What follows belongs to an exercise in optimizing a design on an open flow for small area; a production flow would make more cautious choices. At most, simulation tests tie the RTL to the original design; equivalence was not proved. The series may have gaps, and a smaller design here may also do less where the tests do not look. For runs 5 and 6, only the layout was checked, not whether the RTL still works. In runs 4 to 9 the design's own scripts or RTL, not TritonCTS, make the clock network. The flow treats the clock pin as an ideal source. Dropping or thinning the clock tree relies on that and would not hold on a real chip.

==> config.mk <==
export PLATFORM = sky130hd
export DESIGN_NAME = main
export DESIGN_NICKNAME = main
export VERILOG_FILES = /design/flow/design.v
export SDC_FILE = /design/flow/constraint.sdc
export NUM_CORES = 8
export LEC_CHECK = 0
export CAP_MARGIN = 20
export CORE_MARGIN = 2
export CORE_UTILIZATION = 30
export PLACE_DENSITY = 0.45
export SLEW_MARGIN = 20
==> constraint.sdc <==
create_clock -name core_clock -period 40.0 [get_ports {_clk}]
set_input_delay 8.0000 -clock core_clock [delete_from_list [all_inputs] [get_ports {_clk}]]
set_output_delay 8.0000 -clock core_clock [all_outputs]
set_load 0.01 [all_outputs]
==> design.v <==
module random_byte(
	input  logic       clk,
	input  logic       rst,
	input  logic       fwd,
	input  logic       bwd,
	output logic [4:0] row,
	output logic [1:0] spr
);
	logic [27:0] w;
	wire fb_f = ^(w & 28'h6339973);
	wire fb_b = ^(w & 28'hb19ccb9);
	always_ff @(posedge clk, posedge rst)
		if (rst)	w <= 28'hb6cc389;
		else if (fwd)	w <= {fb_f, w[27:1]};
		else if (bwd)	w <= {w[26:0], fb_b};
	assign row[0] = ^(w & 28'h98c62b4);
	assign row[1] = ^(w & 28'h1);
	assign row[2] = ^(w & 28'h220ce32);
	assign row[3] = ^(w & 28'h7ea580);
	assign row[4] = ^(w & 28'h2f51055);
	assign spr[0] = ^(w & 28'hb4c4c56);
	assign spr[1] = ^(w & 28'h5d08b47);
endmodule
module digits(
	input [3:0]		  digit,
	input [3:0]		  line,
	output logic [15:0]		data_line
);	
	wire [7:0] address = {digit, line};
	always_comb 
		case (address)
			8'b0000_0010: data_line = 16'b00111111_11111100;
			8'b0000_0011: data_line = 16'b00111111_11111100;
			8'b0000_0100: data_line = 16'b00110000_00001100;
			8'b0000_0101: data_line = 16'b00110000_00001100;
			8'b0000_0110: data_line = 16'b00110000_00001100;
			8'b0000_0111: data_line = 16'b00110000_00001100;
			8'b0000_1000: data_line = 16'b00110000_00001100;
			8'b0000_1001: data_line = 16'b00110000_00001100;
			8'b0000_1010: data_line = 16'b00110000_00001100;
			8'b0000_1011: data_line = 16'b00110000_00001100;
			8'b0000_1100: data_line = 16'b00111111_11111100;
			8'b0000_1101: data_line = 16'b00111111_11111100;
			8'b0001_0010: data_line = 16'b00111111_11000000;
			8'b0001_0011: data_line = 16'b00111111_11000000;
			8'b0001_0100: data_line = 16'b00000000_11000000;
			8'b0001_0101: data_line = 16'b00000000_11000000;
			8'b0001_0110: data_line = 16'b00000000_11000000;
			8'b0001_0111: data_line = 16'b00000000_11000000;
			8'b0001_1000: data_line = 16'b00000000_11000000;
			8'b0001_1001: data_line = 16'b00000000_11000000;
			8'b0001_1010: data_line = 16'b00000000_11000000;
			8'b0001_1011: data_line = 16'b00000000_11000000;
			8'b0001_1100: data_line = 16'b00111111_11111100;
			8'b0001_1101: data_line = 16'b00111111_11111100;
			8'b0010_0010: data_line = 16'b00111111_11111100;
			8'b0010_0011: data_line = 16'b00111111_11111100;
			8'b0010_0100: data_line = 16'b00000000_00001100;
			8'b0010_0101: data_line = 16'b00000000_00001100;
			8'b0010_0110: data_line = 16'b00111111_11111100;
			8'b0010_0111: data_line = 16'b00111111_11111100;
			8'b0010_1000: data_line = 16'b00110000_00000000;
			8'b0010_1001: data_line = 16'b00110000_00000000;
			8'b0010_1010: data_line = 16'b00110000_00000000;
			8'b0010_1011: data_line = 16'b00110000_00000000;
			8'b0010_1100: data_line = 16'b00111111_11111100;
			8'b0010_1101: data_line = 16'b00111111_11111100;
			8'b0011_0010: data_line = 16'b00111111_11111100;
			8'b0011_0011: data_line = 16'b00111111_11111100;
			8'b0011_0100: data_line = 16'b00000000_00001100;
			8'b0011_0101: data_line = 16'b00000000_00001100;
			8'b0011_0110: data_line = 16'b00111111_11111100;
			8'b0011_0111: data_line = 16'b00111111_11111100;
			8'b0011_1000: data_line = 16'b00000000_00001100;
			8'b0011_1001: data_line = 16'b00000000_00001100;
			8'b0011_1010: data_line = 16'b00000000_00001100;
			8'b0011_1011: data_line = 16'b00000000_00001100;
			8'b0011_1100: data_line = 16'b00111111_11111100;
			8'b0011_1101: data_line = 16'b00111111_11111100;
			8'b0100_0010: data_line = 16'b00110000_00001100;
			8'b0100_0011: data_line = 16'b00110000_00001100;
			8'b0100_0100: data_line = 16'b00110000_00001100;
			8'b0100_0101: data_line = 16'b00110000_00001100;
			8'b0100_0110: data_line = 16'b00111111_11111100;
			8'b0100_0111: data_line = 16'b00111111_11111100;
			8'b0100_1000: data_line = 16'b00000000_00001100;
			8'b0100_1001: data_line = 16'b00000000_00001100;
			8'b0100_1010: data_line = 16'b00000000_00001100;
			8'b0100_1011: data_line = 16'b00000000_00001100;
			8'b0100_1100: data_line = 16'b00000000_00001100;
			8'b0100_1101: data_line = 16'b00000000_00001100;
			8'b0101_0010: data_line = 16'b00111111_11111100;
			8'b0101_0011: data_line = 16'b00111111_11111100;
			8'b0101_0100: data_line = 16'b00110000_00000000;
			8'b0101_0101: data_line = 16'b00110000_00000000;
			8'b0101_0110: data_line = 16'b00111111_11111100;
			8'b0101_0111: data_line = 16'b00111111_11111100;
			8'b0101_1000: data_line = 16'b00000000_00001100;
			8'b0101_1001: data_line = 16'b00000000_00001100;
			8'b0101_1010: data_line = 16'b00000000_00001100;
			8'b0101_1011: data_line = 16'b00000000_00001100;
			8'b0101_1100: data_line = 16'b00111111_11111100;
			8'b0101_1101: data_line = 16'b00111111_11111100;
			8'b0110_0010: data_line = 16'b00111111_11111100;
			8'b0110_0011: data_line = 16'b00111111_11111100;
			8'b0110_0100: data_line = 16'b00110000_00000000;
			8'b0110_0101: data_line = 16'b00110000_00000000;
			8'b0110_0110: data_line = 16'b00111111_11111100;
			8'b0110_0111: data_line = 16'b00111111_11111100;
			8'b0110_1000: data_line = 16'b00110000_00001100;
			8'b0110_1001: data_line = 16'b00110000_00001100;
			8'b0110_1010: data_line = 16'b00110000_00001100;
			8'b0110_1011: data_line = 16'b00110000_00001100;
			8'b0110_1100: data_line = 16'b00111111_11111100;
			8'b0110_1101: data_line = 16'b00111111_11111100;
			8'b0111_0010: data_line = 16'b00111111_11111100;
			8'b0111_0011: data_line = 16'b00111111_11111100;
			8'b0111_0100: data_line = 16'b00000000_00001100;
			8'b0111_0101: data_line = 16'b00000000_00001100;
			8'b0111_0110: data_line = 16'b00000000_00001100;
			8'b0111_0111: data_line = 16'b00000000_00001100;
			8'b0111_1000: data_line = 16'b00000000_00110000;
			8'b0111_1001: data_line = 16'b00000000_00110000;
			8'b0111_1010: data_line = 16'b00000000_11000000;
			8'b0111_1011: data_line = 16'b00000000_11000000;
			8'b0111_1100: data_line = 16'b00000000_11000000;
			8'b0111_1101: data_line = 16'b00000000_11000000;
			8'b1000_0010: data_line = 16'b00111111_11111100;
			8'b1000_0011: data_line = 16'b00111111_11111100;
			8'b1000_0100: data_line = 16'b00110000_00001100;
			8'b1000_0101: data_line = 16'b00110000_00001100;
			8'b1000_0110: data_line = 16'b00111111_11111100;
			8'b1000_0111: data_line = 16'b00111111_11111100;
			8'b1000_1000: data_line = 16'b00110000_00001100;
			8'b1000_1001: data_line = 16'b00110000_00001100;
			8'b1000_1010: data_line = 16'b00110000_00001100;
			8'b1000_1011: data_line = 16'b00110000_00001100;
			8'b1000_1100: data_line = 16'b00111111_11111100;
			8'b1000_1101: data_line = 16'b00111111_11111100;
			8'b1001_0010: data_line = 16'b00111111_11111100;
			8'b1001_0011: data_line = 16'b00111111_11111100;
			8'b1001_0100: data_line = 16'b00110000_00001100;
			8'b1001_0101: data_line = 16'b00110000_00001100;
			8'b1001_0110: data_line = 16'b00111111_11111100;
			8'b1001_0111: data_line = 16'b00111111_11111100;
			8'b1001_1000: data_line = 16'b00000000_00001100;
			8'b1001_1001: data_line = 16'b00000000_00001100;
			8'b1001_1010: data_line = 16'b00000000_00001100;
			8'b1001_1011: data_line = 16'b00000000_00001100;
			8'b1001_1100: data_line = 16'b00111111_11111100;
			8'b1001_1101: data_line = 16'b00111111_11111100;
			default: 	 data_line = 8'b00000000_00000000;
		endcase
endmodule
module rom_ship(
	input	[3:0]     y,
	output logic [15:0] 	bits
);
always_comb case(y)
	4'b0000: bits = 16'b0000_0000_0000_0000;
	4'b0001: bits = 16'b0000_0000_0000_0000;
	4'b0010: bits = 16'b0011_1111_1111_1100;
	4'b0011: bits = 16'b0011_1111_0000_0000;
	4'b0100: bits = 16'b0011_1000_0000_0000;
	4'b0101: bits = 16'b0111_0000_0000_0000;
	4'b0110: bits = 16'b0111_1111_0000_0000;
	4'b0111: bits = 16'b0111_1111_1111_0000;
	4'b1000: bits = 16'b0111_1111_1111_0000;
	4'b1001: bits = 16'b0111_1111_0000_0000;
	4'b1010: bits = 16'b0111_0000_0000_0000;
	4'b1011: bits = 16'b0011_1000_0000_0000;
	4'b1100: bits = 16'b0011_1111_0000_0000;
	4'b1101: bits = 16'b0011_1111_1111_1100;
	4'b1110: bits = 16'b0000_0000_0000_0000;
	4'b1111: bits = 16'b0000_0000_0000_0000;
endcase
endmodule
module rom_tail(
	input	[3:0]     y,
	input [1:0]		  frame,
	output logic [15:0] 	bits
);
always_comb case({frame, y})
	6'b00_0000: bits = 16'b0000_0000_0000_0000;
	6'b00_0001: bits = 16'b0000_0000_0000_0000;
	6'b00_0010: bits = 16'b0000_0000_0000_0000;
	6'b00_0011: bits = 16'b0000_0000_0000_0000;
	6'b00_0100: bits = 16'b0000_0000_0000_0000;
	6'b00_0101: bits = 16'b0000_0000_0000_0111;
	6'b00_0110: bits = 16'b0000_0000_0001_1111;
	6'b00_0111: bits = 16'b0000_0000_1111_1111;
	6'b00_1000: bits = 16'b0000_0000_1111_1111;
	6'b00_1001: bits = 16'b0000_0000_0001_1111;
	6'b00_1010: bits = 16'b0000_0000_0000_0111;
	6'b00_1011: bits = 16'b0000_0000_0000_0000;
	6'b00_1100: bits = 16'b0000_0000_0000_0000;
	6'b00_1101: bits = 16'b0000_0000_0000_0000;
	6'b00_1110: bits = 16'b0000_0000_0000_0000;
	6'b00_1111: bits = 16'b0000_0000_0000_0000;
	6'b01_0000: bits = 16'b0000_0000_0000_0000;
	6'b01_0001: bits = 16'b0000_0000_0000_0000;
	6'b01_0010: bits = 16'b0000_0000_0000_0000;
	6'b01_0011: bits = 16'b0000_0000_0000_0000;
	6'b01_0100: bits = 16'b0000_0000_0000_0000;
	6'b01_0101: bits = 16'b0000_0000_0000_1110;
	6'b01_0110: bits = 16'b0000_0000_0011_0000;
	6'b01_0111: bits = 16'b0000_0001_1111_1100;
	6'b01_1000: bits = 16'b0000_0001_1111_1100;
	6'b01_1001: bits = 16'b0000_0000_0011_0000;
	6'b01_1010: bits = 16'b0000_0000_0000_1110;
	6'b01_1011: bits = 16'b0000_0000_0000_0000;
	6'b01_1100: bits = 16'b0000_0000_0000_0000;
	6'b01_1101: bits = 16'b0000_0000_0000_0000;
	6'b01_1110: bits = 16'b0000_0000_0000_0000;
	6'b01_1111: bits = 16'b0000_0000_0000_0000;
	6'b10_0000: bits = 16'b0000_0000_0000_0000;
	6'b10_0001: bits = 16'b0000_0000_0000_0000;
	6'b10_0010: bits = 16'b0000_0000_0000_0000;
	6'b10_0011: bits = 16'b0000_0000_0000_0000;
	6'b10_0100: bits = 16'b0000_0000_0000_0000;
	6'b10_0101: bits = 16'b0000_0000_0001_1000;
	6'b10_0110: bits = 16'b0000_0000_1111_0000;
	6'b10_0111: bits = 16'b0000_0111_1100_0001;
	6'b10_1000: bits = 16'b0000_0111_1100_0001;
	6'b10_1001: bits = 16'b0000_0000_1111_0000;
	6'b10_1010: bits = 16'b0000_0000_0001_1000;
	6'b10_1011: bits = 16'b0000_0000_0000_0000;
	6'b10_1100: bits = 16'b0000_0000_0000_0000;
	6'b10_1101: bits = 16'b0000_0000_0000_0000;
	6'b10_1110: bits = 16'b0000_0000_0000_0000;
	6'b10_1111: bits = 16'b0000_0000_0000_0000;
	6'b11_0000: bits = 16'b0000_0000_0000_0000;
	6'b11_0001: bits = 16'b0000_0000_0000_0000;
	6'b11_0010: bits = 16'b0000_0000_0000_0000;
	6'b11_0011: bits = 16'b0000_0000_0000_0000;
	6'b11_0100: bits = 16'b0000_0000_0000_0000;
	6'b11_0101: bits = 16'b0000_0000_0011_0001;
	6'b11_0110: bits = 16'b0000_0001_1000_0011;
	6'b11_0111: bits = 16'b0000_0111_0001_1111;
	6'b11_1000: bits = 16'b0000_0111_0001_1111;
	6'b11_1001: bits = 16'b0000_0001_1000_0011;
	6'b11_1010: bits = 16'b0000_0000_0011_0001;
	6'b11_1011: bits = 16'b0000_0000_0000_0000;
	6'b11_1100: bits = 16'b0000_0000_0000_0000;
	6'b11_1101: bits = 16'b0000_0000_0000_0000;
	6'b11_1110: bits = 16'b0000_0000_0000_0000;
	6'b11_1111: bits = 16'b0000_0000_0000_0000;
endcase
endmodule
module rom_meteor(
	input	[3:0]     y,
	input	[1:0]	    sprite,
	output logic [15:0] 	bits
);
always_comb case({y, sprite})
	6'b0000_00: bits = 16'b0000_0000_0000_0000;
	6'b0001_00: bits = 16'b0000_1111_1000_0000;
	6'b0010_00: bits = 16'b0001_1111_1110_0000;
	6'b0011_00: bits = 16'b0000_0000_1111_0000;
	6'b0100_00: bits = 16'b0010_1111_0111_1000;
	6'b0101_00: bits = 16'b0111_0111_0111_1000;
	6'b0110_00: bits = 16'b0111_1111_1001_1100;
	6'b0111_00: bits = 16'b0111_1111_1001_1100;
	6'b1000_00: bits = 16'b0111_0011_1111_1110;
	6'b1001_00: bits = 16'b0111_0111_1111_1110;
	6'b1010_00: bits = 16'b0111_1101_1111_1110;
	6'b1011_00: bits = 16'b0111_1111_1001_1100;
	6'b1100_00: bits = 16'b0011_1111_0001_1100;
	6'b1101_00: bits = 16'b0000_1111_1111_1000;
	6'b1110_00: bits = 16'b0000_0011_1111_0000;
	6'b1111_00: bits = 16'b0000_0000_0000_0000;
	6'b0000_01: bits = 16'b0000_0000_0000_0000;
	6'b0001_01: bits = 16'b0000_0111_1100_0000;
	6'b0010_01: bits = 16'b0000_1111_1110_0000;
	6'b0011_01: bits = 16'b0001_1110_1111_0000;
	6'b0100_01: bits = 16'b0011_1000_1111_1000;
	6'b0101_01: bits = 16'b0011_1001_1111_1100;
	6'b0110_01: bits = 16'b0101_1111_1110_0110;
	6'b0111_01: bits = 16'b0100_1110_1111_0110;
	6'b1000_01: bits = 16'b0111_1100_1101_1110;
	6'b1001_01: bits = 16'b0111_1111_1111_1110;
	6'b1010_01: bits = 16'b0011_1111_1111_1100;
	6'b1011_01: bits = 16'b0011_1001_1100_1000;
	6'b1100_01: bits = 16'b0000_1111_1011_0000;
	6'b1101_01: bits = 16'b0000_0111_1110_0000;
	6'b1110_01: bits = 16'b0000_0000_0000_0000;
	6'b1111_01: bits = 16'b0000_0000_0000_0000;
	6'b0000_10: bits = 16'b0000_0000_0000_0000;
	6'b0001_10: bits = 16'b0000_1111_1000_0000;
	6'b0010_10: bits = 16'b0001_1111_1110_0000;
	6'b0011_10: bits = 16'b0000_0000_1111_0000;
	6'b0100_10: bits = 16'b0010_1111_0111_1000;
	6'b0101_10: bits = 16'b0111_0111_0111_1000;
	6'b0110_10: bits = 16'b0111_1111_1001_1100;
	6'b0111_10: bits = 16'b0111_1111_1001_1100;
	6'b1000_10: bits = 16'b0011_0011_1111_1110;
	6'b1001_10: bits = 16'b0011_0111_1111_1110;
	6'b1010_10: bits = 16'b0001_1101_1111_1110;
	6'b1011_10: bits = 16'b0001_1111_1001_1100;
	6'b1100_10: bits = 16'b0000_0111_0001_1100;
	6'b1101_10: bits = 16'b0000_0011_1111_1000;
	6'b1110_10: bits = 16'b0000_0000_0111_0000;
	6'b1111_10: bits = 16'b0000_0000_0000_0000;
	6'b0000_11: bits = 16'b0000_0000_0000_0000;
	6'b0001_11: bits = 16'b0000_0000_0000_0000;
	6'b0010_11: bits = 16'b0000_0011_1000_0000;
	6'b0011_11: bits = 16'b0000_0110_1100_0000;
	6'b0100_11: bits = 16'b0000_0110_1100_0000;
	6'b0101_11: bits = 16'b0000_1100_1110_0000;
	6'b0110_11: bits = 16'b0000_1100_0110_0000;
	6'b0111_11: bits = 16'b0000_1100_0110_0000;
	6'b1000_11: bits = 16'b0000_1100_0110_0000;
	6'b1001_11: bits = 16'b0000_1100_0110_0000;
	6'b1010_11: bits = 16'b0000_1100_1110_0000;
	6'b1011_11: bits = 16'b0000_0110_1100_0000;
	6'b1100_11: bits = 16'b0000_0110_1100_0000;
	6'b1101_11: bits = 16'b0000_0011_1000_0000;
	6'b1110_11: bits = 16'b0000_0000_0000_0000;
	6'b1111_11: bits = 16'b0000_0000_0000_0000;
endcase
endmodule
module main(
	input logic		_clk, _rst,
	input logic		up, down,
	output logic		hsync, vsync,
	output logic		active,
	output logic		r, g, b
);
	logic clk;
	logic rst;
	assign clk = _clk;
	assign rst = ~_rst;
	localparam MAX_H = 799;
	localparam MAX_V = 524;
	logic [9:0] hp, vp;
	always_ff @(posedge clk, posedge rst)
		if (rst)		hp <= '0;
		else if (hp == MAX_H)	hp <= '0;
		else			hp <= hp + 1'b1;
	always_ff @(posedge clk, posedge rst)
		if (rst)		vp <= '0;
		else if (hp == MAX_H) begin
			if (vp == MAX_V)	vp <= '0;
			else 			vp <= vp + 1'b1;
		end
	wire tick = (hp == MAX_H) && (vp == 10'd489);
	assign hsync = (10'd656 <= hp && hp <= 10'd751);
	assign vsync = (10'd490 <= vp && vp <= 10'd491);
	assign active = (hp < 10'd640) && (vp < 10'd480);
	wire [5:0] col = hp[9:4];
	wire [4:0] trow = vp[8:4];
	wire [3:0] py = vp[3:0];
	wire [3:0] px = hp[3:0];
	logic [4:0] ship_y;
	always_ff @(posedge clk, posedge rst)
		if (rst) 				ship_y <= '0;
		else if (!tick)				ship_y <= ship_y;
		else if (~up && (ship_y != '0))		ship_y <= ship_y - 5'd1;
		else if (~down && (ship_y != 5'd29))	ship_y <= ship_y + 5'd1;
	logic [5:0] d;
	always_ff @(posedge clk, posedge rst)
		if (rst)		d <= 6'd43;
		else if (tick)		d <= (d == 6'd0) ? 6'd3 : d - 6'd1;
	wire [1:0] tail_frame = ~d[1:0];
	wire fwd = (px == 4'd15 && col < 6'd39) || tick;
	wire bwd = (hp >= 10'd640) && (hp < 10'd679);
	logic [4:0] obj_row;
	logic [1:0] obj_spr;
	random_byte random_byte(.clk(clk), .rst(rst), .fwd(fwd), .bwd(bwd), .row(obj_row), .spr(obj_spr));
	logic ship_in_coin;
	logic [2:0] taken;
	always_ff @(posedge clk, posedge rst)
		if (rst)		taken <= '0;
		else if (tick)		taken <= {ship_in_coin, taken[2:1]};
	wire filled = ({1'b0, col} + 7'd3 >= {1'b0, d}) && !(col < 6'd3 && taken[col[1:0]]);
	wire coin_now = filled && (obj_row == ship_y) && (obj_spr == 2'b11);
	wire at_ship = (col == 6'd3);
	always_ff @(posedge clk, posedge rst)
		if (rst)		ship_in_coin <= 1'b0;
		else if (at_ship)	ship_in_coin <= coin_now;
	logic [3:0] score_0, score_1, score_2, score_3;
	always_ff @(posedge clk, posedge rst)
		if (rst)	begin
			score_0 <= '0;
			score_1 <= '0;
			score_2 <= '0;
			score_3 <= '0;
		end else if (at_ship && coin_now && !ship_in_coin) begin
			if (score_0 == 4'd9) begin
				score_0 <= '0;
				if (score_1 == 4'd9) begin
					score_1 <= '0;
					if (score_2 == 4'd9) begin
						score_2 <= '0;
						if (score_3 == 4'd9) begin
							score_3 <= '0;
						end else begin
							score_3 <= score_3 + 4'd1;
						end
					end else begin
						score_2 <= score_2 + 4'd1;
					end
				end else begin
					score_1 <= score_1 + 4'd1;
				end
			end else begin
				score_0 <= score_0 + 4'd1;
			end
		end
	logic [15:0] ship_line, tail_line, meteor_line, digit_line;
	logic [3:0] digit_to_show;
	always_comb
		case (hp[5:4])
			2'b00: digit_to_show = score_3;
			2'b01: digit_to_show = score_2;
			2'b10: digit_to_show = score_1;
			2'b11: digit_to_show = score_0;
		endcase
	rom_ship rom_ship(.y(py), .bits(ship_line));
	rom_tail rom_tail(.y(py), .frame(tail_frame), .bits(tail_line));
	rom_meteor rom_meteor(.y(py), .sprite(obj_spr), .bits(meteor_line));
	digits digits(.digit(digit_to_show), .line(py), .data_line(digit_line));
	wire ship_row = (trow == ship_y);
	wire ship_px = ship_row && (col == 6'd3) && ship_line[~px];
	wire tail_px = ship_row && (col == 6'd2) && tail_line[~px];
	wire score_px = (trow == 5'd1) && (col[5:2] == 4'd8) && digit_line[~px];
	wire enemy_px = filled && (obj_row == trow) && meteor_line[~px];
	wire coin_px = enemy_px && (obj_spr == 2'b11);
	wire blank = !enemy_px && !ship_px && !score_px && !tail_px;
	assign r = active && (blank || ship_px || score_px);
	assign g = active && (blank || coin_px);
	assign b = active && (blank || coin_px);
endmodule
==> run.sh <==
#!/bin/bash
# synth_recipe.tcl (not shown) runs the flow's synth.tcl, then flattens the netlist and writes it again
# the make line also repeats each setting of config.mk as NAME=value (left out here)
make -C /OpenROAD-flow-scripts/flow DESIGN_CONFIG=/design/flow/config.mk WORK_HOME=/design/flow/orfs CLKGATE_MAP_FILE= SYNTH_SCRIPT=/design/flow/synth_recipe.tcl finish
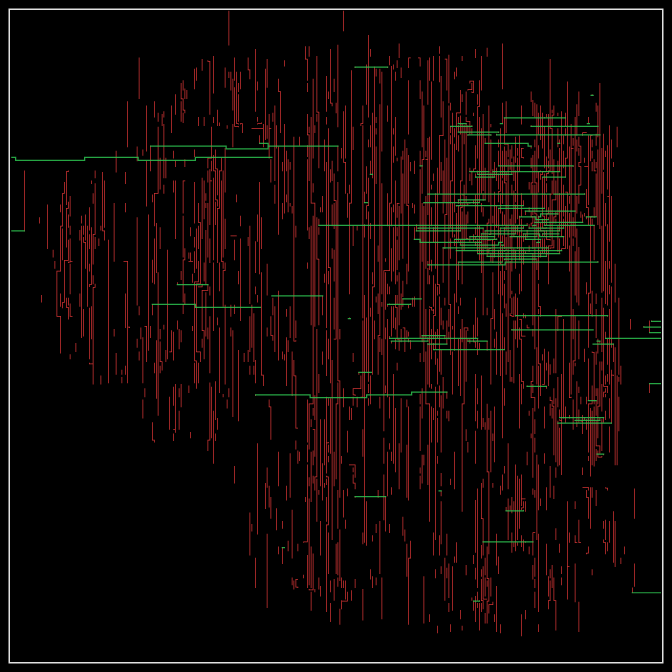
**Above:** run 1 (signal wires by layer).
Two of the layers only.
[green] metal 3 | wire length: 1050 µm
[red] metal 2 | wire length: 9510 µm
DR vias: 6227
drt total wl: 21000 µm

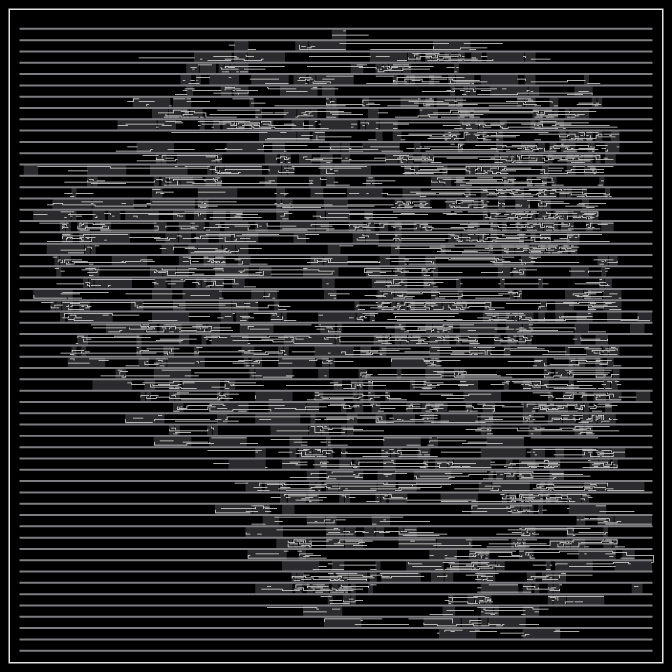
**Above:** run 1 (signal wires on met1).
Supply wires on this layer in gray.
longest straight run: 51.1 µm
wire length on this layer: 9880 µm
met1 Use GR: 0.241

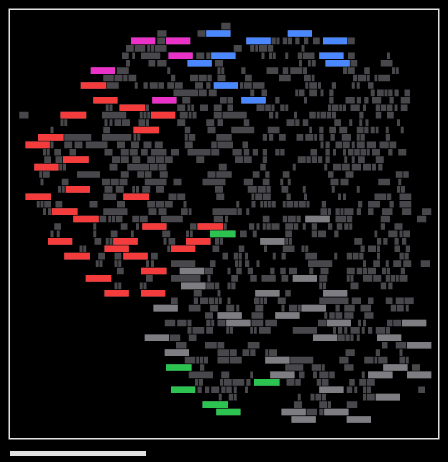
**Above:** run 1 (sequential cells grouped by signal name).
Scale bar: 50 µm. Other sequential cells in the stronger gray, the rest of the logic in the fainter gray.
[blue] vp | flops: 10 | where: top center
[red] random_byte.w | flops: 28 | where: middle left
[green] d | flops: 6 | where: bottom center
[magenta] ship_y | flops: 5

==> results_dict.tcl, run 1 <==
set metrics [dict create \
    ys_seq_elements 79 \
    core_area_um2 22800 \
    crit_cells 11 \
    htreeDepth 3 \
    clk_path_buf_depth 2 \
    setup.worst_path.end_class "output port" \
    netlist.area_leader.share 0.218 \
    cts_root_buffer "clkbuf_16" \
    synth_area_per_cell_um2 8.29 \
    grtUsageMet3 0.0307 \
    clock_skew_ps 10.5 \
    final_nets 856 \
    place_inst 1123 \
    viasPerCell 5.47 \
    holdPathEnd "random_byte.w[3]" \
    synth_mux_area_frac 0.0366 \
    final_common_cell "nand2_1" \
    seq_cell_count 79 \
    crit_chain "xor2_1, xor3_1, xnor2_2, nor3_1, a2111oi_0, o41ai_1, o211ai_1, nand4_1, a21oi_2, mux2i_1, clkdlybuf4s50_1" \
    drt_pass1_iterations 7 \
    setup-violations-final 0 \
    buffer_area_frac 0.0211 \
    status "complete, no violations" \
    die_h_um 157 \
    max_stage_delay_ps 740 \
    r2r_end "random_byte.w[17]" \
    cts_tree "built" \
    yosys.cell_count.top_type "nand2_1" \
    drtAntennaViolNets 0 \
    synth_compound_area_frac 0.226 \
    use_met2 0.277 \
    stdcell_area_um2 7700 \
    critPathRequiredTime_ps 32000 \
    hp-class "register to register" \
    die_w_um 157 \
    path_max_fanout 19 \
    path_delay_family "XOR/XNOR gates" \
    grt_pass1_wl_um 33800 \
    dominant_cells "multi-input combinational cells" \
    seqCellArea_um2 2000 \
    cts_sinks 79 \
    clk_latency_ps 360 \
    final_max_slew_viol_count 0 \
    syn2layout_area_growth_pct 9.93 \
    critical_path.startpoint "random_byte.w[25]" \
    top_usage_layer "met2" \
    drc_errors 0 \
    post_dp_cell_area_um2 7350 \
    clk_pin_slew_worst_paths_ps 60 \
    synth_top_family_by_area "compound AO/OA/AOI/OAI gates" \
    taps 313 \
    top_regs "random_byte.w: 28 flops, hp: 10 flops, vp: 10 flops" \
    synth-simple-area-share 0.193 \
    synthDistinctLibCells 77 \
    ff2ff_path_depth 10 \
    synth-adder-area-share 0.0578 \
    dp_slack_ps 27800 \
    grt_max_degree 57 \
    max_slew_margin 0.380 \
    hold_violations 0 \
    netlist_instances 846 \
    cts_inserted_buffers 9 \
    routed-wl-met3_um 1050 \
    crit_buf_inv 1 \
    async_reset_ff_frac 1.00 \
    max_freq_mhz 79.1 \
    final_util 0.338 \
    seq_area_frac_synth 0.285 \
    initial_utilization 0.308 \
    synth_top_area_cell "dfrtp_1" \
    synth-edff-count 0 \
    fin_crit_sh 0.316 \
    post-cts-setup-buffers 0 \
]
==> run 2: changes to the inputs <==
--- a/config.mk
+++ b/config.mk
@@ -9,4 +9,7 @@
 export CORE_MARGIN = 2
 export CORE_UTILIZATION = 30
+export CTS_BUF_LIST = sky130_fd_sc_hd__clkbuf_16
+export CTS_CLUSTER_DIAMETER = 500
+export CTS_CLUSTER_SIZE = 80
 export PLACE_DENSITY = 0.45
 export SLEW_MARGIN = 20
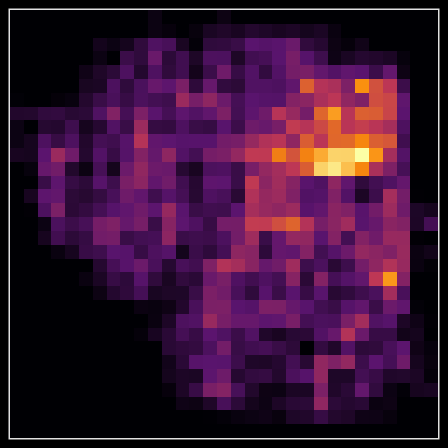
**Above:** run 2 (wire density map).
The die is cut into 31 by 31 equal tiles; black is low, pale yellow is high, scaled to the fullest tile. Values are wire area over tile area, all layers added.
tiles over half the peak: 4.4%
densest ninth of the die: middle right
fullest tile: 0.81

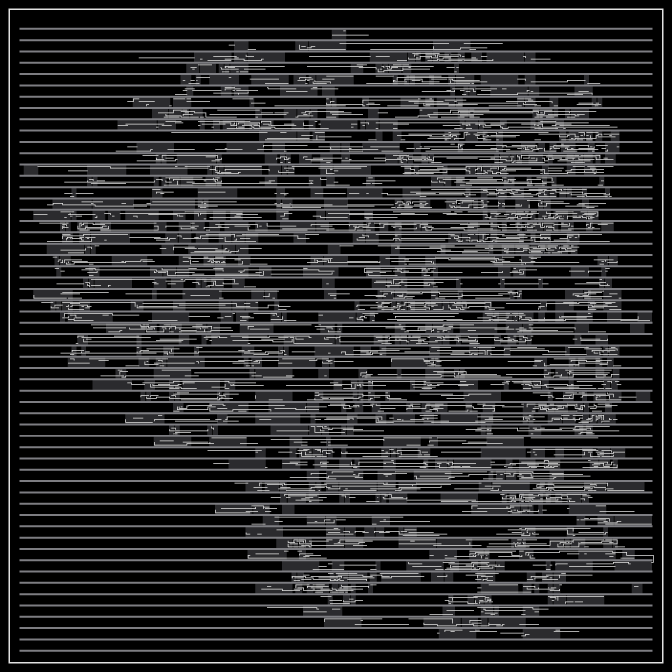
**Above:** run 2 (signal wires on met1).
Supply wires on this layer in gray.
share of all routed wire: 47%
main direction: horizontal
nets with wire on the layer: 786
longest straight run: 51.1 µm

==> results_dict.tcl, run 2 <==
set metrics [dict create \
    setup.worst_path.end_class "output port" \
    post_dp_cell_area_um2 7350 \
    place_inst 1123 \
    top_usage_layer "met2" \
    ys_seq_elements 79 \
    setup-violations-final 0 \
    yosys.cell_count.top_type "nand2_1" \
    stdcell_area_um2 7690 \
    synth_mux_area_frac 0.0366 \
    max_stage_delay_ps 780 \
    status "complete, no violations" \
    final_max_slew_viol_count 0 \
    synth-simple-area-share 0.193 \
    synth_top_area_cell "dfrtp_1" \
    seq_cell_count 79 \
    buffer_area_frac 0.0211 \
    cts_tree "built" \
    cts_root_buffer "clkbuf_16" \
    grt_pass1_wl_um 33800 \
    cts_sinks 79 \
    synth_compound_area_frac 0.226 \
    crit_chain "xor2_1, xnor3_1, xnor2_2, nor3_1, a2111oi_0, o41ai_1, o211ai_1, nand4_1, a21oi_2, mux2i_1, clkdlybuf4s50_1" \
    taps 313 \
    via_count 6227 \
    seqCellArea_um2 2000 \
    die_w_um 157 \
    crit_buf_inv 1 \
    die_h_um 157 \
    drt_pass1_iterations 7 \
    path_max_fanout 19 \
    final_common_cell "nand2_1" \
    drc_errors 0 \
    netlist.area_leader.share 0.218 \
    async_reset_ff_frac 1.00 \
    clock_skew_ps 10.5 \
    grt_max_degree 57 \
    post-cts-setup-buffers 0 \
    path_delay_family "XOR/XNOR gates" \
    dominant_cells "multi-input combinational cells" \
    clk_path_buf_depth 2 \
]
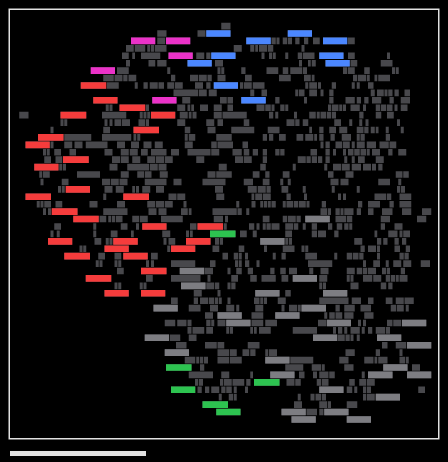
**Above:** run 2 (sequential cells grouped by signal name).
Scale bar: 50 µm. Other sequential cells in the stronger gray, the rest of the logic in the fainter gray.
[red] random_byte.w | flops: 28 | where: middle left
[blue] vp | flops: 10 | where: top center
[magenta] ship_y | flops: 5
[green] d | flops: 6 | where: bottom center

==> run 3: changes to the inputs <==
--- a/config.mk
+++ b/config.mk
@@ -9,7 +9,7 @@
 export CORE_MARGIN = 2
 export CORE_UTILIZATION = 30
-export CTS_BUF_LIST = sky130_fd_sc_hd__clkbuf_16
-export CTS_CLUSTER_DIAMETER = 500
-export CTS_CLUSTER_SIZE = 80
+export CTS_BUF_LIST = sky130_fd_sc_hd__clkbuf_8
+export CTS_CLUSTER_DIAMETER = 200
+export CTS_CLUSTER_SIZE = 40
 export PLACE_DENSITY = 0.45
 export SLEW_MARGIN = 20
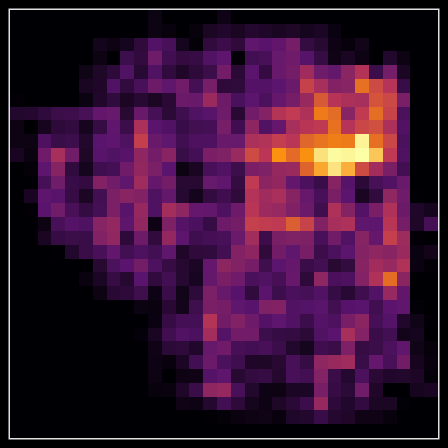
**Above:** run 3 (wire density map).
The die is cut into 31 by 31 equal tiles; black is low, pale yellow is high, scaled to the fullest tile. Values are wire area over tile area, all layers added.
densest ninth of the die: middle right
mean over tiles: 0.13
nearly empty tiles: 30%
emptiest ninth of the die: lower left
tiles over half the peak: 5.0%
drt total wl: 20900 µm
DR vias: 6203
routed length per instance: 18.3 µm
gr usage total: 0.174

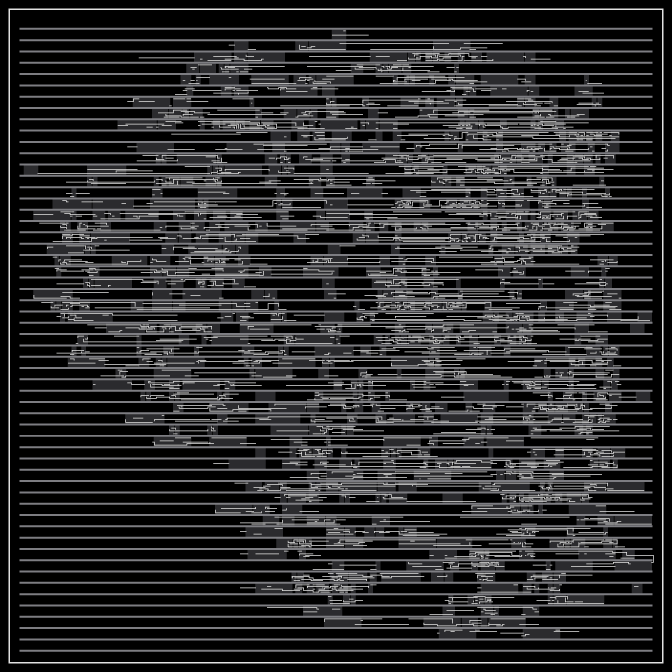
**Above:** run 3 (signal wires on met1).
Supply wires on this layer in gray.
share of all routed wire: 47%
longest straight run: 51.1 µm
met1 Use GR: 0.241

==> results_dict.tcl, run 3 <==
set metrics [dict create \
    status "complete, no violations" \
    clock_skew_ps 16.1 \
    netlist.area_leader.share 0.218 \
    final_nets 856 \
    cts_root_buffer "clkbuf_8" \
    path_max_fanout 7 \
    synth_compound_area_frac 0.226 \
    cts_tree "built" \
    grt_pass1_wl_um 33800 \
    setup.worst_path.end_class "output port" \
    post-cts-setup-buffers 0 \
    ys_seq_elements 79 \
    final.setup.tns_ps 0 \
    top_usage_layer "met2" \
    dominant_cells "multi-input combinational cells" \
    die_w_um 157 \
    buffer_area_frac 0.0214 \
    hold_violations 0 \
    seqCellArea_um2 2000 \
    stdcell_area_um2 7600 \
    cts_resized 0 \
    post_dp_cell_area_um2 7350 \
    setup-violations-final 0 \
    synth-simple-area-share 0.193 \
    final_max_slew_viol_count 0 \
    taps 313 \
    synth_mux_area_frac 0.0366 \
    synth_nets 881 \
    place_hpwl_um 14900 \
    seq_cell_count 79 \
    place_inst 1123 \
    crit_chain "xor2_1, xnor3_1, xnor2_1, and3_1, or2_1, or3_1, a221oi_1, o32ai_1, a21oi_2, mux2i_1, clkdlybuf4s50_1" \
    grt_max_degree 57 \
    clk_latency_ps 380 \
    clk_path_buf_depth 2 \
    yosys.cell_count.top_type "nand2_1" \
    cts_sinks 79 \
    worstPathArrival_ps 4670 \
    final_common_cell "nand2_1" \
    path_delay_family "XOR/XNOR gates" \
    synth_top_area_cell "dfrtp_1" \
    drt_pass1_iterations 8 \
]
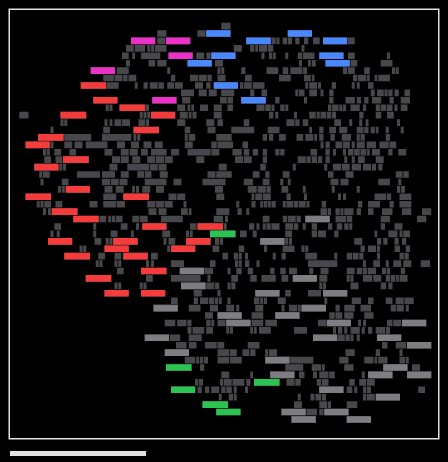
**Above:** run 3 (sequential cells grouped by signal name).
Scale bar: 50 µm. Other sequential cells in the stronger gray, the rest of the logic in the fainter gray.
[red] random_byte.w | flops: 28 | where: middle left
[blue] vp | flops: 10 | where: top center
[green] d | flops: 6 | where: bottom center
[magenta] ship_y | flops: 5
not colored: 30

==> run 4: changes to the inputs <==
==> flow/run.sh (new file) <==
#!/bin/bash
# Own layout flow: the standard flow (standard.sh) with two changes:
#  - synthesis maps the combinational logic with a stronger ABC script
#    (area.abc); registers are mapped before ABC, as in the standard synthesis;
#  - the clock is distributed by cts_own.tcl (a few clock buffers driven by
#    the clock port) instead of ORFS's CTS.
# Each step's output goes to a log file of its own in the work folder.
set -euo pipefail
W=$(pwd)
export OWN_ABC_SCRIPT=$W/flow/area.abc
export OWN_CLOCK_PORT=_clk
export OWN_CLOCK_BUF=${OWN_CLOCK_BUF:-sky130_fd_sc_hd__clkbuf_16}
export OWN_CLOCK_GROUPS=${OWN_CLOCK_GROUPS:-4}
S=(SYNTH_SCRIPT=$W/flow/own_synth.tcl ADDER_MAP_FILE= "BUFFER_PORTS_ARGS=-buffer_cell sky130_fd_sc_hd__buf_1")
bash standard.sh "${S[@]}" place > $W/flow_place.log 2>&1
bash standard.sh "${S[@]}" RUN_SCRIPT=$W/flow/cts_own.tcl RUN_LOG_NAME_STEM=4_1_cts run > $W/flow_cts.log 2>&1
bash standard.sh "${S[@]}" finish > $W/flow_finish.log 2>&1
==> flow/area.abc (new file) <==
strash
&get -n
&deepsyn -T 30
&put
dch -f
amap
topo
==> flow/cts_own.tcl (new file) <==
# Clock distribution for a small design: the registers are split into
# OWN_CLOCK_GROUPS groups by place (k-means), and one clock buffer per group,
# driven by the clock port, drives the group's clock pins (ORFS's CTS builds a
# nine-buffer tree plus dummy loads for 79 registers). Writes the same
# results as ORFS's cts step.
source $::env(SCRIPTS_DIR)/load.tcl
erase_non_stage_variables cts
load_design 3_place.odb 3_place.sdc
set_dont_use $::env(DONT_USE_CELLS)

set block [ord::get_db_block]
set db [ord::get_db]
set port_net [[$block findBTerm $::env(OWN_CLOCK_PORT)] getNet]
set master [$db findMaster $::env(OWN_CLOCK_BUF)]
set k $::env(OWN_CLOCK_GROUPS)
$port_net setSigType CLOCK

# the clock pins and their locations
set pins {}
foreach it [$port_net getITerms] {
  set bb [[$it getInst] getBBox]
  lappend pins [list $it [expr { ([$bb xMin] + [$bb xMax]) / 2.0 }] \
    [expr { ([$bb yMin] + [$bb yMax]) / 2.0 }]]
}
set n [llength $pins]
# k-means on the pin locations, seeded along the sorted x order
set sorted [lsort -real -index 1 $pins]
set cx {}
set cy {}
for { set g 0 } { $g < $k } { incr g } {
  set p [lindex $sorted [expr { int(($g + 0.5) * $n / $k) }]]
  lappend cx [lindex $p 1]
  lappend cy [lindex $p 2]
}
for { set iter 0 } { $iter < 50 } { incr iter } {
  set assign {}
  foreach p $pins {
    set best 0
    set bd 1e30
    for { set g 0 } { $g < $k } { incr g } {
      set dx [expr { [lindex $p 1] - [lindex $cx $g] }]
      set dy [expr { [lindex $p 2] - [lindex $cy $g] }]
      set d [expr { abs($dx) + abs($dy) }]
      if { $d < $bd } { set bd $d; set best $g }
    }
    lappend assign $best
  }
  for { set g 0 } { $g < $k } { incr g } {
    set sx 0.0; set sy 0.0; set m 0
    foreach p $pins a $assign {
      if { $a == $g } {
        set sx [expr { $sx + [lindex $p 1] }]
        set sy [expr { $sy + [lindex $p 2] }]
        incr m
      }
    }
    if { $m > 0 } {
      lset cx $g [expr { $sx / $m }]
      lset cy $g [expr { $sy / $m }]
    }
  }
}
for { set g 0 } { $g < $k } { incr g } {
  set buf [odb::dbInst_create $block $master clkbuf_own_$g]
  set net [odb::dbNet_create $block clknet_own_$g]
  $net setSigType CLOCK
  set m 0
  foreach p $pins a $assign {
    if { $a == $g } {
      set it [lindex $p 0]
      $it disconnect
      $it connect $net
      incr m
    }
  }
  puts "clock buffer $g drives $m clock pins"
  [$buf findITerm A] connect $port_net
  [$buf findITerm X] connect $net
  $buf setLocation [expr { int([lindex $cx $g]) }] [expr { int([lindex $cy $g]) }]
  $buf setPlacementStatus PLACED
}

set_placement_padding -global \
  -left $::env(CELL_PAD_IN_SITES_DETAIL_PLACEMENT) \
  -right $::env(CELL_PAD_IN_SITES_DETAIL_PLACEMENT)
detailed_placement
check_placement -verbose

set_propagated_clock [all_clocks]
estimate_parasitics -placement
report_clock_skew
report_check_types -max_slew -max_capacitance -violators
repair_timing_helper
detailed_placement
check_placement -verbose
report_metrics 4 "cts final"
orfs_write_db $::env(RESULTS_DIR)/4_1_cts.odb
orfs_write_sdc $::env(RESULTS_DIR)/4_cts.sdc
==> flow/own_synth.tcl (new file) <==
# The standard synthesis (synth_recipe.tcl), with one change: ABC maps the
# combinational logic with the script named by OWN_ABC_SCRIPT instead of
# ORFS's speed script. Registers are mapped before ABC runs, so they come out
# as in the standard synthesis.
proc synth {args} { yosys synth -nofsm -noshare {*}$args }
proc abc {args} {
  set i [lsearch -exact $args -script]
  if { $i >= 0 } { lset args [expr { $i + 1 }] $::env(OWN_ABC_SCRIPT) }
  yosys abc {*}$args
}
source $::env(SCRIPTS_DIR)/synth.tcl
# left out here: clear keep_hierarchy, flatten, clean up, hide names made inside functions, write 1_2_yosys.v
==> standard.sh (new file) <==
#!/bin/bash
# synth_recipe.tcl (not shown) runs the flow's synth.tcl, then flattens the netlist and writes it again
# the make line also repeats each setting of config.mk as NAME=value (left out here)
make -C /OpenROAD-flow-scripts/flow DESIGN_CONFIG=/design/flow/config.mk WORK_HOME=/design/flow/orfs CLKGATE_MAP_FILE= SYNTH_SCRIPT=/design/flow/synth_recipe.tcl "${@:-finish}"
==> config.mk (replaced) <==
export PLATFORM = sky130hd
export DESIGN_NAME = main
export DESIGN_NICKNAME = main
export VERILOG_FILES = /design/flow/design.v
export SDC_FILE = /design/flow/constraint.sdc
export NUM_CORES = 8
export LEC_CHECK = 0
export CAP_MARGIN = 20
export CORE_MARGIN = 2
export CORE_UTILIZATION = 70
export GPL_TIMING_DRIVEN = 0
export PLACE_DENSITY = 0.8
export SLEW_MARGIN = 20
removed: run.sh
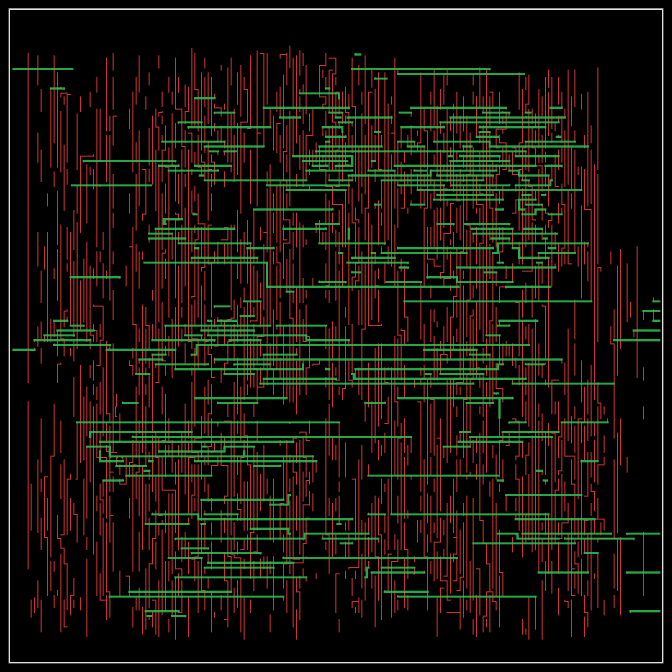
**Above:** run 4 (signal wires by layer).
Two of the layers only.
[green] metal 3 | wire length: 1960 µm
[red] metal 2 | wire length: 6920 µm
routed length per instance: 18.4 µm
drt total wl: 15900 µm
DR vias: 6077
gr usage total: 0.376

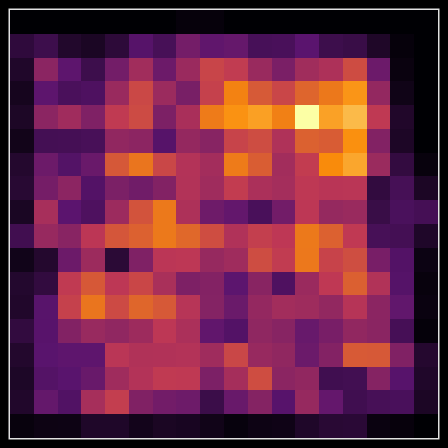
**Above:** run 4 (wire density map).
The die is cut into 18 by 18 equal tiles; black is low, pale yellow is high, scaled to the fullest tile. Values are wire area over tile area, all layers added.
tiles over half the peak: 21%
mean over tiles: 0.33
fullest tile: 1.0
emptiest ninth of the die: upper left
densest ninth of the die: center
nearly empty tiles: 8.3%

==> results_dict.tcl, run 4 <==
set metrics [dict create \
    status "complete, no violations" \
    std_cell_rows 31 \
    synth_area_per_cell_um2 7.16 \
    antenna_found_initial 0 \
    wl_met1_um 6370 \
    synth-edff-count 0 \
    ff2ff_setup_slack_ps 33380 \
    hp-start "d[5]" \
    worstPathArrival_ps 6090 \
    worstSetupPathType "register to output port" \
    grt_pass1_wl_um 26200 \
    top_level_ports 10 \
    dominant_cells "multi-input combinational cells" \
    synth_top_family_by_area "compound AO/OA/AOI/OAI gates" \
    use_met2 0.589 \
    seq_cell_count 79 \
    final_cell_mix "nor2_1 (168), clkinv_1 (121), nand2_1 (75), dfrtp_1 (61), a21oi_1 (57)" \
    final_util 0.775 \
    wl_met2_um 6920 \
    routed-wl-met3_um 1960 \
    hp-class "register to register" \
    fin_crit_sh 0.352 \
    crit_chain "clkinv_1, o22ai_1, nor2_1, a21oi_1, nor2_1, a21oi_1, clkinv_1, o22ai_1, nor2_1, a21oi_1, nor2_1, a21oi_1, clkinv_1, nor2_1, clkinv_1, o31ai_1, a31oi_1, a211oi_1, nor4_1, nor3_1, o21ai_0, o31ai_1, buf_4, buf_1" \
    crit_cells 24 \
    grt_overflow 0 \
    top_regs "random_byte.w: 28 flops, hp: 10 flops, vp: 10 flops" \
    drt_pass1_iterations 9 \
    n_fill_cell 525 \
    top_register "random_byte.w" \
    place_hpwl_um 11800 \
    synth_compound_area_frac 0.308 \
    initial_utilization 0.733 \
    final.setup.tns_ps 0 \
    r2r-start "random_byte.w[0]" \
    hold_violations 0 \
    die_h_um 91.6 \
    post_dp_cell_area_um2 5570 \
    crit_end "g" \
    clock_skew_ps 18.9 \
    min_period_ps 14090 \
    stdcell_area_um2 5680 \
    worst_slack_ps 25910 \
    synth_top_area_cell "dfrtp_1" \
    slowest_stage "dfstp_2" \
    synth_nets 754 \
    ff2ff_path_depth 29 \
    dp_slack_ps 26530 \
    syn_area_um2 5370 \
    async_reset_ff_frac 1.00 \
    sh_seq_area 0.352 \
    grt_max_degree 36 \
    multi_input_area_um2 2920 \
    ys_seq_elements 79 \
    r2r_end "score_3[1]" \
    yosys_warnings 6 \
    path_delay_family "compound AO/OA/AOI/OAI gates" \
    final_common_cell "nor2_1" \
    yosys.cell_count.top_type "nor2_1" \
    synth-simple-area-share 0.232 \
    synthDistinctLibCells 40 \
    cap_viol_max_count 0 \
    ys.flop_type "dfrtp_1" \
    final_max_slew_viol_count 0 \
    grtUsageMet1 0.544 \
    synth-xor-area-share 0.00163 \
    critical_path.startpoint "random_byte.w[0]" \
    holdPathEnd "d[5]" \
    taps 99 \
    setup-violations-final 0 \
    final_nets 771 \
    die_w_um 91.6 \
    place_inst 860 \
    seq_area_frac_synth 0.372 \
    synth-adder-area-share 0 \
    synth_mux_area_frac 0 \
    io_buffer_count 9 \
    clk_pin_slew_worst_paths_ps 90 \
    top_usage_layer "met2" \
    cts_resized 0 \
    cp_common_cell "nor2_1" \
    drtAntennaViolNets 0 \
    setup.worst_path.end_class "output port" \
    post-cts-setup-buffers 0 \
    synth_area_leaders "dfrtp_1 (28%), nor2_1 (12%), dfstp_2 (8.8%)" \
    nMultiInputCombCells 549 \
    highest_layer "met4" \
    netlist.area_leader.share 0.284 \
    clk_latency_ps 160 \
    holdPathStages 2 \
    crit_buf_inv 6 \
    path_max_fanout 9 \
    seqCellArea_um2 2000 \
    multi_input_area_share 0.514 \
    finalNonFillerCells 864 \
    critPathRequiredTime_ps 32000 \
    die_area_um2 8390 \
]
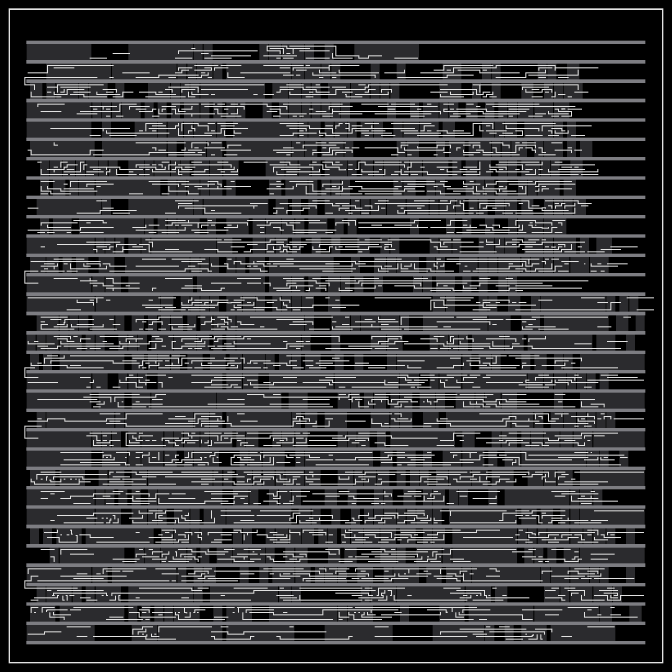
**Above:** run 4 (signal wires on met1).
Supply wires on this layer in gray.
main direction: horizontal
nets with wire on the layer: 728
share of all routed wire: 40%
wire length on this layer: 6370 µm
longest straight run: 32.2 µm

--- run 5 (changed files replaced; the others as in run 4) ---
==> design.v <==
module random_byte(
	input  logic       clk,
	input  logic       rst,
	input  logic       fwd,
	input  logic       bwd,
	output logic [4:0] row,
	output logic [1:0] spr
);
	logic [27:0] w;
	wire x0 = w[4] ^ w[25];
	wire x1 = w[0] ^ w[20];
	wire x2 = w[1] ^ w[11];
	wire x3 = w[16] ^ x1;
	wire x4 = w[5] ^ w[15];
	wire x5 = w[10] ^ x0;
	wire x6 = w[14] ^ x5;
	wire x7 = w[18] ^ w[22];
	wire x8 = w[19] ^ w[27];
	wire x9 = w[6] ^ x2;
	wire x10 = w[2] ^ w[23];
	wire x11 = w[24] ^ x8;
	wire x12 = w[21] ^ x4;
	wire x13 = w[8] ^ w[17];
	wire x14 = x0 ^ x3;
	wire x15 = w[9] ^ x10;
	wire x16 = w[21] ^ x7;
	wire x17 = w[7] ^ w[13];
	wire x18 = x6 ^ x11;
	wire x19 = w[26] ^ x9;
	wire x20 = w[12] ^ x14;
	assign row[0] = w[4] ^ w[5] ^ w[14] ^ w[18] ^ x11 ^ x15 ^ x17;
	assign row[1] = w[0];
	assign row[2] = w[9] ^ x2 ^ x6 ^ x12;
	assign row[3] = w[10] ^ w[15] ^ w[19] ^ w[20] ^ x13 ^ x16 ^ x17;
	assign row[4] = w[6] ^ x10 ^ x16 ^ x20;
	assign spr[0] = w[2] ^ x7 ^ x9 ^ x18;
	assign spr[1] = w[8] ^ w[15] ^ w[22] ^ w[24] ^ x1 ^ x15 ^ x19;
	wire fb_f = x12 ^ x13 ^ x19 ^ x20;
	wire fb_b = w[3] ^ w[7] ^ w[11] ^ x3 ^ x4 ^ x18;
	always_ff @(posedge clk, posedge rst)
		if (rst)	w <= 28'hb6cc389;
		else if (fwd)	w <= {fb_f, w[27:1]};
		else if (bwd)	w <= {w[26:0], fb_b};
endmodule
module digits(input [3:0] digit, input [3:0] line, input [3:0] x, output logic pixel);
	wire d3 = digit[3];
	wire d2 = digit[2];
	wire d1 = digit[1];
	wire d0 = digit[0];
	wire y3 = line[3];
	wire y2 = line[2];
	wire y1 = line[1];
	wire y0 = line[0];
	wire x3 = x[3];
	wire x2 = x[2];
	wire x1 = x[1];
	wire x0 = x[0];
  wire new_n14, new_n15, new_n16, new_n17, new_n18, new_n19, new_n20,
    new_n21, new_n22, new_n23, new_n24, new_n25, new_n26, new_n27, new_n28,
    new_n29, new_n30, new_n31, new_n32, new_n33, new_n34, new_n35, new_n36,
    new_n37, new_n38, new_n39, new_n40, new_n41, new_n42, new_n43, new_n44,
    new_n45, new_n46, new_n47, new_n48, new_n49, new_n50, new_n51, new_n52,
    new_n53, new_n54, new_n55, new_n56, new_n57, new_n58, new_n59, new_n60,
    new_n61, new_n62, new_n63, new_n64, new_n65, new_n66, new_n67, new_n68,
    new_n69, new_n70, new_n71;
  assign new_n14 = y3 & d2;
  assign new_n15 = d1 & ~new_n14;
  assign new_n16 = y1 & ~y3;
  assign new_n17 = ~y3 & ~d1;
  assign new_n18 = ~y3 & ~d2;
  assign new_n19 = ~d0 & ~new_n18;
  assign new_n20 = y2 & y3;
  assign new_n21 = ~y1 & ~y3;
  assign new_n22 = ~y2 & new_n21;
  assign new_n23 = ~new_n20 & ~new_n22;
  assign new_n24 = ~new_n17 & ~new_n19;
  assign new_n25 = new_n23 & ~new_n24;
  assign new_n26 = new_n15 & ~new_n16;
  assign new_n27 = new_n25 & new_n26;
  assign new_n28 = ~x1 & ~new_n27;
  assign new_n29 = x2 & ~new_n28;
  assign new_n30 = ~y2 & ~y1;
  assign new_n31 = d1 & new_n30;
  assign new_n32 = ~x1 & ~x2;
  assign new_n33 = new_n31 & new_n32;
  assign new_n34 = d2 & ~d1;
  assign new_n35 = ~d0 & new_n34;
  assign new_n36 = d0 & d2;
  assign new_n37 = ~y1 & new_n20;
  assign new_n38 = d1 & new_n36;
  assign new_n39 = new_n37 & ~new_n38;
  assign new_n40 = ~d2 & ~d1;
  assign new_n41 = ~d3 & new_n40;
  assign new_n42 = ~new_n38 & ~new_n41;
  assign new_n43 = d0 & ~new_n15;
  assign new_n44 = ~new_n42 & new_n43;
  assign new_n45 = x1 & ~new_n31;
  assign new_n46 = ~x2 & ~new_n45;
  assign new_n47 = y2 & ~new_n42;
  assign new_n48 = ~y2 & new_n35;
  assign new_n49 = ~new_n47 & ~new_n48;
  assign new_n50 = new_n16 & new_n49;
  assign new_n51 = ~new_n23 & ~new_n37;
  assign new_n52 = ~d1 & new_n36;
  assign new_n53 = ~y3 & new_n52;
  assign new_n54 = ~new_n51 & ~new_n53;
  assign new_n55 = ~x2 & ~new_n44;
  assign new_n56 = new_n54 & ~new_n55;
  assign new_n57 = new_n44 & ~new_n46;
  assign new_n58 = ~new_n50 & ~new_n56;
  assign new_n59 = ~new_n57 & ~new_n58;
  assign new_n60 = ~new_n35 & new_n39;
  assign new_n61 = ~new_n59 & ~new_n60;
  assign new_n62 = new_n25 & new_n55;
  assign new_n63 = y3 & new_n35;
  assign new_n64 = ~new_n32 & ~new_n63;
  assign new_n65 = ~x3 & new_n64;
  assign new_n66 = ~new_n39 & ~new_n62;
  assign new_n67 = ~new_n50 & new_n66;
  assign new_n68 = new_n65 & ~new_n67;
  assign new_n69 = ~new_n29 & ~new_n33;
  assign new_n70 = x3 & ~new_n61;
  assign new_n71 = new_n69 & new_n70;
  assign pixel = new_n68 | new_n71;
endmodule
module rom_ship(input [3:0] y, input [3:0] x, output logic pixel);
	wire y3 = y[3];
	wire y2 = y[2];
	wire y1 = y[1];
	wire y0 = y[0];
	wire x3 = x[3];
	wire x2 = x[2];
	wire x1 = x[1];
	wire x0 = x[0];
  wire new_n10, new_n11, new_n12, new_n13, new_n14, new_n15, new_n16,
    new_n17, new_n18, new_n19, new_n20, new_n21, new_n22, new_n23, new_n24,
    new_n25, new_n26, new_n27, new_n28, new_n29, new_n30, new_n31, new_n32,
    new_n33, new_n34, new_n35, new_n36;
  assign new_n10 = ~x3 & ~x2;
  assign new_n11 = y3 & ~y2;
  assign new_n12 = ~y3 & y2;
  assign new_n13 = ~new_n11 & ~new_n12;
  assign new_n14 = ~x3 & ~x0;
  assign new_n15 = ~new_n13 & ~new_n14;
  assign new_n16 = ~y1 & ~y3;
  assign new_n17 = y1 & y3;
  assign new_n18 = ~new_n16 & ~new_n17;
  assign new_n19 = new_n13 & ~new_n18;
  assign new_n20 = ~y3 & y0;
  assign new_n21 = y3 & ~y0;
  assign new_n22 = ~new_n20 & ~new_n21;
  assign new_n23 = ~x1 & new_n22;
  assign new_n24 = ~y2 & ~y0;
  assign new_n25 = y2 & y0;
  assign new_n26 = ~new_n24 & ~new_n25;
  assign new_n27 = ~x2 & ~new_n26;
  assign new_n28 = x3 & ~new_n27;
  assign new_n29 = new_n10 & ~new_n23;
  assign new_n30 = ~new_n15 & new_n23;
  assign new_n31 = ~new_n29 & ~new_n30;
  assign new_n32 = new_n18 & ~new_n28;
  assign new_n33 = new_n31 & ~new_n32;
  assign new_n34 = new_n10 & ~new_n15;
  assign new_n35 = ~x1 & new_n34;
  assign new_n36 = ~new_n33 & ~new_n35;
  assign pixel = ~new_n19 & new_n36;
endmodule
module rom_tail(input [3:0] y, input [1:0] frame, input [3:0] x, output logic pixel);
	wire f1 = frame[1];
	wire f0 = frame[0];
	wire y3 = y[3];
	wire y2 = y[2];
	wire y1 = y[1];
	wire y0 = y[0];
	wire x3 = x[3];
	wire x2 = x[2];
	wire x1 = x[1];
	wire x0 = x[0];
  wire new_n12, new_n13, new_n14, new_n15, new_n16, new_n17, new_n18,
    new_n19, new_n20, new_n21, new_n22, new_n23, new_n24, new_n25, new_n26,
    new_n27, new_n28, new_n29, new_n30, new_n31, new_n32, new_n33, new_n34,
    new_n35, new_n36, new_n37, new_n38, new_n39, new_n40, new_n41, new_n42,
    new_n43, new_n44, new_n45, new_n46, new_n47, new_n48, new_n49, new_n50,
    new_n51, new_n52, new_n53, new_n54, new_n55, new_n56, new_n57, new_n58,
    new_n59, new_n60, new_n61, new_n62, new_n63, new_n64, new_n65;
  assign new_n12 = f0 & x1;
  assign new_n13 = ~f1 & ~f0;
  assign new_n14 = x3 & ~new_n13;
  assign new_n15 = y2 & ~y1;
  assign new_n16 = ~y2 & y1;
  assign new_n17 = ~new_n15 & ~new_n16;
  assign new_n18 = x2 & new_n17;
  assign new_n19 = x1 & x0;
  assign new_n20 = ~f0 & ~new_n19;
  assign new_n21 = ~new_n12 & ~new_n20;
  assign new_n22 = y2 & ~y0;
  assign new_n23 = ~y2 & y0;
  assign new_n24 = ~new_n22 & ~new_n23;
  assign new_n25 = new_n21 & new_n24;
  assign new_n26 = f1 & new_n12;
  assign new_n27 = ~new_n25 & ~new_n26;
  assign new_n28 = new_n18 & new_n27;
  assign new_n29 = new_n14 & new_n28;
  assign new_n30 = ~y3 & y2;
  assign new_n31 = y3 & ~y2;
  assign new_n32 = ~new_n30 & ~new_n31;
  assign new_n33 = ~x1 & ~x0;
  assign new_n34 = ~new_n19 & ~new_n33;
  assign new_n35 = ~new_n21 & ~new_n34;
  assign new_n36 = f1 & new_n24;
  assign new_n37 = ~new_n35 & ~new_n36;
  assign new_n38 = ~f1 & ~new_n24;
  assign new_n39 = ~new_n37 & ~new_n38;
  assign new_n40 = new_n18 & new_n39;
  assign new_n41 = ~new_n33 & new_n40;
  assign new_n42 = ~x3 & ~new_n41;
  assign new_n43 = ~x2 & ~new_n19;
  assign new_n44 = ~new_n12 & new_n43;
  assign new_n45 = x1 & new_n24;
  assign new_n46 = ~f0 & ~new_n45;
  assign new_n47 = ~f1 & new_n12;
  assign new_n48 = ~new_n24 & new_n33;
  assign new_n49 = ~new_n47 & ~new_n48;
  assign new_n50 = ~x2 & new_n49;
  assign new_n51 = ~new_n46 & new_n50;
  assign new_n52 = ~new_n24 & new_n44;
  assign new_n53 = ~f1 & new_n52;
  assign new_n54 = ~new_n51 & ~new_n53;
  assign new_n55 = ~x2 & ~new_n17;
  assign new_n56 = ~new_n35 & ~new_n55;
  assign new_n57 = ~new_n44 & ~new_n56;
  assign new_n58 = ~f1 & ~new_n56;
  assign new_n59 = f1 & ~new_n57;
  assign new_n60 = ~new_n58 & ~new_n59;
  assign new_n61 = new_n24 & new_n60;
  assign new_n62 = new_n17 & new_n54;
  assign new_n63 = ~new_n61 & ~new_n62;
  assign new_n64 = ~new_n29 & ~new_n32;
  assign new_n65 = ~new_n42 & new_n64;
  assign pixel = ~new_n63 & new_n65;
endmodule
module rom_meteor(input [3:0] y, input [1:0] sprite, input [3:0] x, output logic pixel);
	wire s1 = sprite[1];
	wire s0 = sprite[0];
	wire y3 = y[3];
	wire y2 = y[2];
	wire y1 = y[1];
	wire y0 = y[0];
	wire x3 = x[3];
	wire x2 = x[2];
	wire x1 = x[1];
	wire x0 = x[0];
  wire new_n12, new_n13, new_n14, new_n15, new_n16, new_n17, new_n18,
    new_n19, new_n20, new_n21, new_n22, new_n23, new_n24, new_n25, new_n26,
    new_n27, new_n28, new_n29, new_n30, new_n31, new_n32, new_n33, new_n34,
    new_n35, new_n36, new_n37, new_n38, new_n39, new_n40, new_n41, new_n42,
    new_n43, new_n44, new_n45, new_n46, new_n47, new_n48, new_n49, new_n50,
    new_n51, new_n52, new_n53, new_n54, new_n55, new_n56, new_n57, new_n58,
    new_n59, new_n60, new_n61, new_n62, new_n63, new_n64, new_n65, new_n66,
    new_n67, new_n68, new_n69, new_n70, new_n71, new_n72, new_n73, new_n74,
    new_n75, new_n76, new_n77, new_n78, new_n79, new_n80, new_n81, new_n82,
    new_n83, new_n84, new_n85, new_n86, new_n87, new_n88, new_n89, new_n90,
    new_n91, new_n92, new_n93, new_n94, new_n95, new_n96, new_n97, new_n98,
    new_n99, new_n100, new_n101, new_n102, new_n103, new_n104, new_n105,
    new_n106, new_n107, new_n108, new_n109, new_n110, new_n111, new_n112,
    new_n113, new_n114, new_n115, new_n116, new_n117, new_n118, new_n119,
    new_n120, new_n121, new_n122, new_n123, new_n124, new_n125, new_n126,
    new_n127, new_n128, new_n129, new_n130, new_n131, new_n132, new_n133,
    new_n134, new_n135, new_n136, new_n137, new_n138, new_n139, new_n140,
    new_n141, new_n142, new_n143, new_n144, new_n145, new_n146, new_n147,
    new_n148, new_n149, new_n150, new_n151, new_n152, new_n153, new_n154,
    new_n155, new_n156, new_n157, new_n158, new_n159, new_n160, new_n161,
    new_n162, new_n163, new_n164, new_n165, new_n166, new_n167, new_n168,
    new_n169, new_n170, new_n171, new_n172, new_n173, new_n174, new_n175,
    new_n176, new_n177, new_n178, new_n179, new_n180, new_n181;
  assign new_n12 = ~x1 & ~x0;
  assign new_n13 = ~x2 & ~new_n12;
  assign new_n14 = ~s1 & y3;
  assign new_n15 = new_n13 & new_n14;
  assign new_n16 = y1 & y0;
  assign new_n17 = ~y0 & x0;
  assign new_n18 = ~y1 & new_n17;
  assign new_n19 = x1 & new_n16;
  assign new_n20 = ~new_n18 & ~new_n19;
  assign new_n21 = x1 & x0;
  assign new_n22 = y2 & ~new_n12;
  assign new_n23 = ~new_n21 & ~new_n22;
  assign new_n24 = ~y3 & ~new_n20;
  assign new_n25 = ~s0 & new_n24;
  assign new_n26 = ~new_n23 & ~new_n25;
  assign new_n27 = y2 & y1;
  assign new_n28 = ~y2 & ~y1;
  assign new_n29 = ~new_n27 & ~new_n28;
  assign new_n30 = x1 & ~new_n29;
  assign new_n31 = ~x3 & ~new_n30;
  assign new_n32 = y1 & ~x1;
  assign new_n33 = s1 & y1;
  assign new_n34 = s0 & ~new_n33;
  assign new_n35 = y3 & ~y2;
  assign new_n36 = y0 & ~new_n12;
  assign new_n37 = ~new_n34 & new_n35;
  assign new_n38 = ~new_n36 & new_n37;
  assign new_n39 = ~new_n32 & new_n38;
  assign new_n40 = x2 & ~new_n39;
  assign new_n41 = ~x1 & ~new_n13;
  assign new_n42 = ~s0 & ~new_n41;
  assign new_n43 = ~x1 & ~new_n42;
  assign new_n44 = ~x2 & ~new_n43;
  assign new_n45 = y0 & ~new_n44;
  assign new_n46 = s0 & ~new_n21;
  assign new_n47 = new_n16 & ~new_n46;
  assign new_n48 = x2 & new_n47;
  assign new_n49 = ~y1 & ~new_n45;
  assign new_n50 = ~new_n48 & ~new_n49;
  assign new_n51 = y0 & ~x3;
  assign new_n52 = x2 & ~new_n51;
  assign new_n53 = y2 & ~y1;
  assign new_n54 = ~s0 & new_n53;
  assign new_n55 = y3 & new_n50;
  assign new_n56 = new_n54 & ~new_n55;
  assign new_n57 = ~new_n52 & new_n56;
  assign new_n58 = ~new_n17 & new_n57;
  assign new_n59 = new_n31 & ~new_n40;
  assign new_n60 = ~new_n58 & ~new_n59;
  assign new_n61 = new_n36 & new_n54;
  assign new_n62 = ~y3 & ~y2;
  assign new_n63 = ~new_n21 & ~new_n61;
  assign new_n64 = ~new_n62 & new_n63;
  assign new_n65 = ~y0 & new_n53;
  assign new_n66 = y3 & ~y0;
  assign new_n67 = y1 & ~new_n66;
  assign new_n68 = y3 & new_n65;
  assign new_n69 = ~new_n67 & ~new_n68;
  assign new_n70 = new_n22 & new_n69;
  assign new_n71 = ~y0 & new_n70;
  assign new_n72 = new_n64 & ~new_n71;
  assign new_n73 = x2 & ~new_n72;
  assign new_n74 = new_n64 & ~new_n69;
  assign new_n75 = new_n42 & new_n74;
  assign new_n76 = ~new_n73 & ~new_n75;
  assign new_n77 = ~x2 & ~x0;
  assign new_n78 = ~new_n21 & ~new_n77;
  assign new_n79 = ~new_n17 & ~new_n78;
  assign new_n80 = ~x3 & new_n79;
  assign new_n81 = x3 & x1;
  assign new_n82 = new_n17 & new_n81;
  assign new_n83 = ~y3 & ~new_n82;
  assign new_n84 = ~x3 & ~x2;
  assign new_n85 = new_n32 & new_n84;
  assign new_n86 = new_n16 & new_n81;
  assign new_n87 = ~new_n85 & ~new_n86;
  assign new_n88 = ~new_n27 & new_n87;
  assign new_n89 = ~new_n80 & new_n83;
  assign new_n90 = ~new_n88 & ~new_n89;
  assign new_n91 = ~s1 & ~y1;
  assign new_n92 = ~y3 & ~x3;
  assign new_n93 = x0 & new_n92;
  assign new_n94 = y3 & y2;
  assign new_n95 = y0 & new_n94;
  assign new_n96 = ~y0 & new_n62;
  assign new_n97 = ~new_n95 & ~new_n96;
  assign new_n98 = ~y1 & new_n62;
  assign new_n99 = ~new_n21 & ~new_n98;
  assign new_n100 = new_n97 & ~new_n99;
  assign new_n101 = ~y0 & x1;
  assign new_n102 = new_n91 & new_n101;
  assign new_n103 = ~y2 & new_n77;
  assign new_n104 = new_n102 & new_n103;
  assign new_n105 = x3 & new_n104;
  assign new_n106 = new_n93 & ~new_n100;
  assign new_n107 = new_n91 & new_n106;
  assign new_n108 = ~new_n105 & ~new_n107;
  assign new_n109 = ~new_n84 & ~new_n100;
  assign new_n110 = s1 & ~new_n109;
  assign new_n111 = new_n21 & ~new_n97;
  assign new_n112 = s1 & new_n12;
  assign new_n113 = ~new_n29 & new_n112;
  assign new_n114 = y2 & ~new_n65;
  assign new_n115 = x1 & ~new_n114;
  assign new_n116 = y3 & ~x3;
  assign new_n117 = ~s1 & ~new_n116;
  assign new_n118 = ~new_n12 & ~new_n35;
  assign new_n119 = ~new_n117 & new_n118;
  assign new_n120 = new_n97 & ~new_n115;
  assign new_n121 = new_n119 & ~new_n120;
  assign new_n122 = y2 & ~x1;
  assign new_n123 = ~s1 & y1;
  assign new_n124 = ~y3 & ~new_n123;
  assign new_n125 = x1 & ~new_n14;
  assign new_n126 = ~x1 & new_n14;
  assign new_n127 = ~new_n125 & ~new_n126;
  assign new_n128 = ~y0 & ~x3;
  assign new_n129 = new_n127 & ~new_n128;
  assign new_n130 = ~new_n92 & new_n129;
  assign new_n131 = y1 & new_n130;
  assign new_n132 = ~new_n115 & new_n124;
  assign new_n133 = ~new_n122 & new_n132;
  assign new_n134 = ~new_n131 & ~new_n133;
  assign new_n135 = new_n94 & ~new_n121;
  assign new_n136 = ~s1 & ~new_n135;
  assign new_n137 = ~x1 & ~new_n97;
  assign new_n138 = new_n31 & ~new_n137;
  assign new_n139 = ~x3 & ~new_n94;
  assign new_n140 = s1 & new_n65;
  assign new_n141 = new_n12 & new_n140;
  assign new_n142 = new_n32 & new_n36;
  assign new_n143 = new_n14 & new_n142;
  assign new_n144 = new_n102 & new_n139;
  assign new_n145 = ~new_n143 & ~new_n144;
  assign new_n146 = x2 & new_n145;
  assign new_n147 = ~new_n141 & new_n146;
  assign new_n148 = ~x0 & ~new_n134;
  assign new_n149 = ~new_n136 & ~new_n138;
  assign new_n150 = ~new_n148 & ~new_n149;
  assign new_n151 = new_n147 & new_n150;
  assign new_n152 = ~new_n111 & ~new_n113;
  assign new_n153 = ~x2 & ~new_n121;
  assign new_n154 = new_n152 & new_n153;
  assign new_n155 = ~new_n151 & ~new_n154;
  assign new_n156 = ~new_n90 & new_n108;
  assign new_n157 = ~new_n110 & new_n156;
  assign new_n158 = ~new_n155 & new_n157;
  assign new_n159 = ~y1 & x1;
  assign new_n160 = ~new_n18 & ~new_n159;
  assign new_n161 = ~x3 & new_n160;
  assign new_n162 = s1 & new_n161;
  assign new_n163 = ~s1 & ~x2;
  assign new_n164 = new_n18 & new_n163;
  assign new_n165 = ~new_n16 & ~new_n164;
  assign new_n166 = ~new_n13 & ~new_n163;
  assign new_n167 = new_n32 & new_n166;
  assign new_n168 = new_n165 & ~new_n167;
  assign new_n169 = ~new_n84 & ~new_n162;
  assign new_n170 = new_n168 & new_n169;
  assign new_n171 = new_n50 & ~new_n82;
  assign new_n172 = new_n62 & ~new_n171;
  assign new_n173 = ~new_n102 & ~new_n170;
  assign new_n174 = new_n94 & new_n173;
  assign new_n175 = ~new_n172 & ~new_n174;
  assign new_n176 = x3 & ~new_n76;
  assign new_n177 = s0 & ~new_n158;
  assign new_n178 = ~new_n176 & ~new_n177;
  assign new_n179 = new_n175 & new_n178;
  assign new_n180 = ~new_n26 & ~new_n60;
  assign new_n181 = ~new_n15 & new_n180;
  assign pixel = new_n179 & ~new_n181;
endmodule
module main(
	input logic		_clk, _rst,
	input logic		up, down,
	output logic		hsync, vsync,
	output logic		active,
	output logic		r, g, b
);
	logic clk;
	logic rst;
	assign clk = _clk;
	assign rst = ~_rst;
	localparam MAX_H = 799;
	localparam MAX_V = 524;
	logic [9:0] hp, vp;
	always_ff @(posedge clk, posedge rst)
		if (rst)		hp <= '0;
		else if (hp == MAX_H)	hp <= '0;
		else			hp <= hp + 1'b1;
	always_ff @(posedge clk, posedge rst)
		if (rst)		vp <= '0;
		else if (hp == MAX_H) begin
			if (vp == MAX_V)	vp <= '0;
			else 			vp <= vp + 1'b1;
		end
	wire hblank = hp[9] && (hp[8] || hp[7]);	 
	wire tick = (hp == MAX_H) && (vp == 10'd489);
	assign hsync = (10'd656 <= hp && hp <= 10'd751);
	assign vsync = (10'd490 <= vp && vp <= 10'd491);
	assign active = !hblank && (vp < 10'd480);
	wire [5:0] col = hp[9:4];
	wire [4:0] trow = vp[8:4];
	wire [3:0] py = vp[3:0];
	wire [3:0] px = hp[3:0];
	logic [4:0] ship_y;
	always_ff @(posedge clk, posedge rst)
		if (rst) 				ship_y <= '0;
		else if (!tick)				ship_y <= ship_y;
		else if (~up && (ship_y != '0))		ship_y <= ship_y - 5'd1;
		else if (~down && (ship_y != 5'd29))	ship_y <= ship_y + 5'd1;
	logic [5:0] d;
	always_ff @(posedge clk, posedge rst)
		if (rst)		d <= 6'd43;
		else if (tick)		d <= (d == 6'd0) ? 6'd3 : d - 6'd1;
	wire [1:0] tail_frame = ~d[1:0];
	wire fwd = (px == 4'd15 && !hblank) || tick;
	wire bwd = hblank && (hp[1:0] == 2'b00);
	logic [4:0] obj_row;
	logic [1:0] obj_spr;
	random_byte random_byte(.clk(clk), .rst(rst), .fwd(fwd), .bwd(bwd), .row(obj_row), .spr(obj_spr));
	logic ship_in_coin;
	logic [2:0] taken;
	always_ff @(posedge clk, posedge rst)
		if (rst)		taken <= '0;
		else if (tick)		taken <= {ship_in_coin, taken[2:1]};
	wire filled = ({1'b0, col} + 7'd3 >= {1'b0, d}) && !(col < 6'd3 && taken[col[1:0]]);
	wire coin_now = filled && (obj_row == ship_y) && (obj_spr == 2'b11);
	wire at_ship = (col == 6'd3);
	always_ff @(posedge clk, posedge rst)
		if (rst)		ship_in_coin <= 1'b0;
		else if (at_ship)	ship_in_coin <= coin_now;
	logic [3:0] score_0, score_1, score_2, score_3;
	always_ff @(posedge clk, posedge rst)
		if (rst)	begin
			score_0 <= '0;
			score_1 <= '0;
			score_2 <= '0;
			score_3 <= '0;
		end else if (at_ship && coin_now && !ship_in_coin) begin
			if (score_0 == 4'd9) begin
				score_0 <= '0;
				if (score_1 == 4'd9) begin
					score_1 <= '0;
					if (score_2 == 4'd9) begin
						score_2 <= '0;
						if (score_3 == 4'd9) begin
							score_3 <= '0;
						end else begin
							score_3 <= score_3 + 4'd1;
						end
					end else begin
						score_2 <= score_2 + 4'd1;
					end
				end else begin
					score_1 <= score_1 + 4'd1;
				end
			end else begin
				score_0 <= score_0 + 4'd1;
			end
		end
	logic ship_bit, tail_bit, meteor_bit, digit_bit;
	logic [3:0] digit_to_show;
	always_comb
		case (hp[5:4])
			2'b00: digit_to_show = score_3;
			2'b01: digit_to_show = score_2;
			2'b10: digit_to_show = score_1;
			2'b11: digit_to_show = score_0;
		endcase
	rom_ship rom_ship(.y(py), .x(px), .pixel(ship_bit));
	rom_tail rom_tail(.y(py), .frame(tail_frame), .x(px), .pixel(tail_bit));
	rom_meteor rom_meteor(.y(py), .sprite(obj_spr), .x(px), .pixel(meteor_bit));
	digits digits(.digit(digit_to_show), .line(py), .x(px), .pixel(digit_bit));
	wire ship_row = (trow == ship_y);
	wire ship_px = ship_row && (col == 6'd3) && ship_bit;
	wire tail_px = ship_row && (col == 6'd2) && tail_bit;
	wire score_px = (trow == 5'd1) && (col[5:2] == 4'd8) && digit_bit;
	wire enemy_px = filled && (obj_row == trow) && meteor_bit;
	wire coin_px = enemy_px && (obj_spr == 2'b11);
	wire blank = !enemy_px && !ship_px && !score_px && !tail_px;
	assign r = active && (blank || ship_px || score_px);
	assign g = active && (blank || coin_px);
	assign b = active && (blank || coin_px);
endmodule
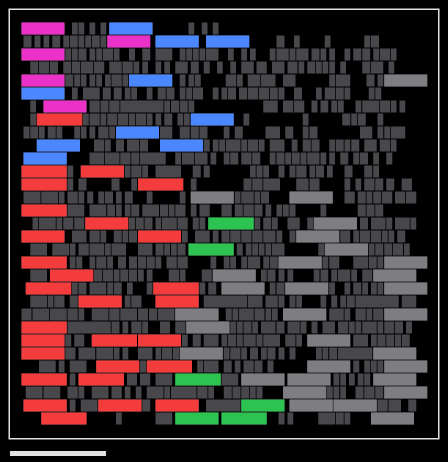
**Above:** run 5 (sequential cells grouped by signal name).
Scale bar: 20 µm. Other sequential cells in the stronger gray, the rest of the logic in the fainter gray.
[blue] vp | flops: 10
[magenta] ship_y | flops: 5 | where: upper left
[green] d | flops: 6
[red] random_byte.w | flops: 28
Util after Layout: 0.764
fraction of area in registers: 0.365
register area: 2000 µm²

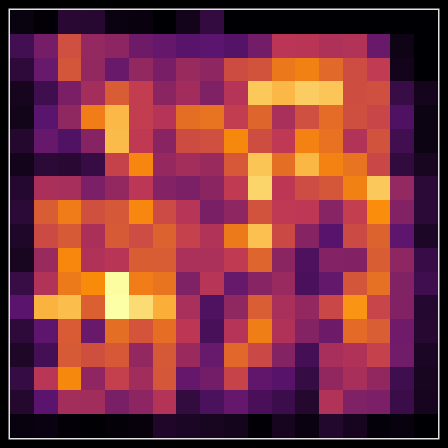
**Above:** run 5 (wire density map).
The die is cut into 18 by 18 equal tiles; black is low, pale yellow is high, scaled to the fullest tile. Values are wire area over tile area, all layers added.
emptiest ninth of the die: lower right
nearly empty tiles: 6.2%
mean over tiles: 0.32

==> results_dict.tcl, run 5 <==
set metrics [dict create \
    use_met2 0.636 \
    synth-xor-area-share 0.00855 \
    grt_pass1_wl_um 23800 \
    wl_met2_um 7010 \
    synth_mux_area_frac 0 \
    async_reset_ff_frac 1.00 \
    fin_crit_sh 0.328 \
    die_area_um2 8020 \
    r2r_end "random_byte.w[4]" \
    cts_resized 0 \
    critPathRequiredTime_ps 32000 \
    hold_violations 0 \
    worst_slack_ps 26870 \
    multi_input_area_share 0.487 \
    seq_area_frac_synth 0.390 \
    ff2ff_path_depth 18 \
    yosys.cell_count.top_type "nor2_1" \
    top_register "random_byte.w" \
    final_max_slew_viol_count 0 \
    cp_common_cell "nor2_1" \
    final_nets 711 \
    drt_pass1_iterations 9 \
    groute.usage.overall 0.373 \
    place_inst 799 \
    stdcell_area_um2 5480 \
    antenna_found_initial 0 \
    io_buffer_count 9 \
    hp-class "register to register" \
    synth_area_leaders "dfrtp_1 (30%), dfstp_2 (9.2%), nor2_1 (9.2%)" \
    drtAntennaViolNets 0 \
    yosys_warnings 2 \
    post-cts-setup-buffers 0 \
    tightest_slew_ps 905 \
    path_delay_family "compound AO/OA/AOI/OAI gates" \
    synth_nets 690 \
    dominant_cells "multi-input combinational cells" \
    clock_skew_ps 26.9 \
    initial_utilization 0.714 \
    nMultiInputCombCells 484 \
    viasPerCell 6.96 \
    final_cell_mix "nor2_1 (124), clkinv_1 (122), dfrtp_1 (61), o22ai_1 (54)" \
    clk_pin_slew_worst_paths_ps 80 \
    netlist.area_leader.share 0.298 \
    ys.flop_type "dfrtp_1" \
    taps 99 \
    std_cell_rows 31 \
    worstPathArrival_ps 5130 \
    die_w_um 89.6 \
    crit_end "g" \
    r2r-start "hp[1]" \
    setup.worst_path.end_class "output port" \
    path_max_fanout 7 \
    crit_cells 27 \
    slowest_stage "nor4_1" \
    synth-simple-area-share 0.197 \
    critical_path.startpoint "random_byte.w[11]" \
    wl_met1_um 5640 \
    clk_latency_ps 160 \
    holdPathEnd "d[3]" \
    multi_input_area_um2 2670 \
    hp-start "d[3]" \
    die_h_um 89.6 \
    synth-adder-area-share 0 \
    grtUsageMet1 0.504 \
    synth-edff-count 0 \
    min_period_ps 13130 \
    top_level_ports 10 \
    crit_buf_inv 6 \
    synth_compound_area_frac 0.313 \
    dp_slack_ps 26610 \
    seq_cell_count 79 \
    status "complete, no violations" \
    final.setup.tns_ps 0 \
    drt-wirelength-per-cell_um 18.4 \
    synth_area_per_cell_um2 7.47 \
    synth_top_area_cell "dfrtp_1" \
    holdPathStages 2 \
    cap_viol_max_count 0 \
    top_usage_layer "met2" \
    place_hpwl_um 11000 \
    ff2ff_setup_slack_ps 33280 \
    final_common_cell "nor2_1" \
    setup-violations-final 0 \
    finalNonFillerCells 804 \
    grt_max_degree 36 \
    syn_area_um2 5120 \
    ys_seq_elements 79 \
    routed-wl-met3_um 1560 \
    post_dp_cell_area_um2 5380 \
    drc_errors 0 \
    grt_overflow 0 \
    synth_top_family_by_area "compound AO/OA/AOI/OAI gates" \
    n_fill_cell 514 \
    top_regs "random_byte.w: 28 flops, hp: 10 flops, vp: 10 flops" \
    worstSetupPathType "register to output port" \
    highest_layer "met4" \
    synthDistinctLibCells 44 \
]
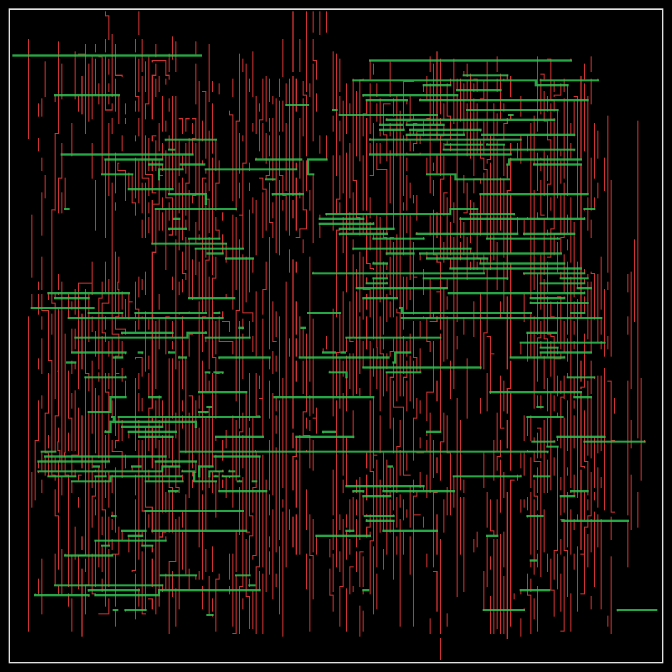
**Above:** run 5 (signal wires by layer).
Two of the layers only.
[green] metal 3 | wire length: 1560 µm
[red] metal 2 | wire length: 7010 µm
DR vias: 5596
drt total wl: 14800 µm

==> run 6: changes to the inputs <==
--- a/flow/run.sh
+++ b/flow/run.sh
@@ -11,5 +11,5 @@
 export OWN_CLOCK_PORT=_clk
 export OWN_CLOCK_BUF=${OWN_CLOCK_BUF:-sky130_fd_sc_hd__clkbuf_16}
-export OWN_CLOCK_GROUPS=${OWN_CLOCK_GROUPS:-4}
+export OWN_CLOCK_GROUPS=${OWN_CLOCK_GROUPS:-3}
 S=(SYNTH_SCRIPT=$W/flow/own_synth.tcl ADDER_MAP_FILE= "BUFFER_PORTS_ARGS=-buffer_cell sky130_fd_sc_hd__buf_1")
 bash standard.sh "${S[@]}" place > $W/flow_place.log 2>&1
--- a/config.mk
+++ b/config.mk
@@ -6,8 +6,8 @@
 export NUM_CORES = 8
 export LEC_CHECK = 0
-export CAP_MARGIN = 20
+export CAP_MARGIN = 5
 export CORE_MARGIN = 2
 export CORE_UTILIZATION = 70
 export GPL_TIMING_DRIVEN = 0
 export PLACE_DENSITY = 0.8
-export SLEW_MARGIN = 20
+export SLEW_MARGIN = 5
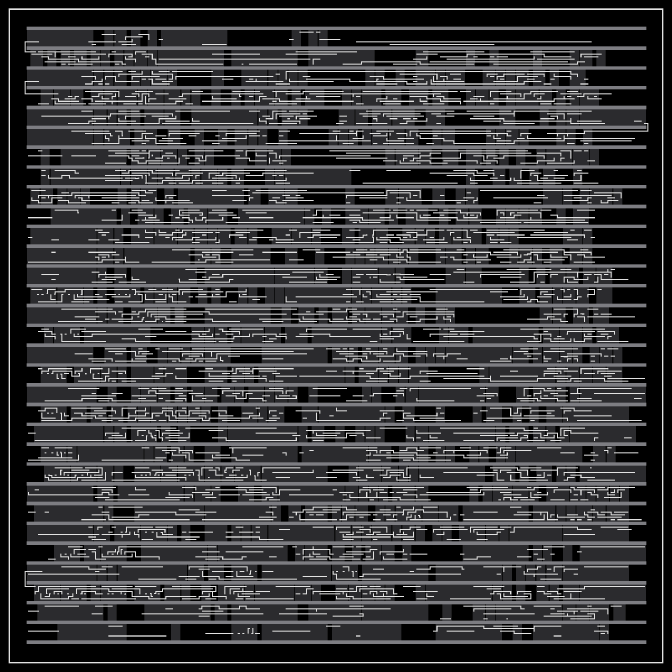
**Above:** run 6 (signal wires on met1).
Supply wires on this layer in gray.
main direction: horizontal
nets with wire on the layer: 678
longest straight run: 39.1 µm
wire length on this layer: 5690 µm
met1 Use GR: 0.500
drt total wl: 14700 µm
DR vias: 5462

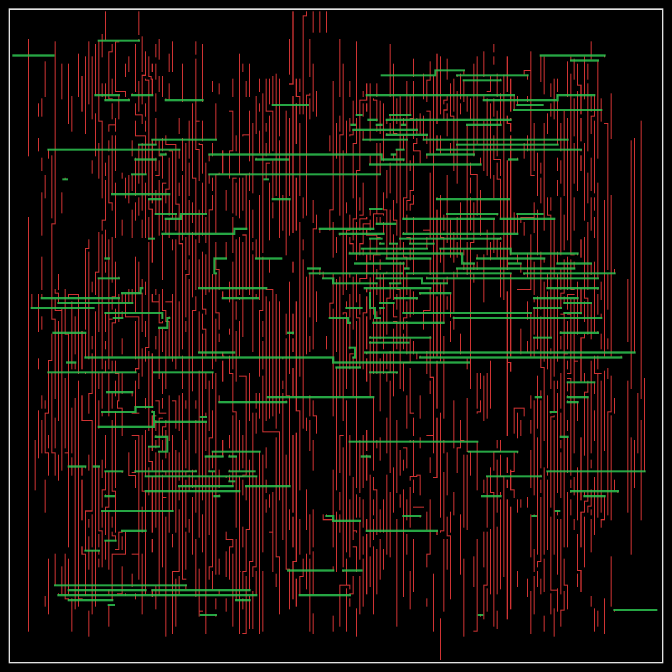
**Above:** run 6 (signal wires by layer).
Two of the layers only.
[green] metal 3 | wire length: 1320 µm
[red] metal 2 | wire length: 7050 µm
routed length per instance: 18.3 µm
gr usage total: 0.378

==> results_dict.tcl, run 6 <==
set metrics [dict create \
    status "complete, no violations" \
    setup.worst_path.end_class "output port" \
    drt_pass1_iterations 6 \
    synth_top_area_cell "dfrtp_1" \
    final.setup.tns_ps 0 \
    yosys.cell_count.top_type "nor2_1" \
    seq_area_frac_synth 0.390 \
    finalNonFillerCells 802 \
    tightest_slew_ps 1100 \
    dp_slack_ps 26770 \
    cts_resized 0 \
    clock_skew_ps 20.3 \
    crit_buf_inv 5 \
    wl_met1_um 5690 \
    hp-start "d[3]" \
    std_cell_rows 31 \
    post_dp_cell_area_um2 5380 \
    synth_area_leaders "dfrtp_1 (30%), dfstp_2 (9.2%), nor2_1 (9.2%)" \
    final_common_cell "nor2_1" \
    final_cell_mix "nor2_1 (124), clkinv_1 (122), dfrtp_1 (61), o22ai_1 (54)" \
    io_buffer_count 9 \
    hp-class "register to register" \
    min_period_ps 13730 \
    ff2ff_path_depth 18 \
    synth_area_per_cell_um2 7.47 \
    synth_top_family_by_area "compound AO/OA/AOI/OAI gates" \
    synth_nets 690 \
    path_max_fanout 8 \
    viasPerCell 6.81 \
    stdcell_area_um2 5450 \
    place_hpwl_um 11000 \
    synth-simple-area-share 0.197 \
    seqCellArea_um2 2000 \
    synthDistinctLibCells 44 \
    synth-xor-area-share 0.00855 \
    drc_errors 0 \
    final_max_slew_viol_count 0 \
    crit_cells 24 \
    setup-violations-final 0 \
    n_fill_cell 515 \
    r2r_end "random_byte.w[18]" \
    yosys_warnings 2 \
    use_met2 0.646 \
    slowest_stage "o21ai_0" \
    clk_pin_slew_worst_paths_ps 100 \
    path_delay_family "compound AO/OA/AOI/OAI gates" \
    dominant_cells "multi-input combinational cells" \
    top_level_ports 10 \
    ys.flop_type "dfrtp_1" \
    seq_cell_count 79 \
    worstPathArrival_ps 5730 \
    place_inst 799 \
    syn_area_um2 5120 \
]
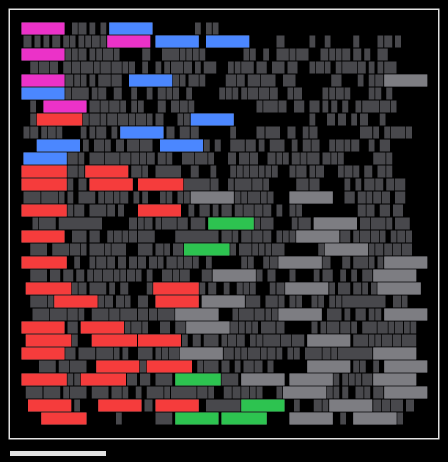
**Above:** run 6 (sequential cells grouped by signal name).
Scale bar: 20 µm. Other sequential cells in the stronger gray, the rest of the logic in the fainter gray.
[red] random_byte.w | flops: 28
[magenta] ship_y | flops: 5 | where: upper left
[blue] vp | flops: 10
[green] d | flops: 6
not colored: 30

==> run 7: changes to the inputs <==
--- a/design.v
+++ b/design.v
@@ -241,14 +241,14 @@
 endmodule
 module rom_meteor(input [3:0] y, input [1:0] sprite, input [3:0] x, output logic pixel);
-	wire s1 = sprite[1];
-	wire s0 = sprite[0];
 	wire y3 = y[3];
-	wire y2 = y[2];
-	wire y1 = y[1];
-	wire y0 = y[0];
-	wire x3 = x[3];
+	wire s0 = sprite[0];
 	wire x2 = x[2];
-	wire x1 = x[1];
+	wire x3 = x[3];
+	wire y1 = y[1];
+	wire y2 = y[2];
+	wire s1 = sprite[1];
 	wire x0 = x[0];
+	wire x1 = x[1];
+	wire y0 = y[0];
   wire new_n12, new_n13, new_n14, new_n15, new_n16, new_n17, new_n18,
     new_n19, new_n20, new_n21, new_n22, new_n23, new_n24, new_n25, new_n26,
@@ -271,178 +271,163 @@
     new_n148, new_n149, new_n150, new_n151, new_n152, new_n153, new_n154,
     new_n155, new_n156, new_n157, new_n158, new_n159, new_n160, new_n161,
-    new_n162, new_n163, new_n164, new_n165, new_n166, new_n167, new_n168,
-    new_n169, new_n170, new_n171, new_n172, new_n173, new_n174, new_n175,
-    new_n176, new_n177, new_n178, new_n179, new_n180, new_n181;
-  assign new_n12 = ~x1 & ~x0;
-  assign new_n13 = ~x2 & ~new_n12;
-  assign new_n14 = ~s1 & y3;
-  assign new_n15 = new_n13 & new_n14;
-  assign new_n16 = y1 & y0;
-  assign new_n17 = ~y0 & x0;
-  assign new_n18 = ~y1 & new_n17;
-  assign new_n19 = x1 & new_n16;
-  assign new_n20 = ~new_n18 & ~new_n19;
-  assign new_n21 = x1 & x0;
-  assign new_n22 = y2 & ~new_n12;
-  assign new_n23 = ~new_n21 & ~new_n22;
-  assign new_n24 = ~y3 & ~new_n20;
-  assign new_n25 = ~s0 & new_n24;
-  assign new_n26 = ~new_n23 & ~new_n25;
-  assign new_n27 = y2 & y1;
-  assign new_n28 = ~y2 & ~y1;
-  assign new_n29 = ~new_n27 & ~new_n28;
-  assign new_n30 = x1 & ~new_n29;
-  assign new_n31 = ~x3 & ~new_n30;
-  assign new_n32 = y1 & ~x1;
-  assign new_n33 = s1 & y1;
-  assign new_n34 = s0 & ~new_n33;
-  assign new_n35 = y3 & ~y2;
-  assign new_n36 = y0 & ~new_n12;
-  assign new_n37 = ~new_n34 & new_n35;
-  assign new_n38 = ~new_n36 & new_n37;
-  assign new_n39 = ~new_n32 & new_n38;
-  assign new_n40 = x2 & ~new_n39;
-  assign new_n41 = ~x1 & ~new_n13;
-  assign new_n42 = ~s0 & ~new_n41;
-  assign new_n43 = ~x1 & ~new_n42;
-  assign new_n44 = ~x2 & ~new_n43;
-  assign new_n45 = y0 & ~new_n44;
-  assign new_n46 = s0 & ~new_n21;
-  assign new_n47 = new_n16 & ~new_n46;
-  assign new_n48 = x2 & new_n47;
-  assign new_n49 = ~y1 & ~new_n45;
-  assign new_n50 = ~new_n48 & ~new_n49;
-  assign new_n51 = y0 & ~x3;
-  assign new_n52 = x2 & ~new_n51;
-  assign new_n53 = y2 & ~y1;
-  assign new_n54 = ~s0 & new_n53;
-  assign new_n55 = y3 & new_n50;
-  assign new_n56 = new_n54 & ~new_n55;
-  assign new_n57 = ~new_n52 & new_n56;
-  assign new_n58 = ~new_n17 & new_n57;
-  assign new_n59 = new_n31 & ~new_n40;
-  assign new_n60 = ~new_n58 & ~new_n59;
-  assign new_n61 = new_n36 & new_n54;
-  assign new_n62 = ~y3 & ~y2;
-  assign new_n63 = ~new_n21 & ~new_n61;
-  assign new_n64 = ~new_n62 & new_n63;
-  assign new_n65 = ~y0 & new_n53;
-  assign new_n66 = y3 & ~y0;
-  assign new_n67 = y1 & ~new_n66;
-  assign new_n68 = y3 & new_n65;
-  assign new_n69 = ~new_n67 & ~new_n68;
-  assign new_n70 = new_n22 & new_n69;
-  assign new_n71 = ~y0 & new_n70;
-  assign new_n72 = new_n64 & ~new_n71;
-  assign new_n73 = x2 & ~new_n72;
-  assign new_n74 = new_n64 & ~new_n69;
-  assign new_n75 = new_n42 & new_n74;
-  assign new_n76 = ~new_n73 & ~new_n75;
-  assign new_n77 = ~x2 & ~x0;
-  assign new_n78 = ~new_n21 & ~new_n77;
-  assign new_n79 = ~new_n17 & ~new_n78;
-  assign new_n80 = ~x3 & new_n79;
-  assign new_n81 = x3 & x1;
-  assign new_n82 = new_n17 & new_n81;
-  assign new_n83 = ~y3 & ~new_n82;
-  assign new_n84 = ~x3 & ~x2;
-  assign new_n85 = new_n32 & new_n84;
-  assign new_n86 = new_n16 & new_n81;
-  assign new_n87 = ~new_n85 & ~new_n86;
-  assign new_n88 = ~new_n27 & new_n87;
-  assign new_n89 = ~new_n80 & new_n83;
+    new_n162, new_n163, new_n164, new_n165, new_n166, new_n167, new_n168;
+  assign new_n12 = ~x2 & x3;
+  assign new_n13 = y3 & x0;
+  assign new_n14 = y1 & ~x0;
+  assign new_n15 = ~y3 & new_n14;
+  assign new_n16 = y2 & ~new_n13;
+  assign new_n17 = ~y1 & new_n16;
+  assign new_n18 = ~new_n15 & ~new_n17;
+  assign new_n19 = ~y1 & x0;
+  assign new_n20 = ~x2 & ~x3;
+  assign new_n21 = ~new_n19 & new_n20;
+  assign new_n22 = y1 & y0;
+  assign new_n23 = x0 & new_n22;
+  assign new_n24 = ~y2 & ~new_n23;
+  assign new_n25 = y3 & new_n24;
+  assign new_n26 = ~y1 & ~y0;
+  assign new_n27 = y1 & y2;
+  assign new_n28 = ~new_n26 & ~new_n27;
+  assign new_n29 = x2 & ~y1;
+  assign new_n30 = ~x0 & ~new_n29;
+  assign new_n31 = ~y3 & ~new_n30;
+  assign new_n32 = x0 & new_n26;
+  assign new_n33 = y2 & ~new_n32;
+  assign new_n34 = ~x3 & new_n19;
+  assign new_n35 = new_n33 & ~new_n34;
+  assign new_n36 = new_n31 & new_n35;
+  assign new_n37 = ~new_n21 & new_n25;
+  assign new_n38 = new_n12 & new_n28;
+  assign new_n39 = ~new_n37 & ~new_n38;
+  assign new_n40 = ~new_n36 & new_n39;
+  assign new_n41 = ~x1 & ~new_n40;
+  assign new_n42 = ~y3 & ~new_n22;
+  assign new_n43 = y3 & ~y2;
+  assign new_n44 = ~new_n42 & ~new_n43;
+  assign new_n45 = ~y1 & y0;
+  assign new_n46 = ~x3 & ~new_n45;
+  assign new_n47 = ~x0 & ~x1;
+  assign new_n48 = ~x3 & ~new_n47;
+  assign new_n49 = ~y1 & ~y2;
+  assign new_n50 = x0 & x1;
+  assign new_n51 = ~y3 & ~y1;
+  assign new_n52 = ~new_n50 & ~new_n51;
+  assign new_n53 = ~new_n27 & ~new_n49;
+  assign new_n54 = x1 & ~new_n53;
+  assign new_n55 = new_n52 & new_n54;
+  assign new_n56 = y0 & new_n50;
+  assign new_n57 = y3 & new_n22;
+  assign new_n58 = ~new_n49 & ~new_n57;
+  assign new_n59 = new_n46 & ~new_n58;
+  assign new_n60 = ~y1 & y2;
+  assign new_n61 = ~y3 & new_n60;
+  assign new_n62 = ~new_n59 & ~new_n61;
+  assign new_n63 = ~new_n48 & ~new_n55;
+  assign new_n64 = ~new_n46 & new_n63;
+  assign new_n65 = ~new_n56 & ~new_n62;
+  assign new_n66 = ~new_n64 & ~new_n65;
+  assign new_n67 = ~new_n15 & new_n44;
+  assign new_n68 = y1 & new_n67;
+  assign new_n69 = x2 & ~new_n68;
+  assign new_n70 = new_n66 & new_n69;
+  assign new_n71 = new_n12 & ~new_n18;
+  assign new_n72 = ~new_n70 & ~new_n71;
+  assign new_n73 = ~new_n41 & new_n72;
+  assign new_n74 = ~x3 & y2;
+  assign new_n75 = ~y3 & ~new_n26;
+  assign new_n76 = ~y2 & y0;
+  assign new_n77 = new_n14 & new_n76;
+  assign new_n78 = ~y2 & new_n42;
+  assign new_n79 = new_n33 & ~new_n75;
+  assign new_n80 = ~new_n78 & ~new_n79;
+  assign new_n81 = ~new_n77 & new_n80;
+  assign new_n82 = ~new_n74 & new_n81;
+  assign new_n83 = ~x2 & ~s1;
+  assign new_n84 = x1 & new_n83;
+  assign new_n85 = x3 & new_n22;
+  assign new_n86 = y3 & new_n85;
+  assign new_n87 = new_n84 & ~new_n86;
+  assign new_n88 = new_n42 & ~new_n74;
+  assign new_n89 = new_n44 & ~new_n82;
   assign new_n90 = ~new_n88 & ~new_n89;
-  assign new_n91 = ~s1 & ~y1;
-  assign new_n92 = ~y3 & ~x3;
-  assign new_n93 = x0 & new_n92;
-  assign new_n94 = y3 & y2;
-  assign new_n95 = y0 & new_n94;
-  assign new_n96 = ~y0 & new_n62;
-  assign new_n97 = ~new_n95 & ~new_n96;
-  assign new_n98 = ~y1 & new_n62;
-  assign new_n99 = ~new_n21 & ~new_n98;
-  assign new_n100 = new_n97 & ~new_n99;
-  assign new_n101 = ~y0 & x1;
-  assign new_n102 = new_n91 & new_n101;
-  assign new_n103 = ~y2 & new_n77;
-  assign new_n104 = new_n102 & new_n103;
-  assign new_n105 = x3 & new_n104;
-  assign new_n106 = new_n93 & ~new_n100;
-  assign new_n107 = new_n91 & new_n106;
-  assign new_n108 = ~new_n105 & ~new_n107;
-  assign new_n109 = ~new_n84 & ~new_n100;
-  assign new_n110 = s1 & ~new_n109;
-  assign new_n111 = new_n21 & ~new_n97;
-  assign new_n112 = s1 & new_n12;
-  assign new_n113 = ~new_n29 & new_n112;
-  assign new_n114 = y2 & ~new_n65;
-  assign new_n115 = x1 & ~new_n114;
-  assign new_n116 = y3 & ~x3;
-  assign new_n117 = ~s1 & ~new_n116;
-  assign new_n118 = ~new_n12 & ~new_n35;
-  assign new_n119 = ~new_n117 & new_n118;
-  assign new_n120 = new_n97 & ~new_n115;
-  assign new_n121 = new_n119 & ~new_n120;
-  assign new_n122 = y2 & ~x1;
-  assign new_n123 = ~s1 & y1;
-  assign new_n124 = ~y3 & ~new_n123;
-  assign new_n125 = x1 & ~new_n14;
-  assign new_n126 = ~x1 & new_n14;
+  assign new_n91 = new_n87 & new_n90;
+  assign new_n92 = ~new_n28 & new_n66;
+  assign new_n93 = ~x0 & new_n92;
+  assign new_n94 = new_n91 & ~new_n93;
+  assign new_n95 = y1 & new_n50;
+  assign new_n96 = ~x2 & ~new_n95;
+  assign new_n97 = new_n33 & ~new_n47;
+  assign new_n98 = ~new_n49 & ~new_n96;
+  assign new_n99 = ~y0 & new_n98;
+  assign new_n100 = ~new_n97 & ~new_n99;
+  assign new_n101 = new_n12 & new_n47;
+  assign new_n102 = ~x3 & new_n29;
+  assign new_n103 = ~new_n101 & ~new_n102;
+  assign new_n104 = new_n76 & ~new_n103;
+  assign new_n105 = y1 & new_n12;
+  assign new_n106 = new_n100 & new_n105;
+  assign new_n107 = ~x3 & ~new_n100;
+  assign new_n108 = ~new_n106 & ~new_n107;
+  assign new_n109 = ~new_n104 & new_n108;
+  assign new_n110 = ~y3 & new_n109;
+  assign new_n111 = ~x3 & x1;
+  assign new_n112 = x2 & ~new_n81;
+  assign new_n113 = new_n111 & new_n112;
+  assign new_n114 = ~new_n101 & ~new_n113;
+  assign new_n115 = new_n12 & ~new_n47;
+  assign new_n116 = x2 & ~x1;
+  assign new_n117 = ~new_n50 & new_n115;
+  assign new_n118 = ~x3 & new_n116;
+  assign new_n119 = ~new_n117 & ~new_n118;
+  assign new_n120 = new_n81 & ~new_n119;
+  assign new_n121 = ~new_n27 & ~new_n114;
+  assign new_n122 = ~new_n49 & new_n121;
+  assign new_n123 = ~new_n120 & ~new_n122;
+  assign new_n124 = ~s1 & ~new_n110;
+  assign new_n125 = ~new_n123 & ~new_n124;
+  assign new_n126 = ~s1 & ~new_n73;
   assign new_n127 = ~new_n125 & ~new_n126;
-  assign new_n128 = ~y0 & ~x3;
-  assign new_n129 = new_n127 & ~new_n128;
-  assign new_n130 = ~new_n92 & new_n129;
-  assign new_n131 = y1 & new_n130;
-  assign new_n132 = ~new_n115 & new_n124;
-  assign new_n133 = ~new_n122 & new_n132;
-  assign new_n134 = ~new_n131 & ~new_n133;
-  assign new_n135 = new_n94 & ~new_n121;
-  assign new_n136 = ~s1 & ~new_n135;
-  assign new_n137 = ~x1 & ~new_n97;
-  assign new_n138 = new_n31 & ~new_n137;
-  assign new_n139 = ~x3 & ~new_n94;
-  assign new_n140 = s1 & new_n65;
-  assign new_n141 = new_n12 & new_n140;
-  assign new_n142 = new_n32 & new_n36;
-  assign new_n143 = new_n14 & new_n142;
-  assign new_n144 = new_n102 & new_n139;
-  assign new_n145 = ~new_n143 & ~new_n144;
-  assign new_n146 = x2 & new_n145;
-  assign new_n147 = ~new_n141 & new_n146;
-  assign new_n148 = ~x0 & ~new_n134;
-  assign new_n149 = ~new_n136 & ~new_n138;
-  assign new_n150 = ~new_n148 & ~new_n149;
-  assign new_n151 = new_n147 & new_n150;
-  assign new_n152 = ~new_n111 & ~new_n113;
-  assign new_n153 = ~x2 & ~new_n121;
-  assign new_n154 = new_n152 & new_n153;
-  assign new_n155 = ~new_n151 & ~new_n154;
-  assign new_n156 = ~new_n90 & new_n108;
-  assign new_n157 = ~new_n110 & new_n156;
-  assign new_n158 = ~new_n155 & new_n157;
-  assign new_n159 = ~y1 & x1;
-  assign new_n160 = ~new_n18 & ~new_n159;
-  assign new_n161 = ~x3 & new_n160;
-  assign new_n162 = s1 & new_n161;
-  assign new_n163 = ~s1 & ~x2;
-  assign new_n164 = new_n18 & new_n163;
-  assign new_n165 = ~new_n16 & ~new_n164;
-  assign new_n166 = ~new_n13 & ~new_n163;
-  assign new_n167 = new_n32 & new_n166;
-  assign new_n168 = new_n165 & ~new_n167;
-  assign new_n169 = ~new_n84 & ~new_n162;
-  assign new_n170 = new_n168 & new_n169;
-  assign new_n171 = new_n50 & ~new_n82;
-  assign new_n172 = new_n62 & ~new_n171;
-  assign new_n173 = ~new_n102 & ~new_n170;
-  assign new_n174 = new_n94 & new_n173;
-  assign new_n175 = ~new_n172 & ~new_n174;
-  assign new_n176 = x3 & ~new_n76;
-  assign new_n177 = s0 & ~new_n158;
-  assign new_n178 = ~new_n176 & ~new_n177;
-  assign new_n179 = new_n175 & new_n178;
-  assign new_n180 = ~new_n26 & ~new_n60;
-  assign new_n181 = ~new_n15 & new_n180;
-  assign pixel = new_n179 & ~new_n181;
+  assign new_n128 = ~new_n94 & new_n127;
+  assign new_n129 = ~new_n52 & new_n115;
+  assign new_n130 = ~new_n102 & new_n116;
+  assign new_n131 = ~new_n19 & new_n130;
+  assign new_n132 = ~new_n129 & ~new_n131;
+  assign new_n133 = y2 & ~new_n132;
+  assign new_n134 = new_n110 & ~new_n133;
+  assign new_n135 = ~new_n27 & ~new_n132;
+  assign new_n136 = new_n12 & ~new_n26;
+  assign new_n137 = x2 & ~s1;
+  assign new_n138 = new_n74 & new_n137;
+  assign new_n139 = x1 & new_n138;
+  assign new_n140 = ~new_n111 & ~new_n138;
+  assign new_n141 = ~s1 & new_n26;
+  assign new_n142 = ~new_n29 & ~new_n141;
+  assign new_n143 = ~new_n140 & ~new_n142;
+  assign new_n144 = ~new_n136 & ~new_n139;
+  assign new_n145 = ~new_n143 & new_n144;
+  assign new_n146 = s1 & new_n47;
+  assign new_n147 = y1 & new_n146;
+  assign new_n148 = ~new_n145 & ~new_n147;
+  assign new_n149 = ~new_n22 & new_n148;
+  assign new_n150 = new_n22 & ~new_n47;
+  assign new_n151 = ~new_n50 & ~new_n150;
+  assign new_n152 = x3 & new_n151;
+  assign new_n153 = ~y2 & ~x1;
+  assign new_n154 = ~new_n14 & ~new_n153;
+  assign new_n155 = x2 & y0;
+  assign new_n156 = ~new_n83 & ~new_n155;
+  assign new_n157 = ~new_n154 & new_n156;
+  assign new_n158 = new_n48 & ~new_n157;
+  assign new_n159 = x2 & new_n32;
+  assign new_n160 = ~new_n152 & ~new_n158;
+  assign new_n161 = y2 & ~new_n159;
+  assign new_n162 = ~new_n160 & ~new_n161;
+  assign new_n163 = y3 & ~new_n135;
+  assign new_n164 = ~new_n149 & new_n163;
+  assign new_n165 = ~new_n162 & new_n164;
+  assign new_n166 = ~new_n134 & ~new_n165;
+  assign new_n167 = ~s0 & new_n166;
+  assign new_n168 = s0 & ~new_n128;
+  assign pixel = new_n167 | new_n168;
 endmodule
 module main(
--- a/flow/run.sh
+++ b/flow/run.sh
@@ -12,5 +12,9 @@
 export OWN_CLOCK_BUF=${OWN_CLOCK_BUF:-sky130_fd_sc_hd__clkbuf_16}
 export OWN_CLOCK_GROUPS=${OWN_CLOCK_GROUPS:-3}
-S=(SYNTH_SCRIPT=$W/flow/own_synth.tcl ADDER_MAP_FILE= "BUFFER_PORTS_ARGS=-buffer_cell sky130_fd_sc_hd__buf_1")
+# the platform's don't-use cells, plus the largest buffers, which repair_design
+# otherwise picks for the high-fanout reset and select nets
+DU=$(bash standard.sh print-DONT_USE_CELLS 2>/dev/null | sed -n 's/^DONT_USE_CELLS: //p')
+DU="$DU ${OWN_EXTRA_DONT_USE-sky130_fd_sc_hd__buf_4 sky130_fd_sc_hd__buf_6 sky130_fd_sc_hd__buf_8 sky130_fd_sc_hd__buf_12 sky130_fd_sc_hd__buf_16 sky130_fd_sc_hd__bufbuf_8 sky130_fd_sc_hd__bufbuf_16}"
+S=(SYNTH_SCRIPT=$W/flow/own_synth.tcl ADDER_MAP_FILE= "BUFFER_PORTS_ARGS=-buffer_cell sky130_fd_sc_hd__buf_1" "DONT_USE_CELLS=$DU" "MIN_BUF_CELL_AND_PORTS=sky130_fd_sc_hd__buf_1 A X")
 bash standard.sh "${S[@]}" place > $W/flow_place.log 2>&1
 bash standard.sh "${S[@]}" RUN_SCRIPT=$W/flow/cts_own.tcl RUN_LOG_NAME_STEM=4_1_cts run > $W/flow_cts.log 2>&1
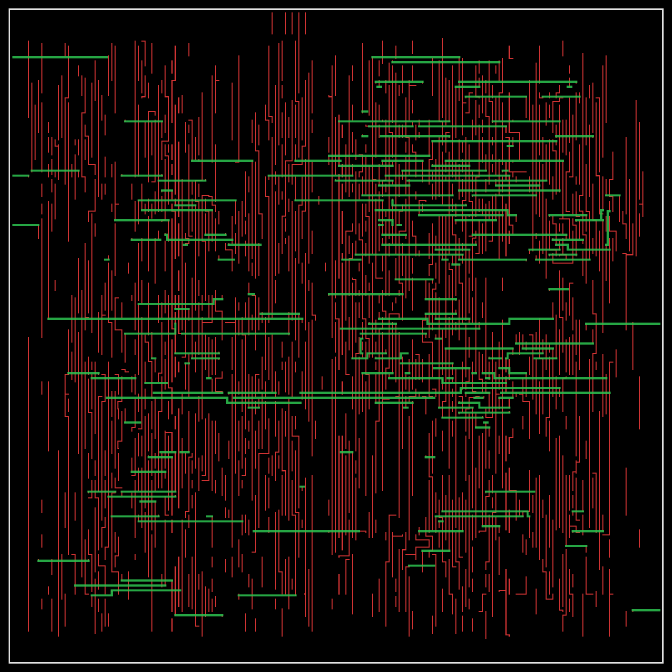
**Above:** run 7 (signal wires by layer).
Two of the layers only.
[green] metal 3 | wire length: 1240 µm
[red] metal 2 | wire length: 6430 µm
gr usage total: 0.328
drt total wl: 13900 µm

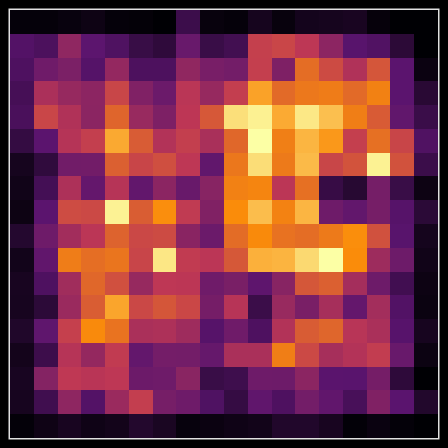
**Above:** run 7 (wire density map).
The die is cut into 18 by 18 equal tiles; black is low, pale yellow is high, scaled to the fullest tile. Values are wire area over tile area, all layers added.
tiles over half the peak: 32%
nearly empty tiles: 4.6%
densest ninth of the die: center
fullest tile: 0.77
mean over tiles: 0.29
DR vias: 5428
routed length per instance: 17.1 µm

==> results_dict.tcl, run 7 <==
set metrics [dict create \
    status "complete, no violations" \
    nMultiInputCombCells 495 \
    synth_mux_area_frac 0 \
    finalNonFillerCells 811 \
    yosys.cell_count.top_type "nor2_1" \
    holdPathStages 2 \
    initialDrtViolationCount 630 \
    synth_nets 699 \
    taps 99 \
    final_nets 718 \
    place_hpwl_um 10300 \
    setup.worst_path.end_class "output port" \
    drc_errors 0 \
    path_max_fanout 12 \
    crit_cells 20 \
    wl_met1_um 5720 \
    synth_area_leaders "dfrtp_1 (30%), dfstp_2 (9.2%), nor2_1 (9.0%)" \
    cts_resized 0 \
    dominant_cells "multi-input combinational cells" \
    synth_area_per_cell_um2 7.41 \
    grt_max_degree 37 \
    final_cell_mix "nor2_1 (121), clkinv_1 (120), nand2_1 (67), dfrtp_1 (61), a21oi_1 (54)" \
    std_cell_rows 31 \
    routabilityCongestion 1.00 \
    synthDistinctLibCells 48 \
    top_register "random_byte.w" \
    r2r_end "random_byte.w[1]" \
    n_fill_cell 552 \
    grt_overflow 0 \
    initial_utilization 0.718 \
    post_dp_cell_area_um2 5350 \
    synth-xor-area-share 0.00510 \
    tightest_slew_ps 904 \
    path_delay_family "compound AO/OA/AOI/OAI gates" \
    synth_top_area_cell "dfrtp_1" \
    yosys_warnings 2 \
    ff2ff_path_depth 21 \
    crit_buf_inv 5 \
    synth_top_family_by_area "compound AO/OA/AOI/OAI gates" \
    first_global_vias 4786 \
    final_common_cell "nor2_1" \
    setup-violations-final 0 \
    worstPathArrival_ps 4650 \
    seq_cell_count 79 \
    synth-adder-area-share 0 \
    synth-edff-count 0 \
    hp-class "register to register" \
    multi_input_area_um2 2710 \
    place_inst 808 \
    final.setup.tns_ps 0 \
    use_met2 0.546 \
    highest_layer "met4" \
    top_level_ports 10 \
    netlist.area_leader.share 0.296 \
    seq_area_frac_synth 0.388 \
    grt_pass1_wl_um 22500 \
    min_period_ps 12650 \
    syn_area_um2 5150 \
    slowest_stage "dfrtp_1" \
    netlist_instances 695 \
    grtUsageMet1 0.457 \
    stdcell_area_um2 5420 \
    drt_pass1_iterations 7 \
    synth-simple-area-share 0.199 \
    final_max_slew_viol_count 0 \
    multi_input_area_share 0.500 \
    viasPerCell 6.69 \
    seqCellArea_um2 2000 \
    cp-start-kind "register" \
    cap_viol_max_count 0 \
    inverters 120 \
    ys.flop_type "dfrtp_1" \
    worst_slack_ps 27350 \
    critPathRequiredTime_ps 32000 \
    io_buffer_count 9 \
    clk_pin_slew_worst_paths_ps 110 \
    clock_skew_ps 18.2 \
    cp_common_cell "nor2_1" \
    hp-start "d[3]" \
    dp_slack_ps 27840 \
    holdBufCountCts 0 \
]
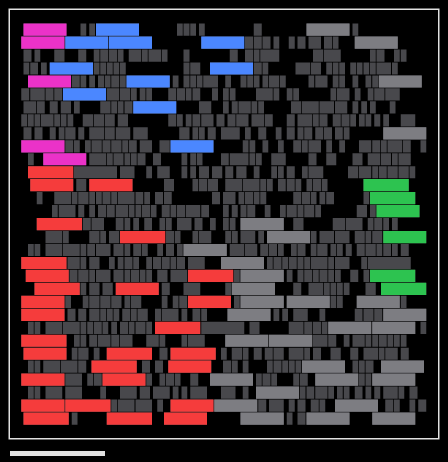
**Above:** run 7 (sequential cells grouped by signal name).
Scale bar: 20 µm. Other sequential cells in the stronger gray, the rest of the logic in the fainter gray.
[magenta] ship_y | flops: 5 | where: upper left
[blue] vp | flops: 10
[red] random_byte.w | flops: 28
[green] d | flops: 6 | where: middle right
not colored: 30

==> run 8: changes to the inputs <==
--- a/config.mk
+++ b/config.mk
@@ -8,6 +8,6 @@
 export CAP_MARGIN = 5
 export CORE_MARGIN = 2
-export CORE_UTILIZATION = 70
+export CORE_UTILIZATION = 78
 export GPL_TIMING_DRIVEN = 0
-export PLACE_DENSITY = 0.8
+export PLACE_DENSITY = 0.85
 export SLEW_MARGIN = 5
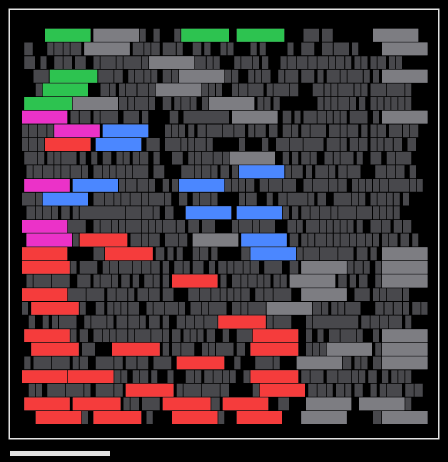
**Above:** run 8 (sequential cells grouped by signal name).
Scale bar: 20 µm. Other sequential cells in the stronger gray, the rest of the logic in the fainter gray.
[green] d | flops: 6 | where: upper left
[magenta] ship_y | flops: 5 | where: middle left
[blue] vp | flops: 10
[red] random_byte.w | flops: 28
not colored: 30

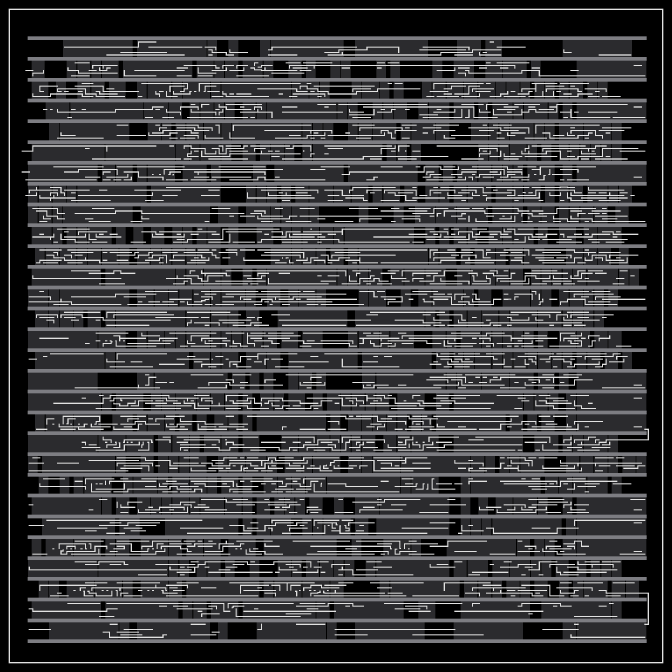
**Above:** run 8 (signal wires on met1).
Supply wires on this layer in gray.
share of all routed wire: 40%
nets with wire on the layer: 670
wire length on this layer: 5520 µm

==> results_dict.tcl, run 8 <==
set metrics [dict create \
    post_dp_cell_area_um2 5320 \
    dominant_cells "multi-input combinational cells" \
    wl_met1_um 5520 \
    top_register "random_byte.w" \
    use_met2 0.624 \
    synthDistinctLibCells 48 \
    cp-start-kind "register" \
    via_count 5620 \
    nMultiInputCombCells 495 \
    multi_input_area_um2 2710 \
    routabilityCongestion 1.05 \
    drc_errors 0 \
    io_buffer_count 9 \
    clk_pin_slew_worst_paths_ps 110 \
    yosys_warnings 2 \
    seqCellArea_um2 2000 \
    std_cell_rows 29 \
    place_inst 786 \
    highest_layer "met4" \
    synth_mux_area_frac 0 \
    clock_skew_ps 22.7 \
    tightest_slew_ps 851 \
    final_cell_mix "nor2_1 (121), clkinv_1 (120), nand2_1 (67), dfrtp_1 (61), a21oi_1 (54)" \
    slowest_stage "a2111oi_0" \
    netlist_instances 695 \
    top_level_ports 10 \
    postRouteWirelength_um 13900 \
    cap_viol_max_count 0 \
    critPathRequiredTime_ps 32000 \
    r2r_end "random_byte.w[12]" \
    seq_cell_count 79 \
    status "complete, no violations" \
    ff2ff_path_depth 20 \
    synth_area_leaders "dfrtp_1 (30%), dfstp_2 (9.2%), nor2_1 (9.0%)" \
    place_hpwl_um 10100 \
    setup-violations-final 0 \
    finalNonFillerCells 789 \
    grtUsageMet1 0.535 \
    n_fill_cell 419 \
    hp-class "register to register" \
    holdBufCountCts 0 \
    worst_slack_ps 27350 \
    multi_input_area_share 0.502 \
    synth_nets 699 \
    drt-wirelength-per-cell_um 17.6 \
    crit_buf_inv 5 \
    holdPathStages 2 \
    setup.worst_path.end_class "output port" \
    final_max_slew_viol_count 0 \
    grt_pass1_wl_um 23100 \
]
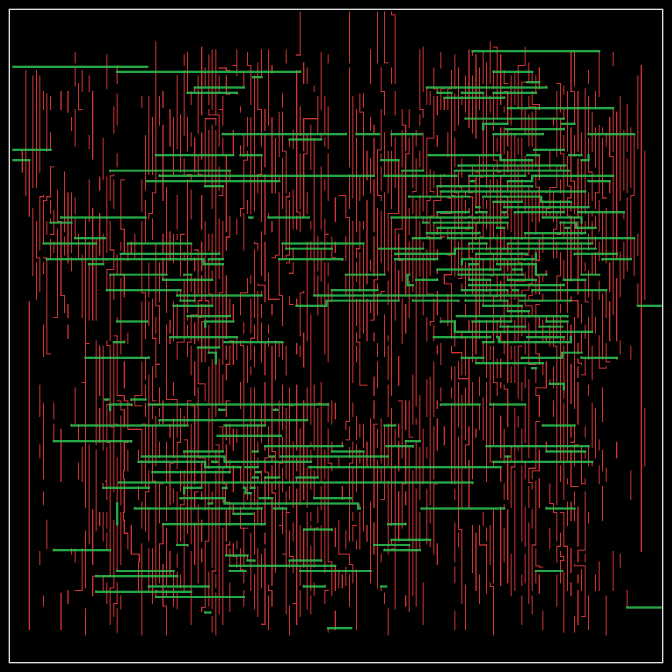
**Above:** run 8 (signal wires by layer).
Two of the layers only.
[green] metal 3 | wire length: 1580 µm
[red] metal 2 | wire length: 6270 µm

==> run 9: changes to the inputs <==
--- a/flow/run.sh
+++ b/flow/run.sh
@@ -10,5 +10,5 @@
 export OWN_ABC_SCRIPT=$W/flow/area.abc
 export OWN_CLOCK_PORT=_clk
-export OWN_CLOCK_BUF=${OWN_CLOCK_BUF:-sky130_fd_sc_hd__clkbuf_16}
+export OWN_CLOCK_BUF=${OWN_CLOCK_BUF:-sky130_fd_sc_hd__buf_12}
 export OWN_CLOCK_GROUPS=${OWN_CLOCK_GROUPS:-3}
 # the platform's don't-use cells, plus the largest buffers, which repair_design
--- a/config.mk
+++ b/config.mk
@@ -8,6 +8,6 @@
 export CAP_MARGIN = 5
 export CORE_MARGIN = 2
-export CORE_UTILIZATION = 78
+export CORE_UTILIZATION = 70
 export GPL_TIMING_DRIVEN = 0
-export PLACE_DENSITY = 0.85
+export PLACE_DENSITY = 0.8
 export SLEW_MARGIN = 5
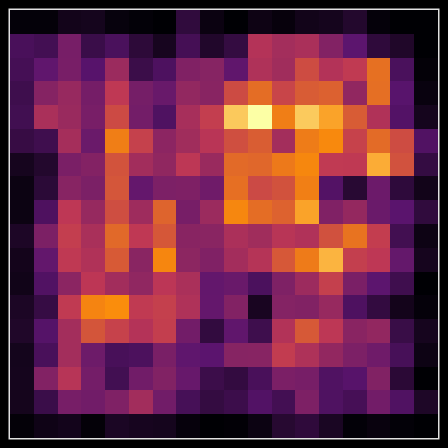
**Above:** run 9 (wire density map).
The die is cut into 18 by 18 equal tiles; black is low, pale yellow is high, scaled to the fullest tile. Values are wire area over tile area, all layers added.
nearly empty tiles: 6.8%
mean over tiles: 0.29
tiles over half the peak: 23%
emptiest ninth of the die: lower right
densest ninth of the die: center
fullest tile: 0.87
drt total wl: 13700 µm
DR vias: 5414
routed length per instance: 16.8 µm
gr usage total: 0.326

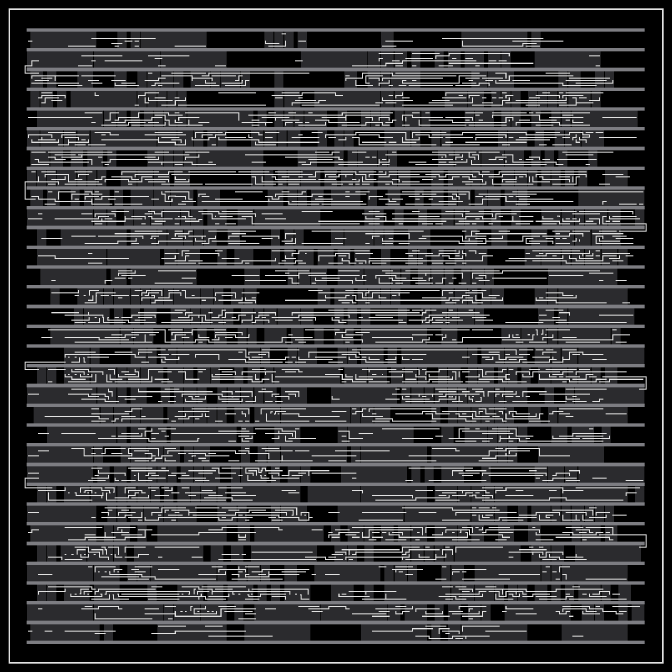
**Above:** run 9 (signal wires on met1).
Supply wires on this layer in gray.
longest straight run: 22.5 µm
nets with wire on the layer: 679
share of all routed wire: 42%
wire length on this layer: 5740 µm
main direction: horizontal
met1 Use GR: 0.461

==> results_dict.tcl, run 9 <==
set metrics [dict create \
    multi_input_area_um2 2710 \
    top_level_ports 10 \
    syn2layout_area_growth_pct 4.91 \
    hp-class "register to register" \
    netlist_instances 695 \
    synth_area_leaders "dfrtp_1 (30%), dfstp_2 (9.2%), nor2_1 (9.0%)" \
    holdBufCountCts 0 \
    die_h_um 89.8 \
    rsz0062_at_grt "false" \
    max_freq_mhz 79.4 \
    top_regs "random_byte.w: 28 flops, hp: 10 flops, vp: 10 flops" \
    synthDistinctLibCells 48 \
    io_buffer_count 9 \
    clock_skew_ps 14.4 \
    top_usage_layer "met2" \
    slowest_stage "dfrtp_1" \
    inverters 120 \
    tightest_slew_ps 902 \
    ff2ff_setup_slack_ps 33400 \
    wl_met2_um 6310 \
    routed-wl-met3_um 1180 \
    syn_area_um2 5150 \
    stdcell_area_um2 5410 \
    seqCellArea_um2 2000 \
    multi_input_area_share 0.501 \
    place_inst 808 \
    post_dp_cell_area_um2 5350 \
    highest_layer "met4" \
    finalNonFillerCells 811 \
    synth_mux_area_frac 0 \
    initialDrtViolationCount 673 \
    cap_viol_max_count 0 \
    nMultiInputCombCells 495 \
    drc_errors 0 \
    routabilityCongestion 1.00 \
    cp-start-kind "register" \
    die_w_um 89.8 \
    synth_nets 699 \
    critPathRequiredTime_ps 32000 \
    dominant_cells "multi-input combinational cells" \
    yosys_warnings 2 \
    setup.worst_path.end_class "output port" \
    setup-violations-final 0 \
    grt_pass1_wl_um 22400 \
    seq_area_frac_synth 0.388 \
    std_cell_rows 31 \
    final_cell_mix "nor2_1 (121), clkinv_1 (120), nand2_1 (67), dfrtp_1 (61), a21oi_1 (54)" \
    top_register "random_byte.w" \
    path_delay_family "compound AO/OA/AOI/OAI gates" \
    r2r_end "random_byte.w[4]" \
    ff2ff_path_depth 21 \
    final_common_cell "nor2_1" \
    max_stage_delay_ps 620 \
    n_fill_cell 555 \
    hp-start "d[3]" \
    use_met2 0.541 \
    crit_chain "clkinv_1, o22ai_1, clkinv_1, nor2_1, nand2_1, clkinv_1, nor2_1, or4_1, a31oi_1, nor3_1, o211ai_1, a21oi_1, a2111oi_0, o21ai_0, o41ai_1, nor2_1, a31oi_1, nor2_1, buf_1, buf_1" \
    status "complete, no violations" \
    crit_end "g" \
    worst_slack_ps 27410 \
    sh_seq_area 0.370 \
    initial_utilization 0.718 \
    place_hpwl_um 10300 \
    crit_buf_inv 5 \
    holdPathStages 2 \
    wl_met1_um 5740 \
    synth-simple-area-share 0.199 \
    final_max_slew_viol_count 0 \
    clk_pin_slew_worst_paths_ps 110 \
    path_max_fanout 12 \
    drt_pass1_iterations 9 \
    seq_cell_count 79 \
]
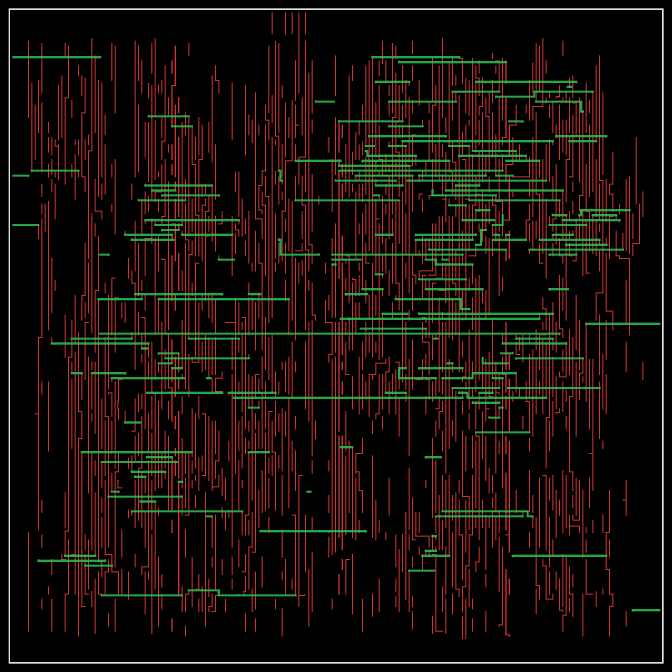
**Above:** run 9 (signal wires by layer).
Two of the layers only.
[green] metal 3 | wire length: 1180 µm
[red] metal 2 | wire length: 6310 µm

[re-timing with driven ports]
No port has a modelled driver above. Below, the same layouts with a new extraction and two added sets of constraints.
Step 1 (the two cells are an assumption about what drives the block):
set clk [get_ports {_clk}]
set_driving_cell -lib_cell sky130_fd_sc_hd__clkbuf_16 $clk
set_driving_cell -lib_cell sky130_fd_sc_hd__buf_2 [delete_from_list [all_inputs] $clk]
Step 2 times the ports against the registers' clock, not the clock port: input delays grow and output delays shrink by t, the midpoint of the rising clock arrivals with the driver on.
Three values: ideal, step 1, step 2; two values: the first two.
run | shift t [ns] | setup slack, ns | hold WS [ns] | slew at the worst register clock pin (ns)
run 1 | 0.392 | 27.354 / 27.315 / 27.707 | 0.489 / 0.489 / 0.489 | 0.07 / 0.07
run 2 | 0.392 | 27.354 / 27.315 / 27.707 | 0.489 / 0.489 / 0.489 | 0.07 / 0.07
run 3 | 0.408 | 27.326 / 27.289 / 27.697 | 0.491 / 0.491 / 0.491 | 0.10 / 0.10
run 4 | 0.228 | 25.914 / 25.831 / 26.060 | 0.503 / 0.503 / 0.503 | 0.09 / 0.09
run 5 | 0.226 | 26.873 / 26.791 / 27.018 | 0.505 / 0.505 / 0.505 | 0.10 / 0.10
run 6 | 0.222 | 26.274 / 26.209 / 26.431 | 0.507 / 0.508 / 0.508 | 0.11 / 0.11
run 7 | 0.235 | 27.349 / 27.279 / 27.514 | 0.521 / 0.521 / 0.521 | 0.11 / 0.11
run 8 | 0.230 | 27.348 / 27.278 / 27.508 | 0.501 / 0.501 / 0.501 | 0.11 / 0.11
run 9 | 0.211 | 27.410 / 27.336 / 27.547 | 0.515 / 0.515 / 0.515 | 0.11 / 0.11
After both steps setup and hold are still met in every run listed.
